From an optimization exercise on the open Yosys and OpenROAD flow, aimed at small area and a short achievable clock period; shortcuts taken in it are not production practice. RTL that was checked went through simulation tests only; none was proved equivalent to the original. The series may have gaps, and a smaller design here may also do less where the tests do not look. No functional check of the RTL was part of runs 2 to 9.

Run 1, supply network:
Pins as bars on the die edge. Tap cells in gray.
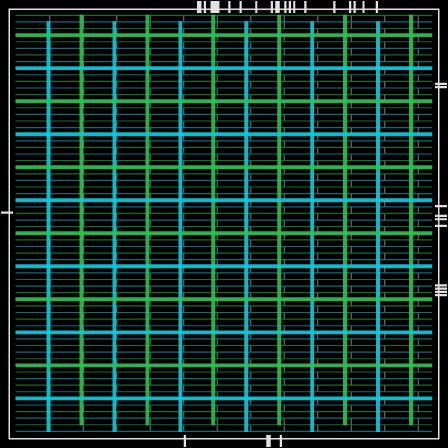
Run 1, placement by cell class:
Bar = 50 um.
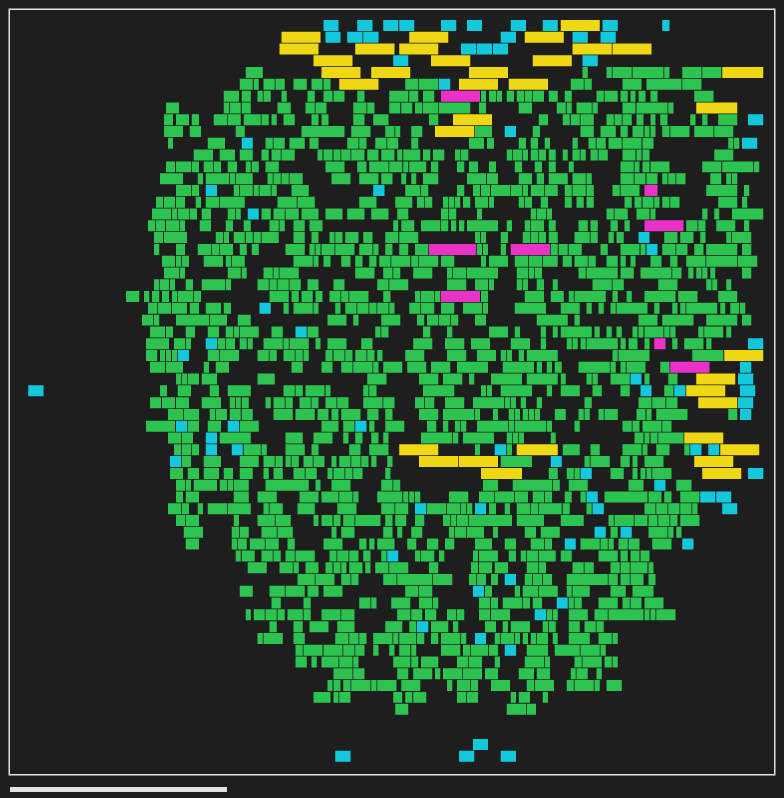
Run 1, clock distribution:
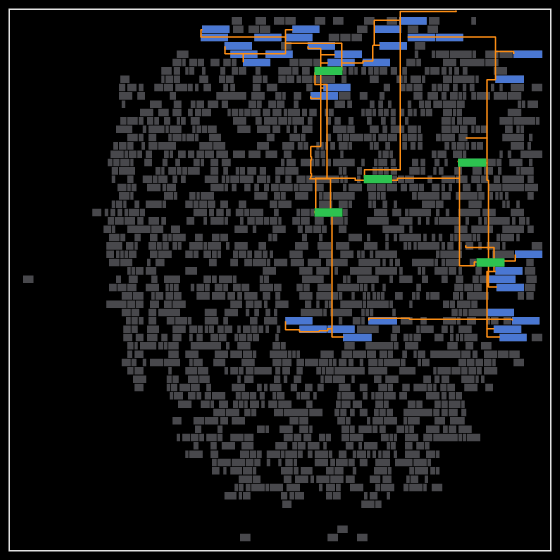
Run 1, routed metal, one color a layer:
Only two layers are drawn.
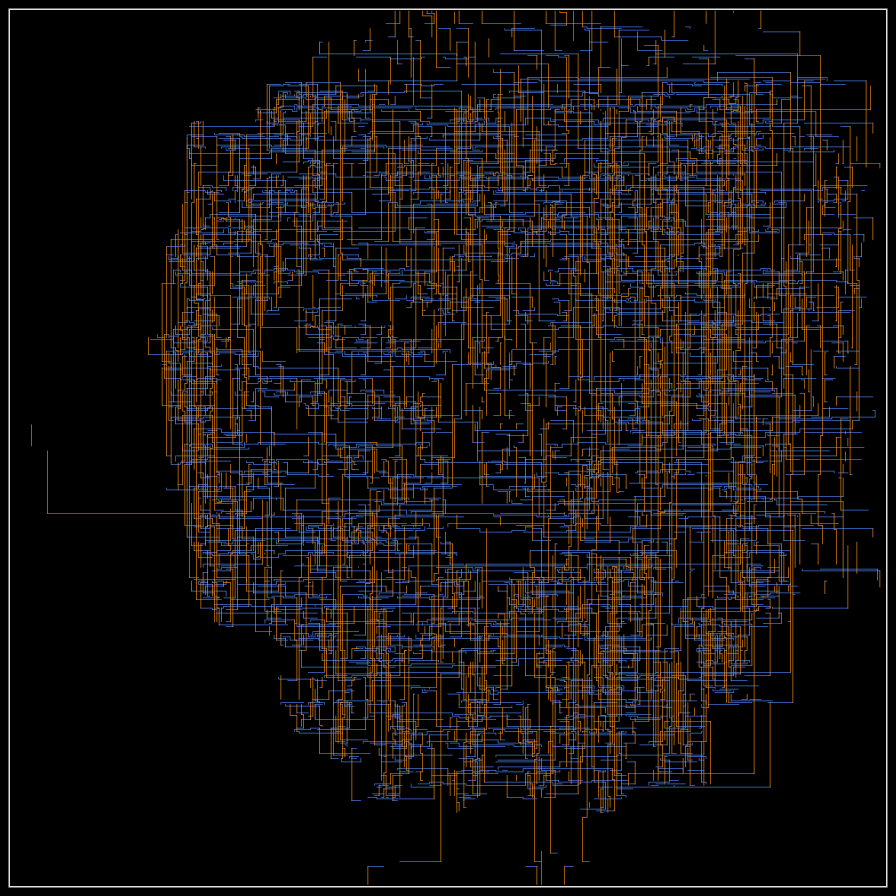
==> design/flow/design.v <==
module alu(
             clk_p_i,
             reset_n_i,
             data_a_i,
             data_b_i,
             inst_i,
             data_o
             );
      input           clk_p_i;
      input           reset_n_i;
      input   [7:0]   data_a_i;
      input   [7:0]   data_b_i;
      input   [2:0]   inst_i;
      output reg  [15:0]  data_o;
      reg     [15:0]   ALU_d2_w;
      reg     [7:0]    data_a_d1_r;
      reg     [7:0]    data_b_d1_r;
      reg     [2:0]    inst_d1_r;
      always@ (*)
      begin
          case(inst_d1_r)
            3'b000:    ALU_d2_w = {{8{data_a_d1_r[7]}},data_a_d1_r}+{{8{data_b_d1_r[7]}},data_b_d1_r};
            3'b001:    ALU_d2_w = {{8{data_b_d1_r[7]}},data_b_d1_r}+~{{8{data_a_d1_r[7]}},data_a_d1_r}+1;
            3'b010:    ALU_d2_w = data_a_d1_r*data_b_d1_r;
            3'b011:    ALU_d2_w = data_a_d1_r&data_b_d1_r;
            3'b100:    ALU_d2_w = data_a_d1_r^data_b_d1_r;
            3'b101:begin 
				if(data_a_d1_r[7]) ALU_d2_w = {8'd0,~data_a_d1_r}+1;
				else ALU_d2_w = data_a_d1_r;
			end
            3'b110:    ALU_d2_w = (data_a_d1_r+data_b_d1_r)>>1;
            3'b111:begin
				if(data_a_d1_r == 8'd0) ALU_d2_w = {8'd0,data_b_d1_r};
				else ALU_d2_w = data_b_d1_r%data_a_d1_r;
			end
            default:   ALU_d2_w = 0;
          endcase
      end
      always@(posedge clk_p_i or negedge reset_n_i)
      begin
          if (reset_n_i == 1'b0)
          begin
			data_a_d1_r <= 0;
			data_b_d1_r <= 0;
			inst_d1_r <= 0;
            data_o <= 0;
          end
          else
          begin
			data_a_d1_r <= data_a_i;
			data_b_d1_r <= data_b_i;
			inst_d1_r <= inst_i;
            data_o <= ALU_d2_w;
          end
      end
endmodule
==> design/flow/run.sh <==
#!/bin/bash
# synth_recipe.tcl (not shown) runs the flow's synth.tcl, then flattens the netlist and writes it again
# the make line also repeats each setting of config.mk as NAME=value (left out here)
make -C /OpenROAD-flow-scripts/flow DESIGN_CONFIG=/design/flow/config.mk WORK_HOME=/design/flow/orfs CLKGATE_MAP_FILE= SYNTH_SCRIPT=/design/flow/synth_recipe.tcl finish
==> design/flow/config.mk <==
export PLATFORM = sky130hd
export DESIGN_NAME = alu
export DESIGN_NICKNAME = alu
export VERILOG_FILES = /design/flow/design.v
export SDC_FILE = /design/flow/constraint.sdc
export NUM_CORES = 4
export LEC_CHECK = 0
export CAP_MARGIN = 20
export CORE_MARGIN = 2
export CORE_UTILIZATION = 35
export SLEW_MARGIN = 20
==> design/flow/constraint.sdc <==
create_clock -name core_clock -period 32.0 [get_ports {clk_p_i}]
set_input_delay 6.4000 -clock core_clock [delete_from_list [all_inputs] [get_ports {clk_p_i}]]
set_output_delay 6.4000 -clock core_clock [all_outputs]
set_load 0.01 [all_outputs]
==> impl_metrics.env, run 1 <==
export IMPL_post_route_period_util_pct=93.9
export IMPL_inv_count=95
export IMPL_synth_cells=1329
export IMPL_avgSynthCellArea_um2=7.82
export IMPL_dpl_cell_count=1745
export IMPL_coreArea_mm2=0.0294
export IMPL_synth_top_area_share_pct=18.7
export IMPL_route_met2_wl_mm=15.1
export IMPL_finalNonFillerCells=1778
export IMPL_drtIter0Drc=647
export IMPL_synth_compound_area_share_pct=27.5
export IMPL_synth_warnings=1
export IMPL_grt_use_total_pct=19.7
export IMPL_die_area_mm2=0.0311
export IMPL_hold_violations=0
export IMPL_num_rows=63
export IMPL_drive_gt1_share_pct=12.5
export IMPL_regArea_um2=881
export IMPL_seq_cell_count=35
export IMPL_cts_path_max_buffers=2
export IMPL_final_area_mm2=0.0119
export IMPL_status="complete, no violations"
export IMPL_crit_type="reg2reg"
export IMPL_dieHeight_um=176
export IMPL_vias=10100
export IMPL_min_period_ns=30.05
export IMPL_nets=1602
export IMPL_required_ns=32.18
export IMPL_synthArstFlopShare_pct=100
export IMPL_gr_total_overflow=0
export IMPL_timing_fmax_ghz=0.0333
export IMPL_clkbuf_count=5
export IMPL_slowest_delay_ns=0.52
export IMPL_crit_family="compound AO/OA/AOI/OAI gates"
export IMPL_grt_pass1_wl_mm=49.7
export IMPL_n_fill_cell=2995
export IMPL_final_setup_viol_count=0
About 'supply network':
- VSS: cyan
- VDD: green
- rows: 63
- met4 straps: 12

About 'placement by cell class':
- clock drivers and dummy loads: magenta (cells 8; share of their area 1.5%)
- combinational and other logic: green (cells 1262; share of their area 85%)
- other buffers and delay cells: cyan (cells 82; share of their area 6.2%)
- flops: yellow (cells 35; share of their area 7.7%)

About 'clock distribution':
- flip-flops: blue (count 35)
- clock drivers: green (count 5)
- clock wires: orange (length 735 um)
- routed clock nets: 6

About 'routed metal, one color a layer':
- metal 1: blue (wire length 14600 um)
- metal 2: orange (wire length 15100 um)

-- run 1: sequential cells by signal, summed over array words and instances, names as in the netlist --
register	cells
inst_d1_r	3
data_o	16
data_a_d1_r	8
data_b_d1_r	8
-- run 1: final timing paths --
check / from / to / slack, ns / cells past startpoint
hold / removal: data_b_d1_r[1]$_DFF_PN0_ / data_o[1]$_DFF_PN0_ / 0.83 / 3
hold reg to reg: data_b_d1_r[1]$_DFF_PN0_ / data_o[1]$_DFF_PN0_ / 0.83 / 3
min in group asynchronous: reset_n_i / inst_d1_r[0]$_DFF_PN0_ / 6.20 / 1
setup / recovery: data_a_d1_r[0]$_DFF_PN0_ / data_o[10]$_DFF_PN0_ / 1.95 / 137
setup reg to reg: data_a_d1_r[0]$_DFF_PN0_ / data_o[10]$_DFF_PN0_ / 1.95 / 137
max in group asynchronous: reset_n_i / data_a_d1_r[4]$_DFF_PN0_ / 25.23 / 1
## Run 2: what changed since run 1
==> design/flow/design.v (replaced) <==
module alu(
             clk_p_i,
             reset_n_i,
             data_a_i,
             data_b_i,
             inst_i,
             data_o
             );
      input           clk_p_i;
      input           reset_n_i;
      input   [7:0]   data_a_i;
      input   [7:0]   data_b_i;
      input   [2:0]   inst_i;
      output reg  [15:0]  data_o;
      reg     [7:0]    data_a_d1_r;
      reg     [7:0]    data_b_d1_r;
      reg     [2:0]    inst_d1_r;
      reg              valid_d1_r;
      wire    [7:0]    a = data_a_d1_r;
      wire    [7:0]    b = data_b_d1_r;
      wire    [2:0]    op = inst_d1_r;
      wire             inv_a = (op == 3'b001) | ((op == 3'b101) & a[7]);
      wire             use_b = (op != 3'b101);
      wire    [7:0]    x = a ^ {8{inv_a}};
      wire    [7:0]    y = b & {8{use_b}};
      wire    [8:0]    s = {1'b0, x} + {1'b0, y} + {8'd0, inv_a};
      wire             s8 = x[7] ^ y[7] ^ s[8];
      wire    [15:0]   prod = a * b;
      wire    [7:0]    r [0:8];
      assign r[0] = 8'd0;
      genvar k;
      generate
        for (k = 1; k <= 8; k = k + 1) begin : g_div
          wire [k-1:0] t;
          if (k == 1) begin : g_t1
            assign t = b[7];
          end else begin : g_tn
            assign t = {r[k-1][k-2:0], b[8-k]};
          end
          wire [k:0] d = {1'b0, t} - {1'b0, a[k-1:0]};
          wire hz;
          if (k == 8) begin : g_hz8
            assign hz = 1'b1;
          end else begin : g_hzn
            assign hz = ~|a[7:k];
          end
          wire ge = hz & ~d[k];
          if (k == 8) begin : g_r8
            assign r[k] = ge ? d[k-1:0] : t;
          end else begin : g_rn
            assign r[k] = {{(8-k){1'b0}}, (ge ? d[k-1:0] : t)};
          end
        end
      endgenerate
      wire    [7:0]    rem = r[8];
      reg     [15:0]   res;
      always @(*)
      begin
          case (op)
            3'b000,
            3'b001:  res = {{8{s8}}, s[7:0]};
            3'b010:  res = prod;
            3'b011:  res = {8'd0, a & b};
            3'b100:  res = {8'd0, a ^ b};
            3'b101:  res = {8'd0, s[7:0]};
            3'b110:  res = {8'd0, s[8:1]};
            default: res = {8'd0, rem};
          endcase
      end
      always @(posedge clk_p_i)
      begin
          data_a_d1_r <= data_a_i;
          data_b_d1_r <= data_b_i;
          inst_d1_r <= inst_i;
      end
      always @(posedge clk_p_i or negedge reset_n_i)
      begin
          if (reset_n_i == 1'b0)
          begin
              valid_d1_r <= 1'b0;
              data_o <= 16'd0;
          end
          else
          begin
              valid_d1_r <= 1'b1;
              data_o <= valid_d1_r ? res : 16'd0;
          end
      end
endmodule
Run 2, clock distribution:
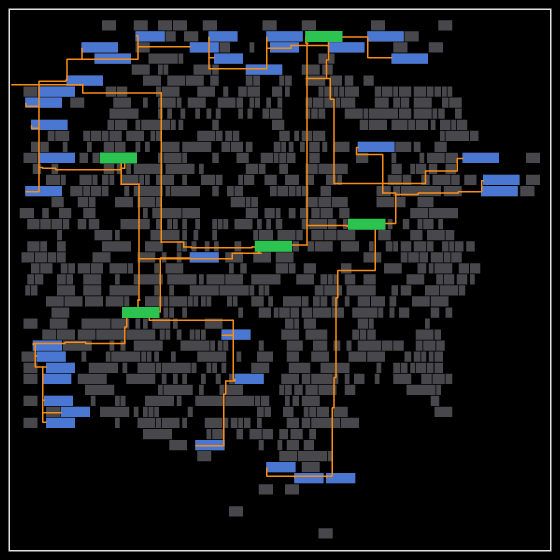
- flip-flops: blue (count 36)
- clock drivers: green (count 5)
- clock wires: orange (length 825 um)
- routed clock nets: 6

Run 2, supply network:
Pins as bars on the die edge. Tap cells in gray.
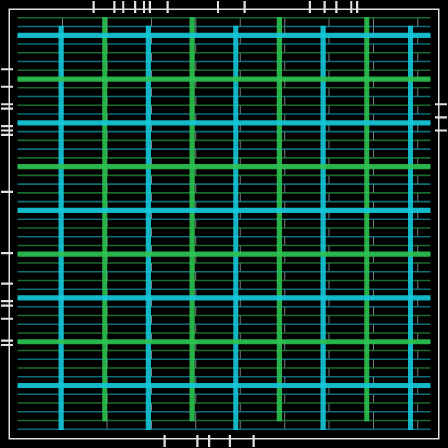
- VDD: green
- VSS: cyan
- met4 straps: 9
- tap cells: 220
- signal pins: 37
- met5 straps: 9

Run 2, routed metal, one color a layer:
Only two layers are drawn.
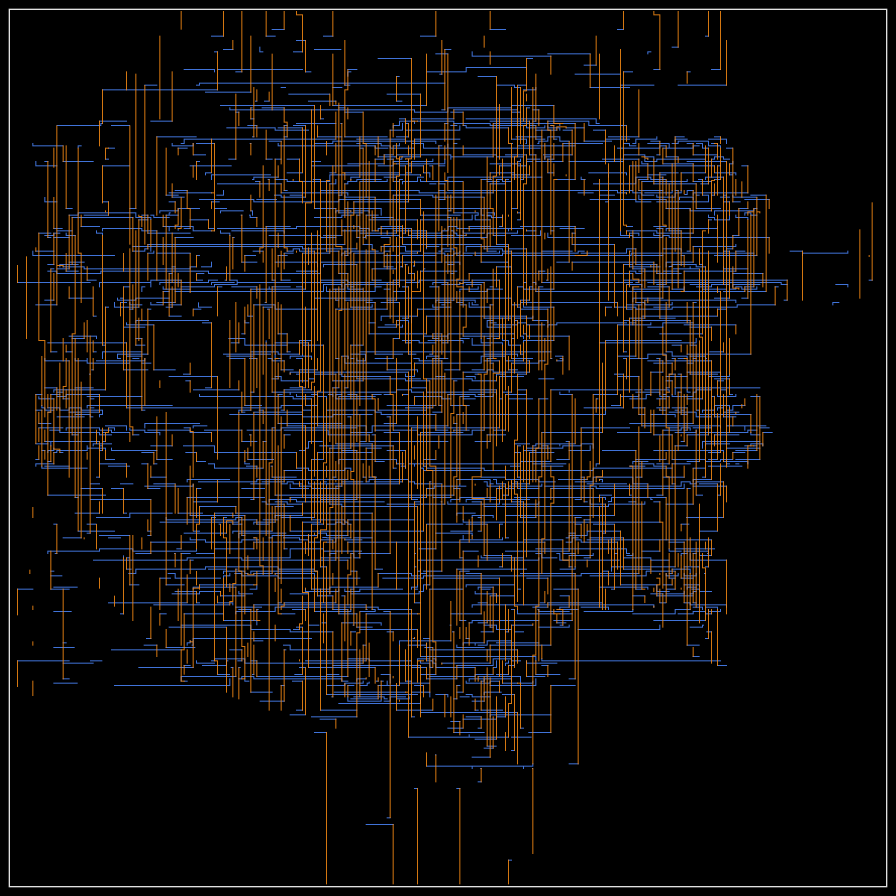
- metal 2: orange (wire length 7750 um)
- metal 1: blue (wire length 7260 um)

==> run 2 against run 1 <==
Against the previous run:
- design area decreased by 45%
- critical endpoint is now data_o[2]$_DFF_PN0_
- highest routed layer unchanged
- routed wire length down 48%
- critical path type unchanged
- non-clock buffer count down 41
- still clean
==> impl_metrics.env, run 2 <==
export IMPL_required_ns=32.19
export IMPL_final_area_mm2=0.00657
export IMPL_status="complete, no violations"
export IMPL_synth_top_area_share_pct=20.0
export IMPL_reg_top3="data_o x16, data_a_d1_r x8, data_b_d1_r x8"
export IMPL_dieHeight_um=133
export IMPL_synth_warnings=1
export IMPL_min_period_ns=11.97
export IMPL_min_from="valid_d1_r$_DFF_PN0_"
export IMPL_drive_gt1_share_pct=5.26
export IMPL_cts_path_max_buffers=2
export IMPL_nets=880
export IMPL_finalNonFillerCells=943
export IMPL_r2r_cells=42
export IMPL_timing_fmax_ghz=0.0836
export IMPL_crit_type="reg2reg"
export IMPL_dpl_cell_count=935
export IMPL_whs_path_depth=1
export IMPL_synth_compound_area_share_pct=20.8
export IMPL_rrSetupSlack_ns=20.03
export IMPL_slowest_delay_ns=0.81
export IMPL_drtIter0Drc=311
export IMPL_avgSynthCellArea_um2=8.43
export IMPL_post_route_period_util_pct=37.4
export IMPL_startpoint="data_a_d1_r[6]$_DFF_P_"
export IMPL_synth_cells=691
export IMPL_largest_reg_flops=16
export IMPL_vias=5129
export IMPL_grt_use_total_pct=19.2
export IMPL_timing_rr_end="data_o[2]$_DFF_PN0_"
export IMPL_final_setup_viol_count=0
==> run 2: cell types whose count changed after synthesis, moves of 25 or more <==
cell	before	now
o21ai_0	60	25
a21oi_1	89	47
nand2_1	113	55
nor3_1	62	15
xnor2_1	47	22
o21a_1	51	6
nor2_1	114	62
ha_1	155	93
==> run 2: cell families after synthesis <==
group | count (synthesis)
other cells | 1
fa+ha+maj | 137
buf+inv | 107
xor+xnor | 36
simple gates | 188
compound gates | 172
flops | 36
mux | 14
==> run 2: final cells by class <==
type / instances / area (um^2)
fillers: 1675 / 9830
multi-input cells: 548 / 4610
flip-flops and latches: 36 / 806
repair buffers: 41 / 398
inverters: 90 / 338
well taps: 220 / 275
clock buffers: 7 / 143
clock inverters: 1 / 7.51
Run 2, placement by cell class:
Bar = 50 um.
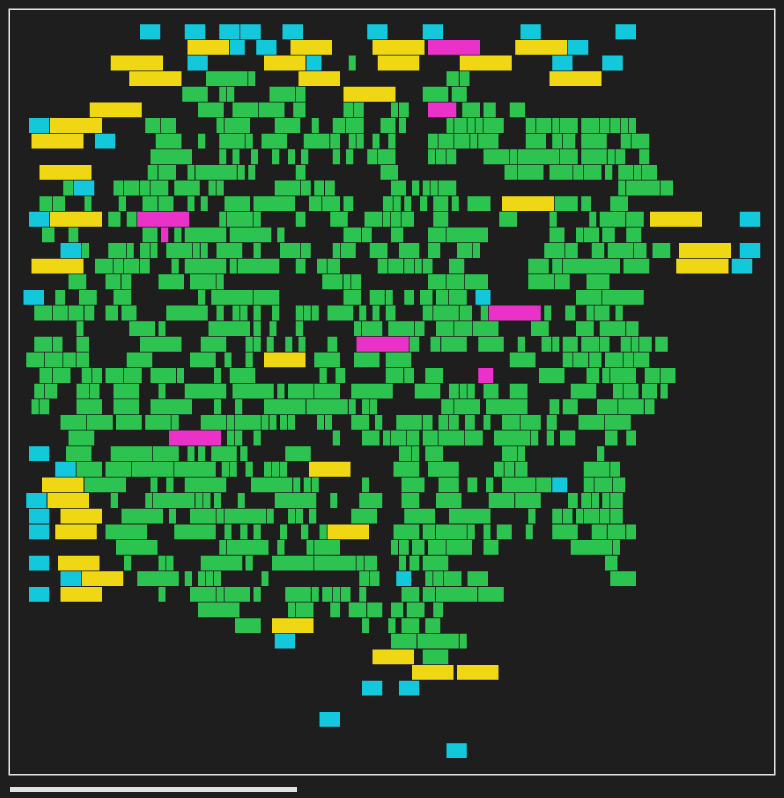

## Run 3: what changed since run 2
--- a/design/flow/config.mk
+++ b/design/flow/config.mk
@@ -7,5 +7,6 @@
 export LEC_CHECK = 0
 export CAP_MARGIN = 20
 export CORE_MARGIN = 2
-export CORE_UTILIZATION = 35
+export CORE_UTILIZATION = 65
+export PLACE_DENSITY = 0.75
 export SLEW_MARGIN = 20
Run 3, placement by cell class:
Bar = 20 um.
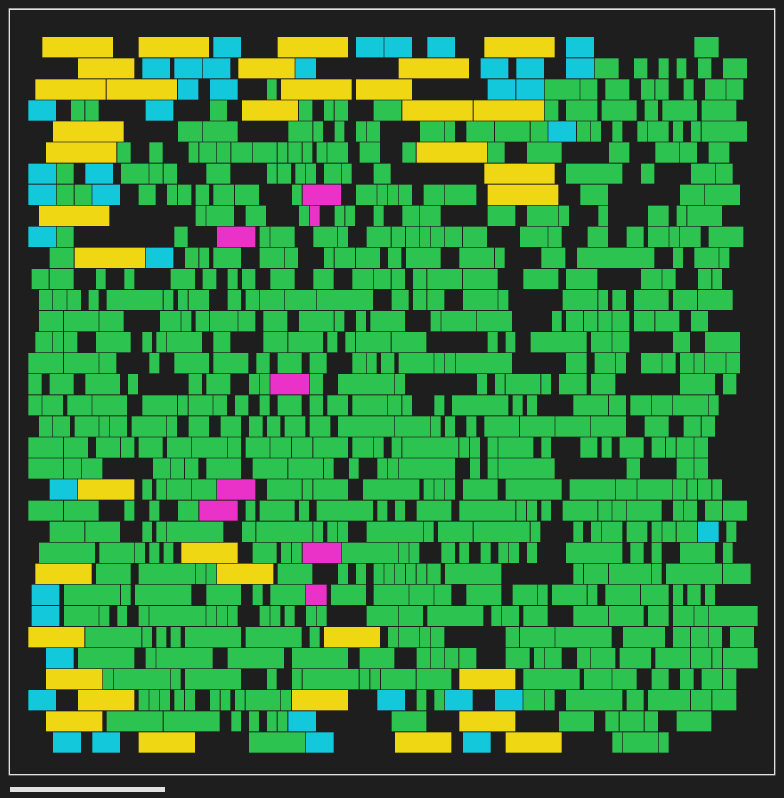
- combinational and other logic: green (cells 638; share of their area 79%)
- flops: yellow (cells 36; share of their area 13%)
- other buffers and delay cells: cyan (cells 39; share of their area 6.1%)
- clock drivers and dummy loads: magenta (cells 8; share of their area 1.5%)

Run 3, routed metal, one color a layer:
Only two layers are drawn.
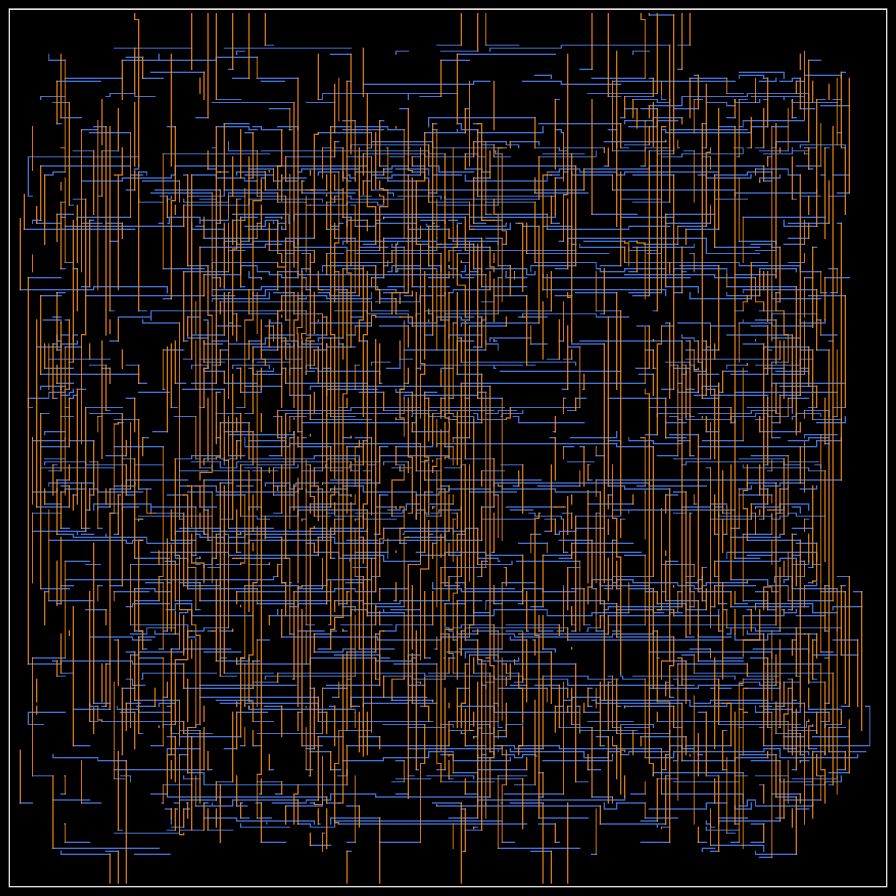
- metal 2: orange (wire length 7580 um)
- metal 1: blue (wire length 6390 um)

==> run 3 against run 2 <==
Against the previous run:
- sequential cell count stayed put
- global-route usage is 14 points higher
- still clean on timing, DRC and antenna
- critical endpoint unchanged
- largest cell class unchanged
==> impl_metrics.env, run 3 <==
export IMPL_required_ns=32.19
export IMPL_clock_area_share_pct=1.48
export IMPL_min_period_ns=12.53
export IMPL_num_multi_input_gates=548
export IMPL_dpl_cell_count=821
export IMPL_cts_path_max_buffers=2
export IMPL_die_w_um=98.7
export IMPL_multi_input_area_share_pct=72.4
export IMPL_dieHeight_um=98.7
export IMPL_n_fill_cell=705
export IMPL_slowest_delay_ns=0.81
export IMPL_timing_fmax_ghz=0.0798
export IMPL_buffers=39
export IMPL_min_from="valid_d1_r$_DFF_PN0_"
export IMPL_status="complete, no violations"
export IMPL_grt_use_total_pct=33.4
export IMPL_finalNonFillerCells=829
export IMPL_timing_rr_end="data_o[2]$_DFF_PN0_"
export IMPL_clkbuf_count=7
export IMPL_synth_warnings=1
export IMPL_r2r_cells=43
export IMPL_drtIter0Drc=445
export IMPL_largest_reg_flops=16
export IMPL_vias=5244
export IMPL_startpoint="data_a_d1_r[6]$_DFF_P_"
export IMPL_inv_count=90
export IMPL_avgSynthCellArea_um2=8.43
export IMPL_final_setup_viol_count=0
export IMPL_whs_path_depth=1
export IMPL_synth_cells=691
export IMPL_crit_type="reg2reg"
export IMPL_regArea_um2=806
export IMPL_reg_top3="data_o x16, data_a_d1_r x8, data_b_d1_r x8"
export IMPL_post_route_period_util_pct=39.2
Run 3, supply network:
Pins as bars on the die edge. Tap cells in gray.
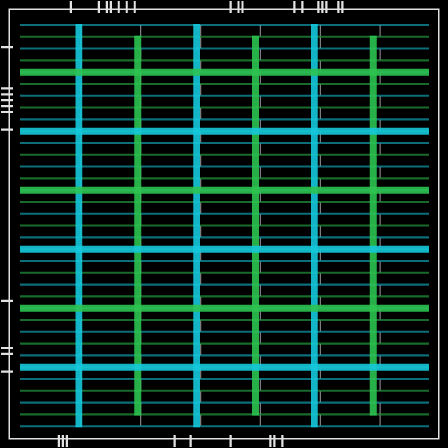
- VDD: green
- VSS: cyan
- signal pins: 37
- tap cells: 108
- met1 rails: 35

[run 3: cell types whose count changed in the layout (fill, tap and decap cells not counted), sizes merged]
| cell | delta |
|---|---|
| buf | -2 |
[run 3: critical path: cells and delay by family (launching register included)]
| family | cells | cell delay, ns |
|---|---|---|
| buffers and inverters | 4 | 0.79 |
| and+or+nand+nor | 12 | 2.63 |
| adders and majority gates | 7 | 2.73 |
| AOI/OAI and AO/OA | 15 | 4.03 |
| DFF | 1 | 0.44 |
| muxes | 5 | 1.78 |
[run 3: kinds of logic after synthesis]
| group | synth area share (%) |
|---|---|
| compound gates | 20.8 |
| xor+xnor | 5.41 |
| fa+ha+maj | 35.1 |
| buf+inv | 7.07 |
| flops | 13.8 |
| mux | 2.64 |
| other cells | 0.0644 |
| simple gates | 15.0 |
[run 3: stage by stage]
step	cell area, um^2	utilization, %	hold WS, ns
6_report	6360	72.9	0.612
5_1_grt	6360	72.9	0.630
4_1_cts	6360	72.9	0.604
3_5_place_dp	6270	71.9	0.594
3_3_place_gp	6270	71.9	0.591
2_1_floorplan	5820	-	0.541
Run 3, clock distribution:
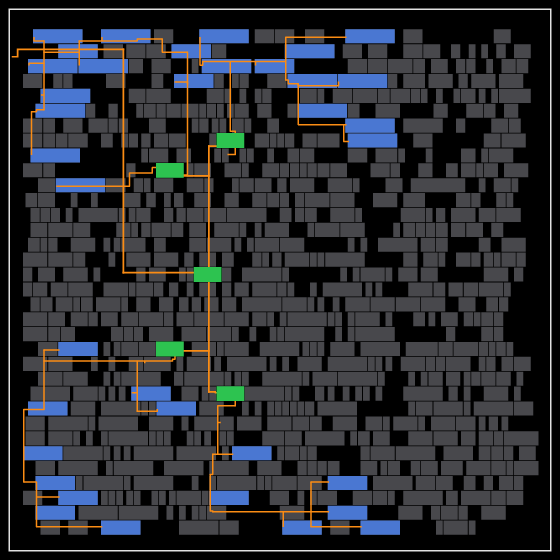

--- run 4 (changed files replaced; the others as in run 3) ---
==> design/flow/design.v <==
module alu(
             clk_p_i,
             reset_n_i,
             data_a_i,
             data_b_i,
             inst_i,
             data_o
             );
      input           clk_p_i;
      input           reset_n_i;
      input   [7:0]   data_a_i;
      input   [7:0]   data_b_i;
      input   [2:0]   inst_i;
      output reg  [15:0]  data_o;
      reg     [7:0]    data_a_d1_r;
      reg     [7:0]    data_b_d1_r;
      reg     [2:0]    inst_d1_r;
      reg              valid_d1_r;
  wire [7:0] b_p = data_b_i;
  wire [0:0] p1_t = b_p[7];
  wire [1:0] p1_d1 = {1'b0, p1_t} - {1'b0, data_a_i[0:0]};
  wire p1_c1 = ~|data_a_i[7:1] & ~p1_d1[1];
  wire [0:0] p1_r = p1_c1 ? p1_d1[0:0] : p1_t;
  wire [7:0] b_store = (inst_i == 3'b111) ? {p1_r, data_b_i[6:0]} : data_b_i;
      wire    [7:0]    a = data_a_d1_r;
      wire    [7:0]    b = data_b_d1_r;
      wire    [2:0]    op = inst_d1_r;
      wire             inv_a = (op == 3'b001) | ((op == 3'b101) & a[7]);
      wire             use_b = (op != 3'b101);
      wire    [7:0]    x = a ^ {8{inv_a}};
      wire    [7:0]    y = b & {8{use_b}};
      wire    [8:0]    s = {1'b0, x} + {1'b0, y} + {8'd0, inv_a};
      wire             s8 = x[7] ^ y[7] ^ s[8];
      wire    [15:0]   prod;
      mul8 u_mul(.a(a), .b(b), .p(prod));
  wire [7:0] b_q = b;
  wire [7:0] q_x1 = a;
  wire [8:0] q_x2 = {a, 1'b0};
  wire [9:0] q_x3 = {2'b0, a} + {1'b0, a, 1'b0};
  wire [1:0] q2_t = {b[7:7], b_q[6]};
  wire [2:0] q2_d1 = {1'b0, q2_t} - {1'b0, a[1:0]};
  wire q2_c1 = ~|a[7:2] & ~q2_d1[2];
  wire [1:0] q2_r = q2_c1 ? q2_d1[1:0] : q2_t;
  wire [3:0] q3_t = {q2_r, b_q[5:4]};
  wire [4:0] q3_d1 = {1'b0, q3_t} - {1'b0, q_x1[3:0]};
  wire q3_c1 = (a < 8'd16) & ~q3_d1[4];
  wire [4:0] q3_d2 = {1'b0, q3_t} - {1'b0, q_x2[3:0]};
  wire q3_c2 = (a < 8'd8) & ~q3_d2[4];
  wire [4:0] q3_d3 = {1'b0, q3_t} - {1'b0, q_x3[3:0]};
  wire q3_c3 = (a < 8'd6) & ~q3_d3[4];
  wire [3:0] q3_r = q3_c3 ? q3_d3[3:0] : q3_c2 ? q3_d2[3:0] : q3_c1 ? q3_d1[3:0] : q3_t;
  wire [5:0] q5_t = {q3_r, b_q[3:2]};
  wire [6:0] q5_d1 = {1'b0, q5_t} - {1'b0, q_x1[5:0]};
  wire q5_c1 = (a < 8'd64) & ~q5_d1[6];
  wire [6:0] q5_d2 = {1'b0, q5_t} - {1'b0, q_x2[5:0]};
  wire q5_c2 = (a < 8'd32) & ~q5_d2[6];
  wire [6:0] q5_d3 = {1'b0, q5_t} - {1'b0, q_x3[5:0]};
  wire q5_c3 = (a < 8'd22) & ~q5_d3[6];
  wire [5:0] q5_r = q5_c3 ? q5_d3[5:0] : q5_c2 ? q5_d2[5:0] : q5_c1 ? q5_d1[5:0] : q5_t;
  wire [7:0] q7_t = {q5_r, b_q[1:0]};
  wire [8:0] q7_d1 = {1'b0, q7_t} - {1'b0, q_x1[7:0]};
  wire q7_c1 = 1'b1 & ~q7_d1[8];
  wire [8:0] q7_d2 = {1'b0, q7_t} - {1'b0, q_x2[7:0]};
  wire q7_c2 = (a < 8'd128) & ~q7_d2[8];
  wire [8:0] q7_d3 = {1'b0, q7_t} - {1'b0, q_x3[7:0]};
  wire q7_c3 = (a < 8'd86) & ~q7_d3[8];
  wire [7:0] q7_r = q7_c3 ? q7_d3[7:0] : q7_c2 ? q7_d2[7:0] : q7_c1 ? q7_d1[7:0] : q7_t;
  wire [7:0] rem = q7_r;
      reg     [15:0]   res;
      always @(*)
      begin
          case (op)
            3'b000,
            3'b001:  res = {{8{s8}}, s[7:0]};
            3'b010:  res = prod;
            3'b011:  res = {8'd0, a & b};
            3'b100:  res = {8'd0, a ^ b};
            3'b101:  res = {8'd0, s[7:0]};
            3'b110:  res = {8'd0, s[8:1]};
            default: res = {8'd0, rem};
          endcase
      end
      always @(posedge clk_p_i)
      begin
          data_a_d1_r <= data_a_i;
          data_b_d1_r <= b_store;
          inst_d1_r <= inst_i;
      end
      always @(posedge clk_p_i or negedge reset_n_i)
      begin
          if (reset_n_i == 1'b0)
          begin
              valid_d1_r <= 1'b0;
              data_o <= 16'd0;
          end
          else
          begin
              valid_d1_r <= 1'b1;
              data_o <= valid_d1_r ? res : 16'd0;
          end
      end
endmodule
module mul8(input [7:0] a, input [7:0] b, output [15:0] p);
  wire pp1;
  wire pp2;
  wire pp3;
  wire pp4;
  wire pp5;
  wire pp6;
  wire pp7;
  wire pp8;
  wire pp9;
  wire pp10;
  wire pp11;
  wire pp12;
  wire pp13;
  wire pp14;
  wire pp15;
  wire pp16;
  wire pp17;
  wire pp18;
  wire pp19;
  wire pp20;
  wire pp21;
  wire pp22;
  wire pp23;
  wire pp24;
  wire pp25;
  wire pp26;
  wire pp27;
  wire pp28;
  wire pp29;
  wire pp30;
  wire pp31;
  wire pp32;
  wire pp33;
  wire pp34;
  wire pp35;
  wire pp36;
  wire pp37;
  wire pp38;
  wire pp39;
  wire pp40;
  wire pp41;
  wire pp42;
  wire pp43;
  wire pp44;
  wire pp45;
  wire pp46;
  wire pp47;
  wire pp48;
  wire pp49;
  wire pp50;
  wire pp51;
  wire pp52;
  wire pp53;
  wire pp54;
  wire pp55;
  wire pp56;
  wire pp57;
  wire pp58;
  wire pp59;
  wire pp60;
  wire pp61;
  wire pp62;
  wire pp63;
  wire pp64;
  wire s65;
  wire c66;
  wire s67;
  wire c68;
  wire s69;
  wire c70;
  wire s71;
  wire c72;
  wire s73;
  wire c74;
  wire s75;
  wire c76;
  wire s77;
  wire c78;
  wire s79;
  wire c80;
  wire s81;
  wire c82;
  wire s83;
  wire c84;
  wire s85;
  wire c86;
  wire s87;
  wire c88;
  wire s89;
  wire c90;
  wire s91;
  wire c92;
  wire s93;
  wire c94;
  wire s95;
  wire c96;
  wire s97;
  wire c98;
  wire s99;
  wire c100;
  wire s101;
  wire c102;
  wire s103;
  wire c104;
  wire s105;
  wire c106;
  wire s107;
  wire c108;
  wire s109;
  wire c110;
  wire s111;
  wire c112;
  wire s113;
  wire c114;
  wire s115;
  wire c116;
  wire s117;
  wire c118;
  wire s119;
  wire c120;
  wire s121;
  wire c122;
  wire s123;
  wire c124;
  wire s125;
  wire c126;
  wire s127;
  wire c128;
  wire s129;
  wire c130;
  wire s131;
  wire c132;
  wire s133;
  wire c134;
  wire s135;
  wire c136;
  wire s137;
  wire c138;
  wire s139;
  wire c140;
  wire s141;
  wire c142;
  wire s143;
  wire c144;
  wire s145;
  wire c146;
  wire s147;
  wire c148;
  wire s149;
  wire c150;
  wire s151;
  wire c152;
  wire s153;
  wire c154;
  wire s155;
  wire c156;
  wire s157;
  wire c158;
  wire s159;
  wire c160;
  wire s161;
  wire c162;
  wire s163;
  wire c164;
  wire s165;
  wire c166;
  wire s167;
  wire c168;
  wire s169;
  wire c170;
  wire s171;
  wire c172;
  wire s173;
  wire c174;
  wire s175;
  wire c176;
  wire s177;
  wire c178;
  assign pp1 = a[0] & b[0];
  assign pp2 = a[1] & b[0];
  assign pp3 = a[2] & b[0];
  assign pp4 = a[3] & b[0];
  assign pp5 = a[4] & b[0];
  assign pp6 = a[5] & b[0];
  assign pp7 = a[6] & b[0];
  assign pp8 = a[7] & b[0];
  assign pp9 = a[0] & b[1];
  assign pp10 = a[1] & b[1];
  assign pp11 = a[2] & b[1];
  assign pp12 = a[3] & b[1];
  assign pp13 = a[4] & b[1];
  assign pp14 = a[5] & b[1];
  assign pp15 = a[6] & b[1];
  assign pp16 = a[7] & b[1];
  assign pp17 = a[0] & b[2];
  assign pp18 = a[1] & b[2];
  assign pp19 = a[2] & b[2];
  assign pp20 = a[3] & b[2];
  assign pp21 = a[4] & b[2];
  assign pp22 = a[5] & b[2];
  assign pp23 = a[6] & b[2];
  assign pp24 = a[7] & b[2];
  assign pp25 = a[0] & b[3];
  assign pp26 = a[1] & b[3];
  assign pp27 = a[2] & b[3];
  assign pp28 = a[3] & b[3];
  assign pp29 = a[4] & b[3];
  assign pp30 = a[5] & b[3];
  assign pp31 = a[6] & b[3];
  assign pp32 = a[7] & b[3];
  assign pp33 = a[0] & b[4];
  assign pp34 = a[1] & b[4];
  assign pp35 = a[2] & b[4];
  assign pp36 = a[3] & b[4];
  assign pp37 = a[4] & b[4];
  assign pp38 = a[5] & b[4];
  assign pp39 = a[6] & b[4];
  assign pp40 = a[7] & b[4];
  assign pp41 = a[0] & b[5];
  assign pp42 = a[1] & b[5];
  assign pp43 = a[2] & b[5];
  assign pp44 = a[3] & b[5];
  assign pp45 = a[4] & b[5];
  assign pp46 = a[5] & b[5];
  assign pp47 = a[6] & b[5];
  assign pp48 = a[7] & b[5];
  assign pp49 = a[0] & b[6];
  assign pp50 = a[1] & b[6];
  assign pp51 = a[2] & b[6];
  assign pp52 = a[3] & b[6];
  assign pp53 = a[4] & b[6];
  assign pp54 = a[5] & b[6];
  assign pp55 = a[6] & b[6];
  assign pp56 = a[7] & b[6];
  assign pp57 = a[0] & b[7];
  assign pp58 = a[1] & b[7];
  assign pp59 = a[2] & b[7];
  assign pp60 = a[3] & b[7];
  assign pp61 = a[4] & b[7];
  assign pp62 = a[5] & b[7];
  assign pp63 = a[6] & b[7];
  assign pp64 = a[7] & b[7];
  assign s65 = pp7 ^ pp14;
  assign c66 = pp7 & pp14;
  assign s67 = pp8 ^ pp15 ^ pp22;
  assign c68 = (pp8 & pp15) | (pp8 & pp22) | (pp15 & pp22);
  assign s69 = pp29 ^ pp36;
  assign c70 = pp29 & pp36;
  assign s71 = pp16 ^ pp23 ^ pp30;
  assign c72 = (pp16 & pp23) | (pp16 & pp30) | (pp23 & pp30);
  assign s73 = pp37 ^ pp44;
  assign c74 = pp37 & pp44;
  assign s75 = pp24 ^ pp31 ^ pp38;
  assign c76 = (pp24 & pp31) | (pp24 & pp38) | (pp31 & pp38);
  assign s77 = pp5 ^ pp12;
  assign c78 = pp5 & pp12;
  assign s79 = pp6 ^ pp13 ^ pp20;
  assign c80 = (pp6 & pp13) | (pp6 & pp20) | (pp13 & pp20);
  assign s81 = pp27 ^ pp34;
  assign c82 = pp27 & pp34;
  assign s83 = pp21 ^ pp28 ^ pp35;
  assign c84 = (pp21 & pp28) | (pp21 & pp35) | (pp28 & pp35);
  assign s85 = pp42 ^ pp49 ^ s65;
  assign c86 = (pp42 & pp49) | (pp42 & s65) | (pp49 & s65);
  assign s87 = pp43 ^ pp50 ^ pp57;
  assign c88 = (pp43 & pp50) | (pp43 & pp57) | (pp50 & pp57);
  assign s89 = s67 ^ s69 ^ c66;
  assign c90 = (s67 & s69) | (s67 & c66) | (s69 & c66);
  assign s91 = pp51 ^ pp58 ^ s71;
  assign c92 = (pp51 & pp58) | (pp51 & s71) | (pp58 & s71);
  assign s93 = s73 ^ c68 ^ c70;
  assign c94 = (s73 & c68) | (s73 & c70) | (c68 & c70);
  assign s95 = pp45 ^ pp52 ^ pp59;
  assign c96 = (pp45 & pp52) | (pp45 & pp59) | (pp52 & pp59);
  assign s97 = s75 ^ c72 ^ c74;
  assign c98 = (s75 & c72) | (s75 & c74) | (c72 & c74);
  assign s99 = pp32 ^ pp39 ^ pp46;
  assign c100 = (pp32 & pp39) | (pp32 & pp46) | (pp39 & pp46);
  assign s101 = pp53 ^ pp60 ^ c76;
  assign c102 = (pp53 & pp60) | (pp53 & c76) | (pp60 & c76);
  assign s103 = pp40 ^ pp47 ^ pp54;
  assign c104 = (pp40 & pp47) | (pp40 & pp54) | (pp47 & pp54);
  assign s105 = pp4 ^ pp11;
  assign c106 = pp4 & pp11;
  assign s107 = pp19 ^ pp26 ^ pp33;
  assign c108 = (pp19 & pp26) | (pp19 & pp33) | (pp26 & pp33);
  assign s109 = pp41 ^ s79 ^ s81;
  assign c110 = (pp41 & s79) | (pp41 & s81) | (s79 & s81);
  assign s111 = s83 ^ s85 ^ c80;
  assign c112 = (s83 & s85) | (s83 & c80) | (s85 & c80);
  assign s113 = s87 ^ s89 ^ c84;
  assign c114 = (s87 & s89) | (s87 & c84) | (s89 & c84);
  assign s115 = s91 ^ s93 ^ c88;
  assign c116 = (s91 & s93) | (s91 & c88) | (s93 & c88);
  assign s117 = s95 ^ s97 ^ c92;
  assign c118 = (s95 & s97) | (s95 & c92) | (s97 & c92);
  assign s119 = s99 ^ s101 ^ c96;
  assign c120 = (s99 & s101) | (s99 & c96) | (s101 & c96);
  assign s121 = pp61 ^ s103 ^ c100;
  assign c122 = (pp61 & s103) | (pp61 & c100) | (s103 & c100);
  assign s123 = pp48 ^ pp55 ^ pp62;
  assign c124 = (pp48 & pp55) | (pp48 & pp62) | (pp55 & pp62);
  assign s125 = pp3 ^ pp10;
  assign c126 = pp3 & pp10;
  assign s127 = pp18 ^ pp25 ^ s105;
  assign c128 = (pp18 & pp25) | (pp18 & s105) | (pp25 & s105);
  assign s129 = s77 ^ s107 ^ c106;
  assign c130 = (s77 & s107) | (s77 & c106) | (s107 & c106);
  assign s131 = c78 ^ s109 ^ c108;
  assign c132 = (c78 & s109) | (c78 & c108) | (s109 & c108);
  assign s133 = c82 ^ s111 ^ c110;
  assign c134 = (c82 & s111) | (c82 & c110) | (s111 & c110);
  assign s135 = c86 ^ s113 ^ c112;
  assign c136 = (c86 & s113) | (c86 & c112) | (s113 & c112);
  assign s137 = c90 ^ s115 ^ c114;
  assign c138 = (c90 & s115) | (c90 & c114) | (s115 & c114);
  assign s139 = c94 ^ s117 ^ c116;
  assign c140 = (c94 & s117) | (c94 & c116) | (s117 & c116);
  assign s141 = c98 ^ s119 ^ c118;
  assign c142 = (c98 & s119) | (c98 & c118) | (s119 & c118);
  assign s143 = c102 ^ s121 ^ c120;
  assign c144 = (c102 & s121) | (c102 & c120) | (s121 & c120);
  assign s145 = c104 ^ s123 ^ c122;
  assign c146 = (c104 & s123) | (c104 & c122) | (s123 & c122);
  assign s147 = pp56 ^ pp63 ^ c124;
  assign c148 = (pp56 & pp63) | (pp56 & c124) | (pp63 & c124);
  assign p[0] = pp1;
  assign s149 = pp2 ^ pp9;
  assign c150 = pp2 & pp9;
  assign p[1] = s149;
  assign s151 = pp17 ^ s125 ^ c150;
  assign c152 = (pp17 & s125) | (pp17 & c150) | (s125 & c150);
  assign p[2] = s151;
  assign s153 = s127 ^ c126 ^ c152;
  assign c154 = (s127 & c126) | (s127 & c152) | (c126 & c152);
  assign p[3] = s153;
  assign s155 = s129 ^ c128 ^ c154;
  assign c156 = (s129 & c128) | (s129 & c154) | (c128 & c154);
  assign p[4] = s155;
  assign s157 = s131 ^ c130 ^ c156;
  assign c158 = (s131 & c130) | (s131 & c156) | (c130 & c156);
  assign p[5] = s157;
  assign s159 = s133 ^ c132 ^ c158;
  assign c160 = (s133 & c132) | (s133 & c158) | (c132 & c158);
  assign p[6] = s159;
  assign s161 = s135 ^ c134 ^ c160;
  assign c162 = (s135 & c134) | (s135 & c160) | (c134 & c160);
  assign p[7] = s161;
  assign s163 = s137 ^ c136 ^ c162;
  assign c164 = (s137 & c136) | (s137 & c162) | (c136 & c162);
  assign p[8] = s163;
  assign s165 = s139 ^ c138 ^ c164;
  assign c166 = (s139 & c138) | (s139 & c164) | (c138 & c164);
  assign p[9] = s165;
  assign s167 = s141 ^ c140 ^ c166;
  assign c168 = (s141 & c140) | (s141 & c166) | (c140 & c166);
  assign p[10] = s167;
  assign s169 = s143 ^ c142 ^ c168;
  assign c170 = (s143 & c142) | (s143 & c168) | (c142 & c168);
  assign p[11] = s169;
  assign s171 = s145 ^ c144 ^ c170;
  assign c172 = (s145 & c144) | (s145 & c170) | (c144 & c170);
  assign p[12] = s171;
  assign s173 = s147 ^ c146 ^ c172;
  assign c174 = (s147 & c146) | (s147 & c172) | (c146 & c172);
  assign p[13] = s173;
  assign s175 = pp64 ^ c148 ^ c174;
  assign c176 = (pp64 & c148) | (pp64 & c174) | (c148 & c174);
  assign p[14] = s175;
  assign s177 = 1'b0 ^ c176;
  assign c178 = 1'b0 & c176;
  assign p[15] = s177;
endmodule
==> design/flow/config.mk <==
export PLATFORM = sky130hd
export DESIGN_NAME = alu
export DESIGN_NICKNAME = alu
export VERILOG_FILES = /design/flow/design.v
export SDC_FILE = /design/flow/constraint.sdc
export NUM_CORES = 4
export LEC_CHECK = 0
export CAP_MARGIN = 20
export CORE_MARGIN = 2
export CORE_UTILIZATION = 35
export SLEW_MARGIN = 20
Run 4, clock distribution:
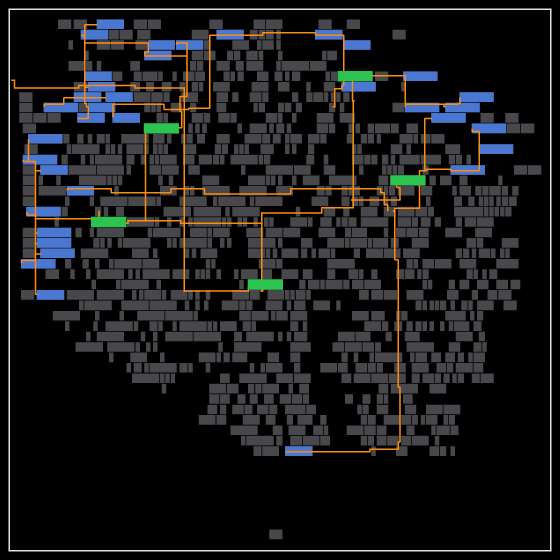
- clock wires: orange (length 887 um)
- clock drivers: green (count 5)
- flip-flops: blue (count 36)
- routed clock nets: 6

Run 4, routed metal, one color a layer:
Only two layers are drawn.
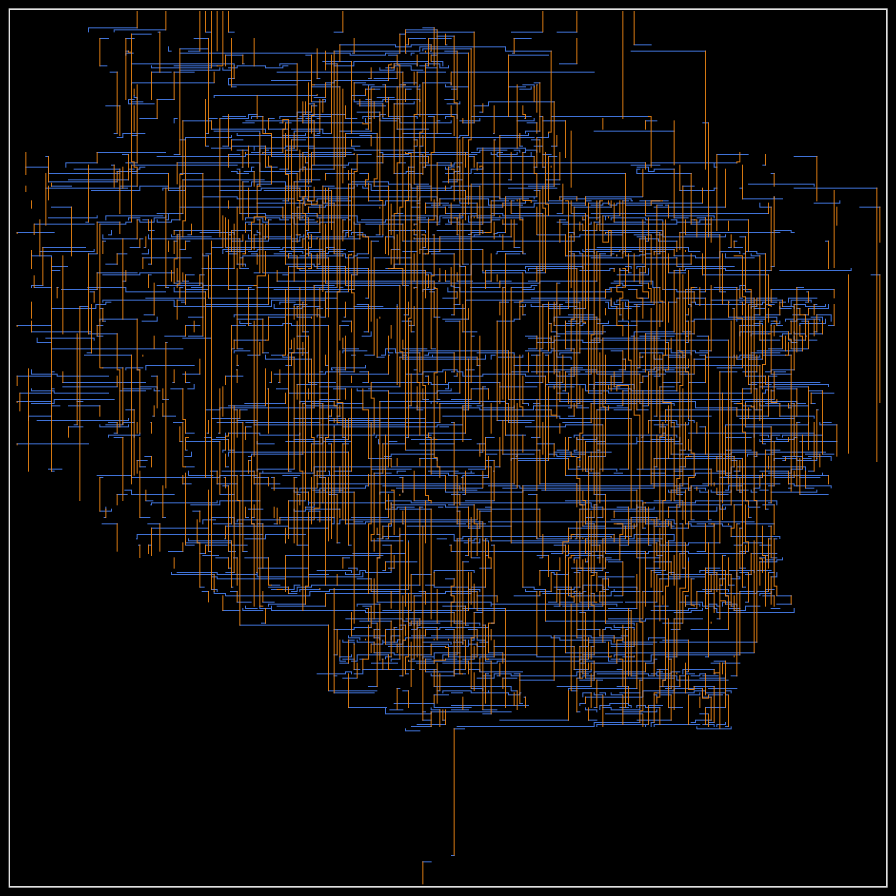
- metal 1: blue (wire length 8740 um)
- metal 2: orange (wire length 8440 um)

Run 4, placement by cell class:
Bar = 50 um.
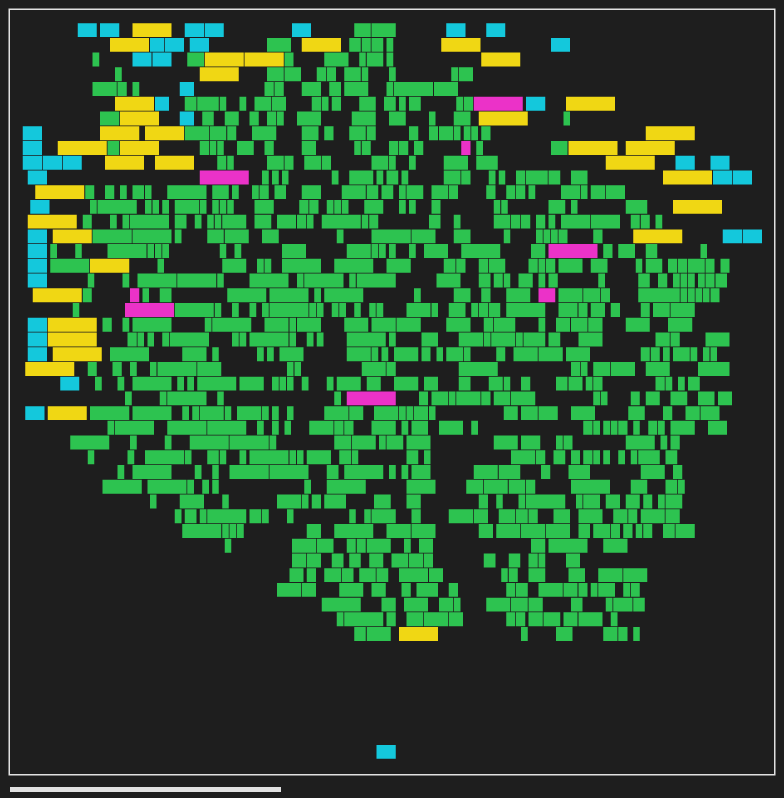
- clock drivers and dummy loads: magenta (cells 8; share of their area 2.0%)
- flops: yellow (cells 36; share of their area 11%)
- combinational and other logic: green (cells 741; share of their area 81%)
- other buffers and delay cells: cyan (cells 40; share of their area 5.5%)

==> run 4 against run 3 <==
Against the previous run:
- still clean on timing, DRC and antenna
- hold slack improved by 0.048 ns
- global-route usage fell by 14 points
- sequential cell count did not move
- setup slack improved by 4.3 ns
- sequential share of layout area fell by 1.7 points
- cell count rose by 28%
- design area rose by 15%
- clock skew rose by 0.016 ns
==> impl_metrics.env, run 4 <==
export IMPL_vias=5786
export IMPL_avgSynthCellArea_um2=8.30
export IMPL_drtIter0Drc=440
export IMPL_status="complete, no violations"
export IMPL_largest_reg_flops=16
export IMPL_muxShareOfSynthArea_pct=2.26
export IMPL_yosys_area_share_simple_pct=16.3
export IMPL_timing_fmax_ghz=0.122
export IMPL_synth_top_family_by_area="adder cells"
export IMPL_r2r_cells=29
export IMPL_die_w_um=141
export IMPL_fin_util_pct=39.5
export IMPL_reg_top3="data_o x16, data_a_d1_r x8, data_b_d1_r x8"
export IMPL_slew_violations=0
export IMPL_synth_cells=792
export IMPL_dieHeight_um=141
export IMPL_slowest_delay_ns=0.75
export IMPL_required_ns=32.22
export IMPL_final_setup_viol_count=0
export IMPL_post_route_period_util_pct=25.7
export IMPL_startpoint="data_a_d1_r[1]$_DFF_P_"
export IMPL_fin_tns_setup_ns=0
export IMPL_grt_use_total_pct=19.5
export IMPL_rrSetupSlack_ns=23.78
export IMPL_synth_compound_area_share_pct=21.4
export IMPL_synthAdderAreaFrac_pct=36.3
export IMPL_post_place_ws_ns=23.84
export IMPL_crit_type="reg2reg"
export IMPL_min_from="valid_d1_r$_DFF_PN0_"
export IMPL_whs_ns=0.660
export IMPL_clock_latency_ns=0.32
export IMPL_synth_xor_area_share_pct=4.13
export IMPL_synth_warnings=1
export IMPL_min_period_ns=8.23
export IMPL_synthArstFlopShare_pct=47.2
-- run 4: per-layer routing --
metal  routed length (um)  GRT usage (%)
met2                 8440           30.5
met3                 1140           2.85
met5                    0              0
met4                  442           5.47
met1                 8740           27.9
-- run 4: worst max-delay path: cells and delay by family (launching register included) --
family / cells / cell delay (ns)
AOI/OAI and AO/OA: 16 / 3.66
adders and majority gates: 4 / 1.61
buffers and inverters: 3 / 0.87
DFF: 1 / 0.75
muxes: 2 / 0.72
and+or+nand+nor: 4 / 0.49
-- run 4: through the flow --
stage,std cells,area [um^2]
after floorplan,792,6580
after global placement,1051,7190
after detailed placement,1051,7190
after CTS,1059,7330
after global routing,1059,7330
final,1059,7330
-- run 4: layout make-up --
type,instances,area (um^2),share of cell area [%]
well taps,234,293,3.99
inverters,108,405,5.53
multi-input cells,633,5300,72.2
clock inverters,3,18.8,0.256
flip-flops and latches,36,806,11.0
repair buffers,40,390,5.32
clock buffers,5,125,1.71
Run 4, supply network:
Pins as bars on the die edge. Tap cells in gray.
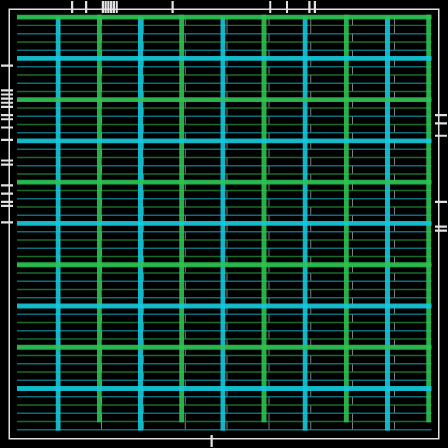

## Run 5: what changed since run 4
--- a/design/flow/design.v
+++ b/design/flow/design.v
@@ -17,11 +17,18 @@
       reg     [2:0]    inst_d1_r;
       reg              valid_d1_r;
   wire [7:0] b_p = data_b_i;
-  wire [0:0] p1_t = b_p[7];
-  wire [1:0] p1_d1 = {1'b0, p1_t} - {1'b0, data_a_i[0:0]};
-  wire p1_c1 = ~|data_a_i[7:1] & ~p1_d1[1];
-  wire [0:0] p1_r = p1_c1 ? p1_d1[0:0] : p1_t;
-  wire [7:0] b_store = (inst_i == 3'b111) ? {p1_r, data_b_i[6:0]} : data_b_i;
+  wire [7:0] p_x1 = data_a_i;
+  wire [8:0] p_x2 = {data_a_i, 1'b0};
+  wire [9:0] p_x3 = {2'b0, data_a_i} + {1'b0, data_a_i, 1'b0};
+  wire [1:0] p1_t = b_p[7:6];
+  wire [2:0] p1_d1 = {1'b0, p1_t} - {1'b0, p_x1[1:0]};
+  wire p1_c1 = (data_a_i < 8'd4) & ~p1_d1[2];
+  wire [2:0] p1_d2 = {1'b0, p1_t} - {1'b0, p_x2[1:0]};
+  wire p1_c2 = (data_a_i < 8'd2) & ~p1_d2[2];
+  wire [2:0] p1_d3 = {1'b0, p1_t} - {1'b0, p_x3[1:0]};
+  wire p1_c3 = (data_a_i < 8'd2) & ~p1_d3[2];
+  wire [1:0] p1_r = p1_c3 ? p1_d3[1:0] : p1_c2 ? p1_d2[1:0] : p1_c1 ? p1_d1[1:0] : p1_t;
+  wire [7:0] b_store = (inst_i == 3'b111) ? {p1_r, data_b_i[5:0]} : data_b_i;
       wire    [7:0]    a = data_a_d1_r;
       wire    [7:0]    b = data_b_d1_r;
       wire    [2:0]    op = inst_d1_r;
@@ -37,11 +44,7 @@
   wire [7:0] q_x1 = a;
   wire [8:0] q_x2 = {a, 1'b0};
   wire [9:0] q_x3 = {2'b0, a} + {1'b0, a, 1'b0};
-  wire [1:0] q2_t = {b[7:7], b_q[6]};
-  wire [2:0] q2_d1 = {1'b0, q2_t} - {1'b0, a[1:0]};
-  wire q2_c1 = ~|a[7:2] & ~q2_d1[2];
-  wire [1:0] q2_r = q2_c1 ? q2_d1[1:0] : q2_t;
-  wire [3:0] q3_t = {q2_r, b_q[5:4]};
+  wire [3:0] q3_t = {b[7:6], b_q[5:4]};
   wire [4:0] q3_d1 = {1'b0, q3_t} - {1'b0, q_x1[3:0]};
   wire q3_c1 = (a < 8'd16) & ~q3_d1[4];
   wire [4:0] q3_d2 = {1'b0, q3_t} - {1'b0, q_x2[3:0]};
Run 5, supply network:
Pins as bars on the die edge. Tap cells in gray.
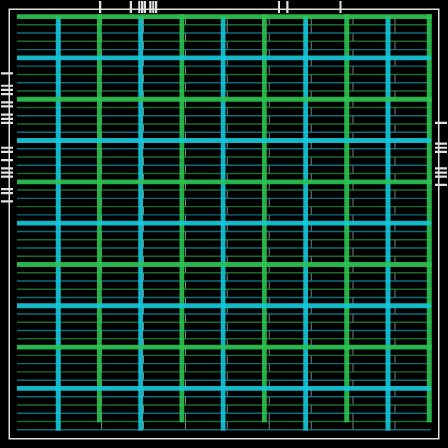
- VDD: green
- VSS: cyan
- met4 straps: 10
- tap cells: 234

Run 5, routed metal, one color a layer:
Only two layers are drawn.
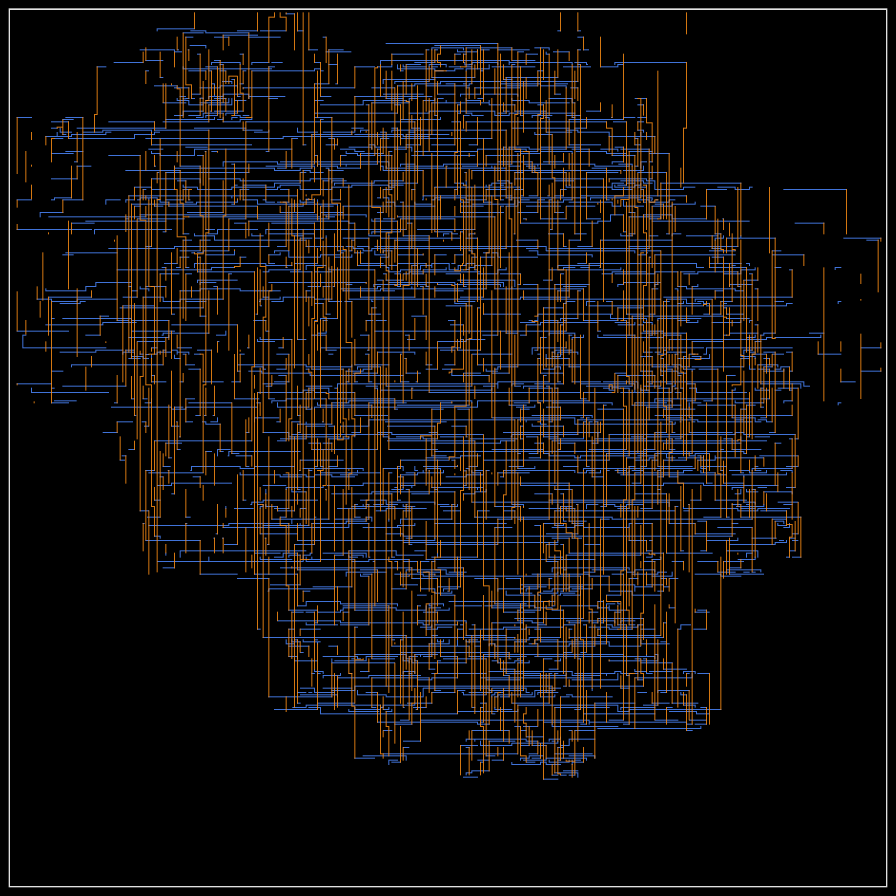
- metal 1: blue (wire length 8630 um)
- metal 2: orange (wire length 8440 um)

Run 5, clock distribution:
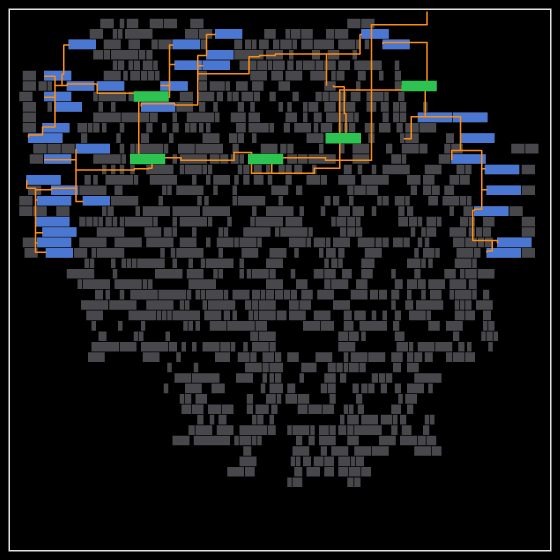
- clock drivers: green (count 5)
- clock wires: orange (length 621 um)
- flip-flops: blue (count 36)
- routed clock nets: 6

==> run 5 against run 4 <==
Against the previous run:
- clock skew down 0.016 ns
- fmax up 0.51%
- setup slack better by 0.041 ns
==> impl_metrics.env, run 5 <==
export IMPL_synthArstFlopShare_pct=47.2
export IMPL_fin_util_pct=39.5
export IMPL_r2r_cells=23
export IMPL_whs_ns=0.683
export IMPL_drtIter0Drc=313
export IMPL_fin_tns_setup_ns=0
export IMPL_met3_wirelength_um=918
export IMPL_wl_met1_mm=8.63
export IMPL_multi_input_area_mm2=0.00531
export IMPL_met3_usage_pct=2.45
export IMPL_reg_top3="data_o x16, data_a_d1_r x8, data_b_d1_r x8"
export IMPL_grt_busiest_layer="met2"
export IMPL_min_period_ns=8.18
export IMPL_dieHeight_um=141
export IMPL_synth_compound_area_share_pct=22.0
export IMPL_use_met2_pct=32.1
export IMPL_placed_cell_area_mm2=0.00717
export IMPL_largest_reg_flops=16
export IMPL_rrSetupSlack_ns=24.20
export IMPL_timing_fmax_ghz=0.122
export IMPL_required_ns=32.22
export IMPL_crit_cells=8
export IMPL_synth_warnings=1
export IMPL_synth_xor_area_share_pct=4.81
export IMPL_clock_latency_ns=0.29
export IMPL_slowest_delay_ns=0.49
export IMPL_status="complete, no violations"
export IMPL_synth_top_family_by_area="adder cells"
export IMPL_ys_ff_latch=36
export IMPL_top_layer="met4"
export IMPL_regArea_um2=806
export IMPL_cp_num_buf_inv=1
export IMPL_synthAdderAreaFrac_pct=37.1
export IMPL_yosys_area_share_simple_pct=15.2
export IMPL_startpoint="data_a_i[0]"
export IMPL_vias=5809
export IMPL_crit_family="compound AO/OA/AOI/OAI gates"
export IMPL_post_place_ws_ns=23.52
export IMPL_drive_gt1_share_pct=2.91
export IMPL_synth_cells=791
==> run 5: logic make-up (layout without fill, tap and decap cells) <==
logic type,Yosys count,count (layout)
AO/OA/AOI/OAI,215,215
XOR/XNOR,36,36
adder cells (fa/ha/maj),158,158
buffers and inverters,116,149
flip-flops,36,36
multiplexers,11,11
other,1,1
AND/OR/NAND/NOR,218,218
==> run 5: cell type report <==
class                           count  share of cell area, %
Clock buffer                        7                   1.81
Clock inverter                      1                  0.120
Inverter                          102                   5.24
Multi-Input combinational cell    639                   72.6
Sequential cell                    36                   11.0
Tap cell                          234                   4.00
Timing Repair Buffer               39                   5.24
==> run 5: per-stage QoR <==
step,cells
after global routing,1058
after CTS,1058
after global placement,1050
final,1058
after detailed placement,1050
after floorplan,791
Run 5, placement by cell class:
Bar = 50 um.
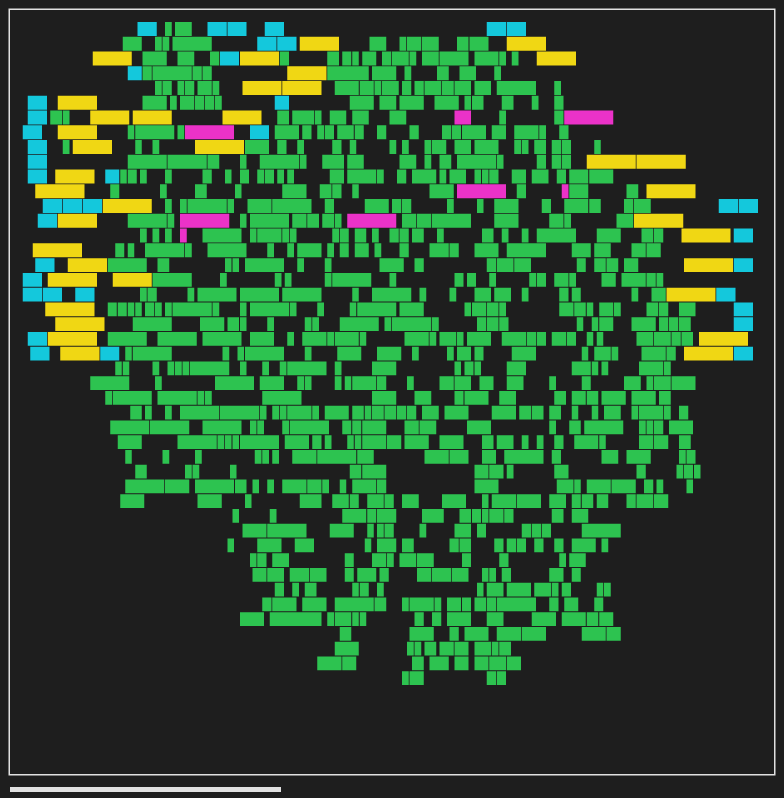

## Run 6: what changed since run 5
==> design/flow/flow/run.sh (new file) <==
#!/bin/bash
set -euo pipefail
bash standard.sh BUFFER_PORTS_ARGS="-buffer_cell sky130_fd_sc_hd__buf_2" SETUP_SLACK_MARGIN=24 TNS_END_PERCENT=0 finish > make_finish.log 2>&1
==> design/flow/standard.sh (new file) <==
#!/bin/bash
# synth_recipe.tcl (not shown) runs the flow's synth.tcl, then flattens the netlist and writes it again
# the make line also repeats each setting of config.mk as NAME=value (left out here)
make -C /OpenROAD-flow-scripts/flow DESIGN_CONFIG=/design/flow/config.mk WORK_HOME=/design/flow/orfs CLKGATE_MAP_FILE= SYNTH_SCRIPT=/design/flow/synth_recipe.tcl "${@:-finish}"
removed: design/flow/run.sh
Run 6, placement by cell class:
Bar = 50 um.
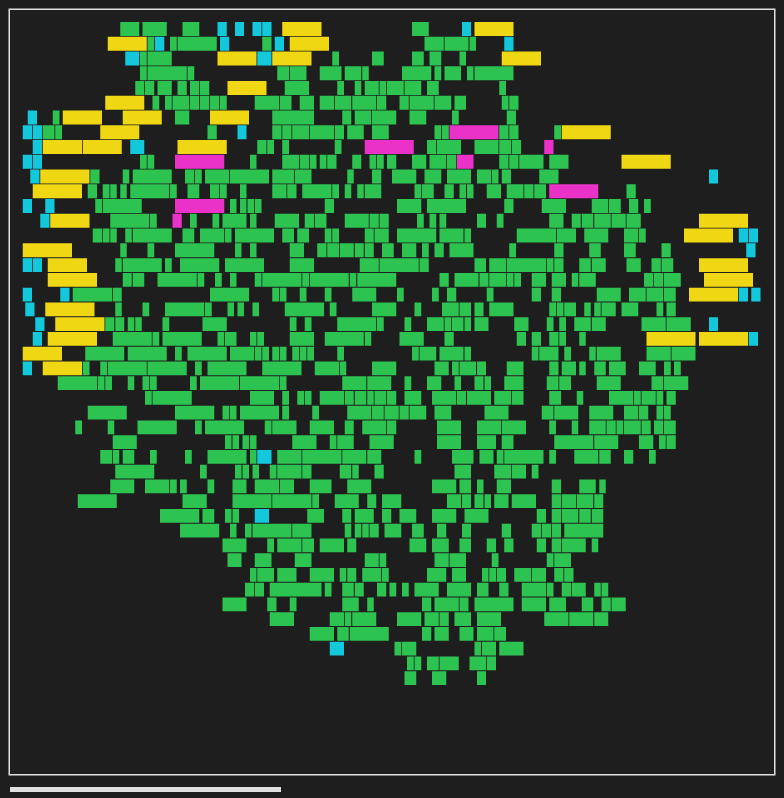
- combinational and other logic: green (cells 741; share of their area 83%)
- clock drivers and dummy loads: magenta (cells 8; share of their area 2.1%)
- flops: yellow (cells 36; share of their area 12%)
- other buffers and delay cells: cyan (cells 42; share of their area 3.3%)

Run 6, clock distribution:
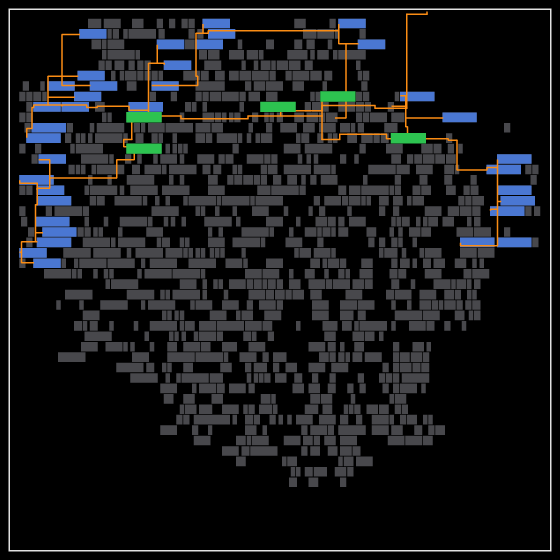
- clock drivers: green (count 5)
- flip-flops: blue (count 36)
- clock wires: orange (length 564 um)
- routed clock nets: 6

==> run 6 against run 5 <==
Against the previous run:
- utilization decreased by 0.82 points
- synthesized cell count unchanged
- clock skew decreased by 0.0025 ns
- cell count increased by 0.28%
- via count decreased by 0.28%
- still clean on timing, DRC and antenna
- routed wire length decreased by 0.69%
- non-clock buffer count increased by 3
- critical path type unchanged
- global-route usage decreased by 0.70 points
- clock-buffer cell count decreased by 2
- largest cell class unchanged
==> impl_metrics.env, run 6 <==
export IMPL_status="complete, no violations"
export IMPL_fin_util_pct=38.7
export IMPL_slowest_delay_ns=0.45
export IMPL_cp_num_buf_inv=1
export IMPL_reg_top3="data_o x16, data_a_d1_r x8, data_b_d1_r x8"
export IMPL_rrSetupSlack_ns=24.59
export IMPL_r2r_cells=26
export IMPL_grt_busiest_layer="met2"
export IMPL_drtIter0Drc=381
export IMPL_largest_reg_flops=16
export IMPL_clock_latency_ns=0.29
export IMPL_dpl_cell_count=1050
export IMPL_min_period_ns=7.78
export IMPL_crit_cells=8
export IMPL_ys_ff_latch=36
export IMPL_placed_cell_area_mm2=0.00699
export IMPL_synthArstFlopShare_pct=47.2
export IMPL_dieHeight_um=141
export IMPL_crit_family="compound AO/OA/AOI/OAI gates"
export IMPL_timing_fmax_ghz=0.129
export IMPL_met3_usage_pct=2.14
export IMPL_synth_warnings=1
export IMPL_post_place_ws_ns=23.94
export IMPL_finalNonFillerCells=1061
export IMPL_whs_ns=0.680
export IMPL_fin_tns_setup_ns=0
export IMPL_vias=5793
Run 6, routed metal, one color a layer:
Only two layers are drawn.
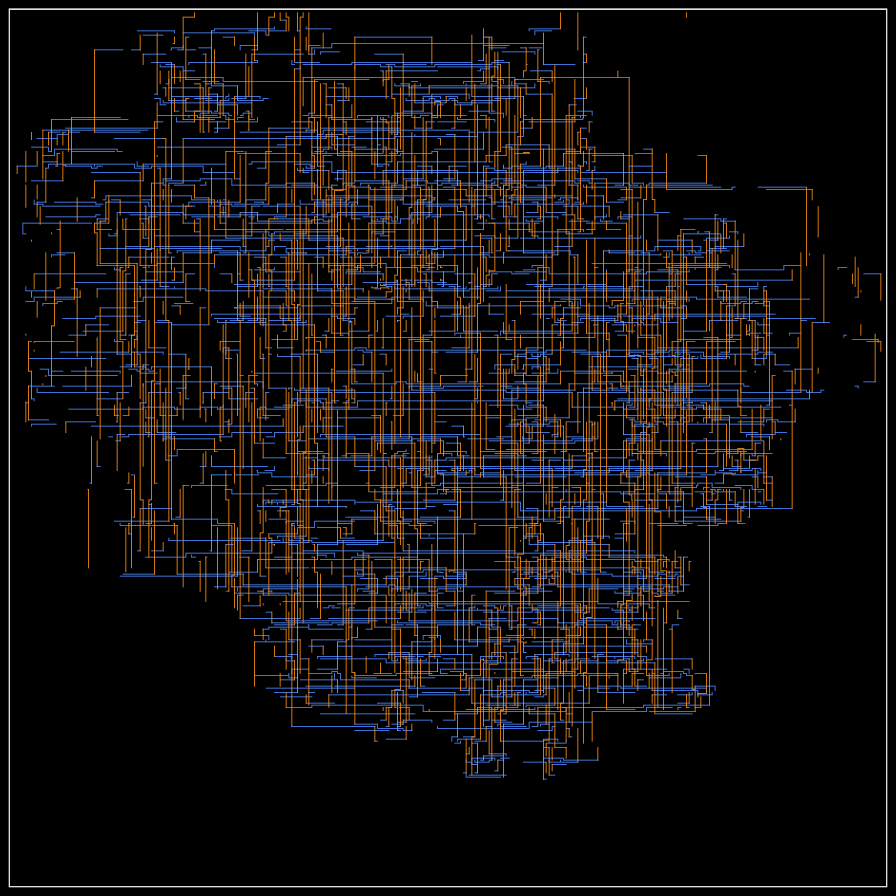
- metal 2: orange (wire length 8160 um)
- metal 1: blue (wire length 8770 um)

-- run 6: cell counts after synthesis --
Identical to the previous run, type by type.
-- run 6: cells by family after synthesis --
group                      Yosys count  share of synthesized area (%)
and+or+nand+nor                    218                           15.2
AOI/OAI and AO/OA                  215                           22.0
adders and majority gates          158                           37.1
buffers and inverters              116                           6.77
xor gates and xnor gates            36                           4.81
DFF                                 36                           12.3
muxes                               11                           1.74
other                                1                         0.0572
-- run 6: layout make-up --
cell class | count | area [um^2] | area share (%)
multi-input combinational | 639 | 5310 | 74.1
sequential | 36 | 806 | 11.3
inverter | 102 | 387 | 5.40
tap | 234 | 293 | 4.09
clock buffer | 5 | 125 | 1.75
clock inverter | 3 | 18.8 | 0.262
timing repair buffer | 42 | 225 | 3.14
-- run 6: repair_timing --
action,CTS,global route
endpoints found under the setup margin,0,3
buffers inserted,0,3
resized for setup,0,2
-- run 6: layer usage --
metal	vias to the layer above	routed length, um
met5	-	0
met3	34	923
met4	0	415
met2	157	8160
li1	2802	-
met1	2800	8770
## Run 7: what changed since run 6
==> design/flow/flow/run.sh (replaced) <==
#!/bin/bash
set -euo pipefail
bash standard.sh BUFFER_PORTS_ARGS="-buffer_cell sky130_fd_sc_hd__buf_2" SETUP_SLACK_MARGIN=25 TNS_END_PERCENT=0 finish > make_finish.log 2>&1
Run 7, clock distribution:
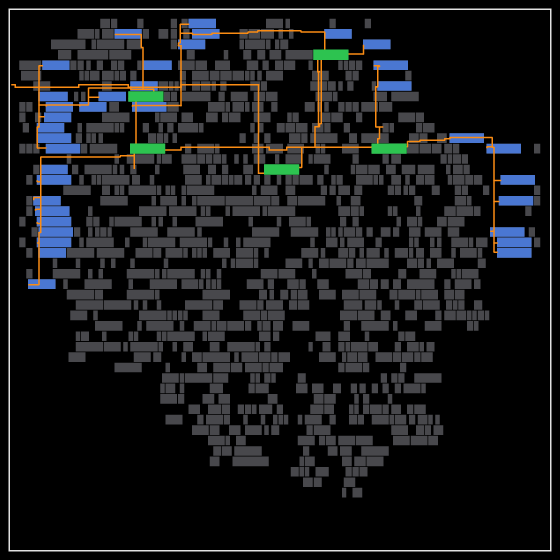
- clock wires: orange (length 588 um)
- clock drivers: green (count 5)
- flip-flops: blue (count 36)
- routed clock nets: 6

Run 7, supply network:
Pins as bars on the die edge. Tap cells in gray.
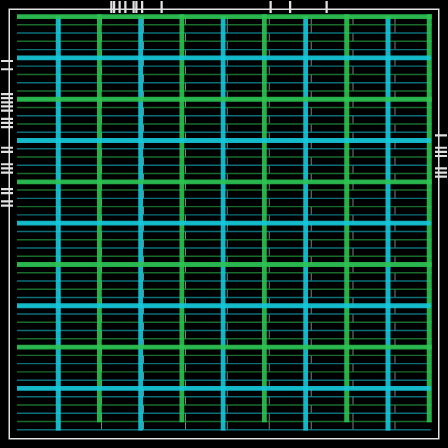
- VSS: cyan
- VDD: green
- tap cells: 234
- rows: 50
- met1 rails: 51
- signal pins: 37

Run 7, routed metal, one color a layer:
Only two layers are drawn.
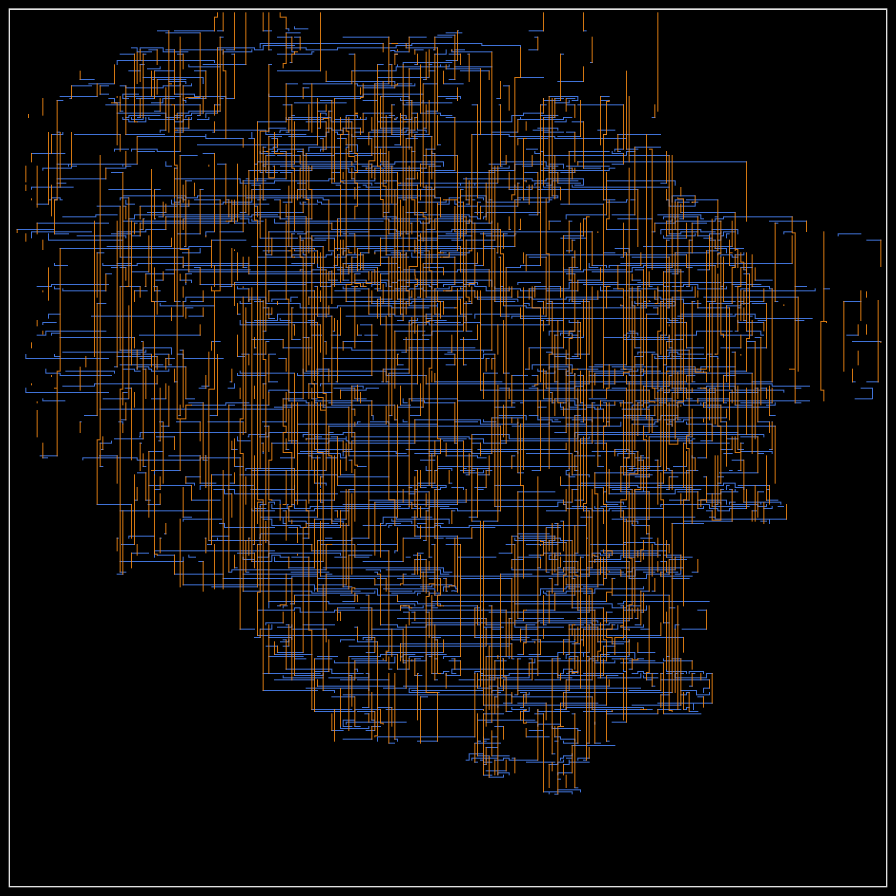
- metal 2: orange (wire length 8460 um)
- metal 1: blue (wire length 8600 um)

==> run 7 against run 6 <==
Against the previous run:
- still clean
- routed wire length increased by 0.91%
- cell count rose by 0.38%
- clock skew hardly changed
- global-route usage grew 0.30 points
- setup slack better by 0.25 ns
- highest routed layer unchanged
==> impl_metrics.env, run 7 <==
export IMPL_slowest_delay_ns=0.40
export IMPL_synth_top_family_by_area="adder cells"
export IMPL_grt_busiest_layer="met2"
export IMPL_status="complete, no violations"
export IMPL_synth_area_leaders="fa_1, ha_1, dfrtp_1"
export IMPL_dpl_cell_count=1050
export IMPL_synth_xor_area_share_pct=4.81
export IMPL_met3_usage_pct=2.92
export IMPL_whs_ns=0.674
export IMPL_clock_latency_ns=0.29
export IMPL_fin_tns_setup_ns=0
export IMPL_yosys_area_share_simple_pct=15.2
export IMPL_drtIter0Drc=341
export IMPL_reg_top3="data_o x16, data_a_d1_r x8, data_b_d1_r x8"
export IMPL_synth_warnings=1
export IMPL_timing_fmax_ghz=0.133
export IMPL_muxShareOfSynthArea_pct=1.74
export IMPL_synthAdderAreaFrac_pct=37.1
export IMPL_finalNonFillerCells=1065
export IMPL_vias=5821
export IMPL_rrSetupSlack_ns=24.80
export IMPL_dieHeight_um=141
export IMPL_cp_num_buf_inv=2
export IMPL_placed_cell_area_mm2=0.00702
export IMPL_post_place_ws_ns=24.06
export IMPL_cts_resized=8
export IMPL_synth_compound_area_share_pct=22.0
export IMPL_largest_reg_flops=16
export IMPL_fin_util_pct=39.3
export IMPL_post_cts_buffers=0
export IMPL_synthArstFlopShare_pct=47.2
==> run 7: per-layer routing <==
layer / wire [um] / share of wire (%)
met1: 8600 / 47
met2: 8460 / 46
met3: 1100 / 6.0
met4: 284 / 1.5
met5: 0 / 0
==> run 7: worst max path at each step <==
| stage | to | slack (ns) | cells after the start | from |
|---|---|---|---|---|
| finish | data_b_d1_r[7]$_DFF_P_ | 24.46 | 10 | data_b_i[6] |
| global route | data_b_d1_r[7]$_DFF_P_ | 24.39 | 9 | data_b_i[6] |
| CTS | data_b_d1_r[7]$_DFF_P_ | 24.44 | 9 | data_b_i[6] |
| detailed placement | data_b_d1_r[7]$_DFF_P_ | 24.06 | 9 | data_b_i[6] |
| global placement | data_b_d1_r[7]$_DFF_P_ | 24.04 | 9 | data_b_i[6] |
| floorplan | data_b_d1_r[7]$_DFF_P_ | 24.32 | 8 | data_b_i[6] |
==> run 7: cell type report <==
cell class	instances	area, um^2
fill	1918	11200
clock inverter	3	18.8
multi-input combinational	639	5350
clock buffer	5	125
tap	234	293
timing repair buffer	46	272
sequential	36	808
inverter	102	403
Run 7, placement by cell class:
Bar = 50 um.
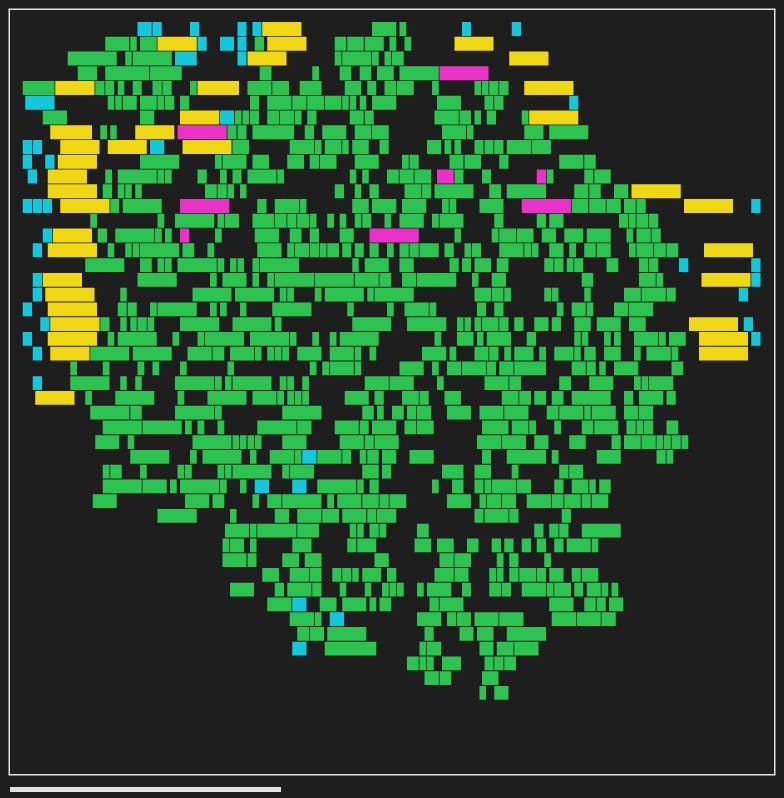

## Run 8: what changed since run 7
--- a/design/flow/config.mk
+++ b/design/flow/config.mk
@@ -7,5 +7,5 @@
 export LEC_CHECK = 0
 export CAP_MARGIN = 20
 export CORE_MARGIN = 2
-export CORE_UTILIZATION = 35
+export CORE_UTILIZATION = 60
 export SLEW_MARGIN = 20
Run 8, placement by cell class:
Bar = 20 um.
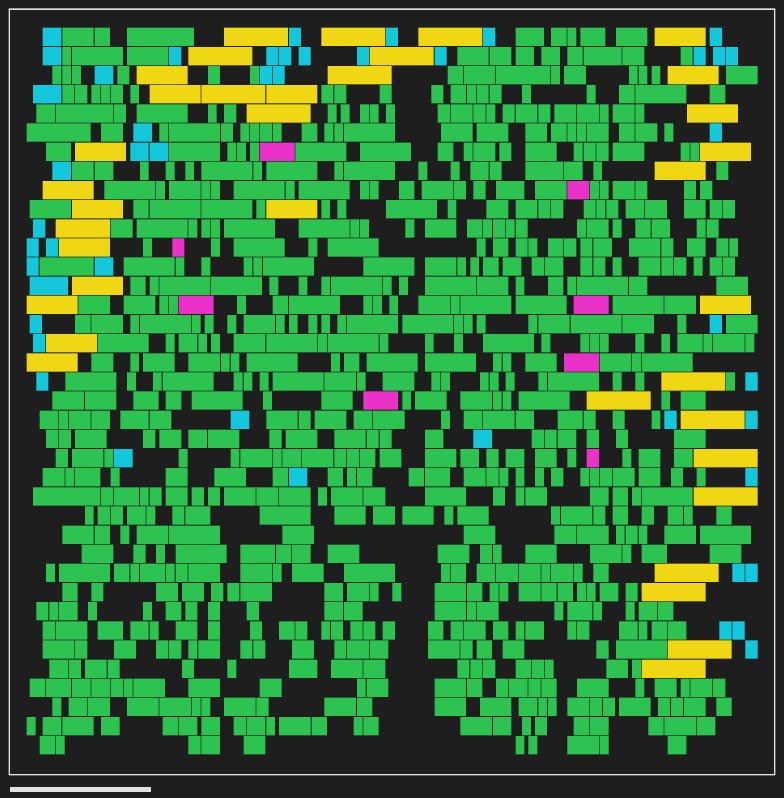
- clock drivers and dummy loads: magenta (cells 8; share of their area 1.3%)
- flops: yellow (cells 36; share of their area 12%)
- other buffers and delay cells: cyan (cells 47; share of their area 4.0%)
- combinational and other logic: green (cells 741; share of their area 83%)

Run 8, supply network:
Pins as bars on the die edge. Tap cells in gray.
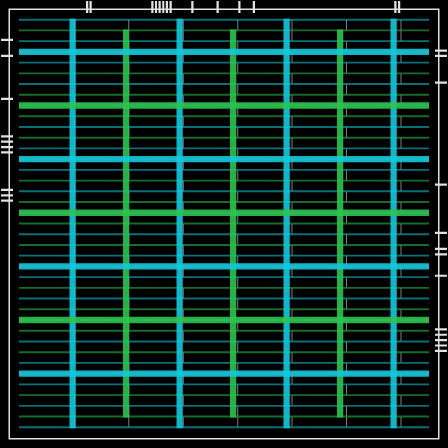
- VSS: cyan
- VDD: green
- met4 straps: 7
- signal pins: 37
- met1 rails: 39

==> run 8 against run 7 <==
Against the previous run:
- still clean on timing, DRC and antenna
- synthesized area did not move
- fmax down 0.37%
- non-clock buffer count grew 1
- hold slack better by 0.0099 ns
- sequential cell count did not move
- routed wire length shrank 2.0%
- critical path type unchanged
==> impl_metrics.env, run 8 <==
export IMPL_via_per_inst=6.12
export IMPL_status="complete, no violations"
export IMPL_startpoint="data_b_i[6]"
export IMPL_cts_resized=13
export IMPL_ioPinCount=37
export IMPL_grt_max_degree=25
export IMPL_synth_warnings=1
export IMPL_drc=0
export IMPL_die_w_um=109
export IMPL_rrSetupSlack_ns=24.79
export IMPL_post_place_ws_ns=23.93
export IMPL_whs_ns=0.684
export IMPL_synth_area_leaders="fa_1, ha_1, dfrtp_1"
export IMPL_fin_tns_setup_ns=0
export IMPL_setup_slack_ns=24.44
export IMPL_synth_common_cells="inv_1, ha_1, nor2_1"
export IMPL_crit_family="compound AO/OA/AOI/OAI gates"
export IMPL_cts_clk_slew_worst_paths_ns=0.08
export IMPL_port_buffers=36
export IMPL_timing_critical_path_cells="buf_8 > inv_12 > ha_4 > fa_2 > o311ai_4 > a21oi_2 > a21oi_2 > o21ai_1 > o21ai_1"
export IMPL_synth_cell_type_count=66
export IMPL_layout_common_cells="ha_1, inv_1, nor2_1"
export IMPL_hold_violations=0
export IMPL_critPathMaxFanout=2
export IMPL_grt_pass1_vias=5858
export IMPL_clock_latency_ns=0.31
export IMPL_gr_total_overflow=0
export IMPL_crit_path_end="data_b_d1_r[7]$_DFF_P_"
export IMPL_drtIter0Drc=401
export IMPL_finalNonFillerCells=972
export IMPL_vias=5949
export IMPL_largest_reg_flops=16
export IMPL_crit_cells=9
export IMPL_synth_flop_cell="dfxtp_1"
export IMPL_reg_top3="data_o x16, data_a_d1_r x8, data_b_d1_r x8"
export IMPL_post_cts_buffers=4
export IMPL_fin_util_pct=66.5
export IMPL_cp_num_buf_inv=2
export IMPL_antenna_found_initial=0
export IMPL_synthArstFlopShare_pct=47.2
export IMPL_placed_cell_area_mm2=0.00689
export IMPL_r2r_cells=25
export IMPL_dpl_cell_count=954
export IMPL_timing_fmax_ghz=0.132
export IMPL_slowest_delay_ns=0.48
export IMPL_initial_core_util_pct=61.0
export IMPL_dieHeight_um=109
export IMPL_synth_cells=791
Run 8, clock distribution:
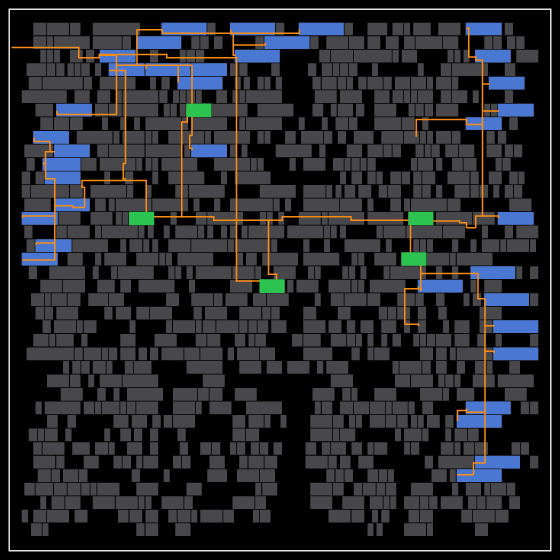
- clock wires: orange (length 618 um)
- flip-flops: blue (count 36)
- clock drivers: green (count 5)
- routed clock nets: 6
- flops lie: all over the die

[run 8: final cells by class]
cell class,instances,area (um^2)
Inverter,102,403
Timing Repair Buffer,47,282
Sequential cell,36,807
Fill cell,958,3600
Tap cell,140,175
Clock inverter,3,18.8
Multi-Input combinational cell,639,5390
Clock buffer,5,68.8
[run 8: cells by family (layout without fill, tap and decap cells)]
logic type                 count (synthesis)  count (layout)  synth area share, %
DFF                                       36              36                 12.3
buffers and inverters                    116             157                 6.77
AOI/OAI and AO/OA                        215             215                 22.0
xor gates and xnor gates                  36              36                 4.81
other                                      1               1               0.0572
muxes                                     11              11                 1.74
and+or+nand+nor                          218             218                 15.2
adders and majority gates                158             158                 37.1
[run 8: metal layers]
layer | share of wire [%] | global-route usage [%] | vias to the layer above
met4 | 1.3 | 7.78 | 0
li1 | - | - | 2814
met1 | 45 | 45.7 | 2934
met3 | 5.5 | 3.74 | 21
met2 | 48 | 54.0 | 180
met5 | 0 | 0 | -
## Run 9: what changed since run 8
==> design/flow/flow/run.sh (replaced) <==
#!/bin/bash
set -euo pipefail
bash standard.sh BUFFER_PORTS_ARGS="-buffer_cell sky130_fd_sc_hd__buf_2" SETUP_SLACK_MARGIN=26 TNS_END_PERCENT=0 finish > make_finish.log 2>&1
--- a/design/flow/config.mk
+++ b/design/flow/config.mk
@@ -7,5 +7,5 @@
 export LEC_CHECK = 0
 export CAP_MARGIN = 20
 export CORE_MARGIN = 2
-export CORE_UTILIZATION = 60
+export CORE_UTILIZATION = 35
 export SLEW_MARGIN = 20
==> run 9 against run 8 <==
Against the previous run:
- cell count up 9.6%
- die area up 68%
- clock skew down 0.0033 ns
- sequential cell count unchanged
==> impl_metrics.env, run 9 <==
export IMPL_largest_reg_flops=16
export IMPL_route_met2_wl_mm=8.46
export IMPL_dieHeight_um=141
export IMPL_setup_slack_ns=24.46
export IMPL_gr_usage_met1_pct=26.8
export IMPL_hold_violations=0
export IMPL_buffers=46
export IMPL_synth_flop_cell="dfxtp_1"
export IMPL_regArea_um2=808
export IMPL_buf_share_pct=3.73
export IMPL_critPathMaxFanout=4
export IMPL_fin_util_pct=39.3
export IMPL_initial_core_util_pct=35.4
export IMPL_cts_clk_slew_worst_paths_ns=0.06
export IMPL_multi_input_area_mm2=0.00535
export IMPL_whs_ns=0.674
export IMPL_inv_count=102
export IMPL_fin_tns_setup_ns=0
export IMPL_timing_fmax_ghz=0.133
export IMPL_synthArstFlopShare_pct=47.2
export IMPL_cp_num_buf_inv=2
export IMPL_n_fill_cell=1918
export IMPL_grt_pass1_vias=5691
export IMPL_layout_common_cells="ha_1, inv_1, nor2_1"
export IMPL_synth_common_cells="inv_1, ha_1, nor2_1"
export IMPL_via_per_inst=5.47
export IMPL_gr_total_overflow=0
export IMPL_met3_wirelength_mm=1.10
export IMPL_num_multi_input_gates=639
export IMPL_placed_cell_area_mm2=0.00702
export IMPL_top_layer="met4"
export IMPL_use_met2_pct=31.6
export IMPL_grt_max_degree=25
export IMPL_drtIter0Drc=341
export IMPL_clock_area_share_pct=1.98
export IMPL_grt_busiest_layer="met2"
export IMPL_synth_warnings=1
export IMPL_synth_area_leaders="fa_1, ha_1, dfrtp_1"
export IMPL_largestClassByArea="multi-input combinational cells"
export IMPL_ioPinCount=37
export IMPL_vias=5821
export IMPL_status="complete, no violations"
export IMPL_num_tap_cells=234
export IMPL_dpl_cell_count=1050
export IMPL_synth_cells=791
export IMPL_timing_critical_path_cells="buf_8 > inv_12 > ha_4 > fa_2 > o21ai_2 > o311ai_2 > a21oi_1 > a21oi_1 > o21ai_1 > o21ai_1"
export IMPL_clock_latency_ns=0.29
run 9: cells by family (layout without fill, tap and decap cells):
group	Yosys count	count (layout)	share of synthesized area, %
AOI/OAI and AO/OA	215	215	22.0
xor gates and xnor gates	36	36	4.81
adders and majority gates	158	158	37.1
buffers and inverters	116	156	6.77
DFF	36	36	12.3
muxes	11	11	1.74
other	1	1	0.0572
and+or+nand+nor	218	218	15.2
run 9: path summary, 6_finish.rpt:
kind / from / end / slack [ns] / cells past startpoint
setup reg to reg: data_a_d1_r[2]$_DFF_P_ / data_o[14]$_DFF_PN0_ / 24.80 / 21
setup / recovery: data_b_i[6] / data_b_d1_r[7]$_DFF_P_ / 24.46 / 10
max in group asynchronous: reset_n_i / data_o[2]$_DFF_PN0_ / 25.62 / 1
min in group asynchronous: reset_n_i / data_o[13]$_DFF_PN0_ / 6.06 / 1
hold reg to reg: valid_d1_r$_DFF_PN0_ / data_o[0]$_DFF_PN0_ / 0.67 / 1
hold / removal: valid_d1_r$_DFF_PN0_ / data_o[0]$_DFF_PN0_ / 0.67 / 1
run 9: repair_timing:
action	CTS	global route
setup endpoints to repair	65	66
buffers inserted	0	7
endpoints found under the hold margin	0	0
gates cloned	0	0
resized for setup	8	8
pin swaps	5	2

[what the ideal ports hide]
How much do the figures lean on ideal ports? The routed layouts below were timed once more, with nothing changed but the port constraints. Step 1 assumes that a clkbuf_16 drives the clock port and a buf_2 every other input. Step 2, shift: input delay + t, output delay - t, t = (earliest + latest rising clock arrival at the registers) / 2. This alone moves slack from input paths to output paths. a / b / c = ideal ports / drivers / drivers and shift; a / b = the first two.
| run | t (ns) | setup WS [ns] | hold WS [ns] | worst data-port slew with drivers (ns) |
|---|---|---|---|---|
| run 1 | 0.332 | 1.951 / 1.951 / 1.951 | 0.834 / 0.834 / 0.834 | 0.04 |
| run 2 | 0.338 | 20.031 / 20.031 / 20.031 | 0.610 / 0.610 / 0.610 | 0.05 |
| run 3 | 0.323 | 19.466 / 19.466 / 19.466 | 0.612 / 0.612 / 0.612 | 0.04 |
| run 4 | 0.349 | 23.775 / 23.775 / 23.775 | 0.660 / 0.660 / 0.660 | 0.04 |
| run 5 | 0.326 | 23.816 / 23.828 / 23.503 | 0.683 / 0.683 / 0.683 | 0.03 |
| run 6 | 0.319 | 24.218 / 24.230 / 23.911 | 0.680 / 0.680 / 0.680 | 0.03 |
| run 7 | 0.324 | 24.464 / 24.456 / 24.133 | 0.674 / 0.674 / 0.674 | 0.05 |
| run 8 | 0.342 | 24.436 / 24.417 / 24.075 | 0.684 / 0.684 / 0.684 | 0.06 |
| run 9 | 0.324 | 24.464 / 24.456 / 24.133 | 0.674 / 0.674 / 0.674 | 0.05 |
After both steps every run listed still meets setup and hold. The setup slack of run 8, which loses most, moves by -0.019 ns with the drivers and by -0.361 ns with both steps.
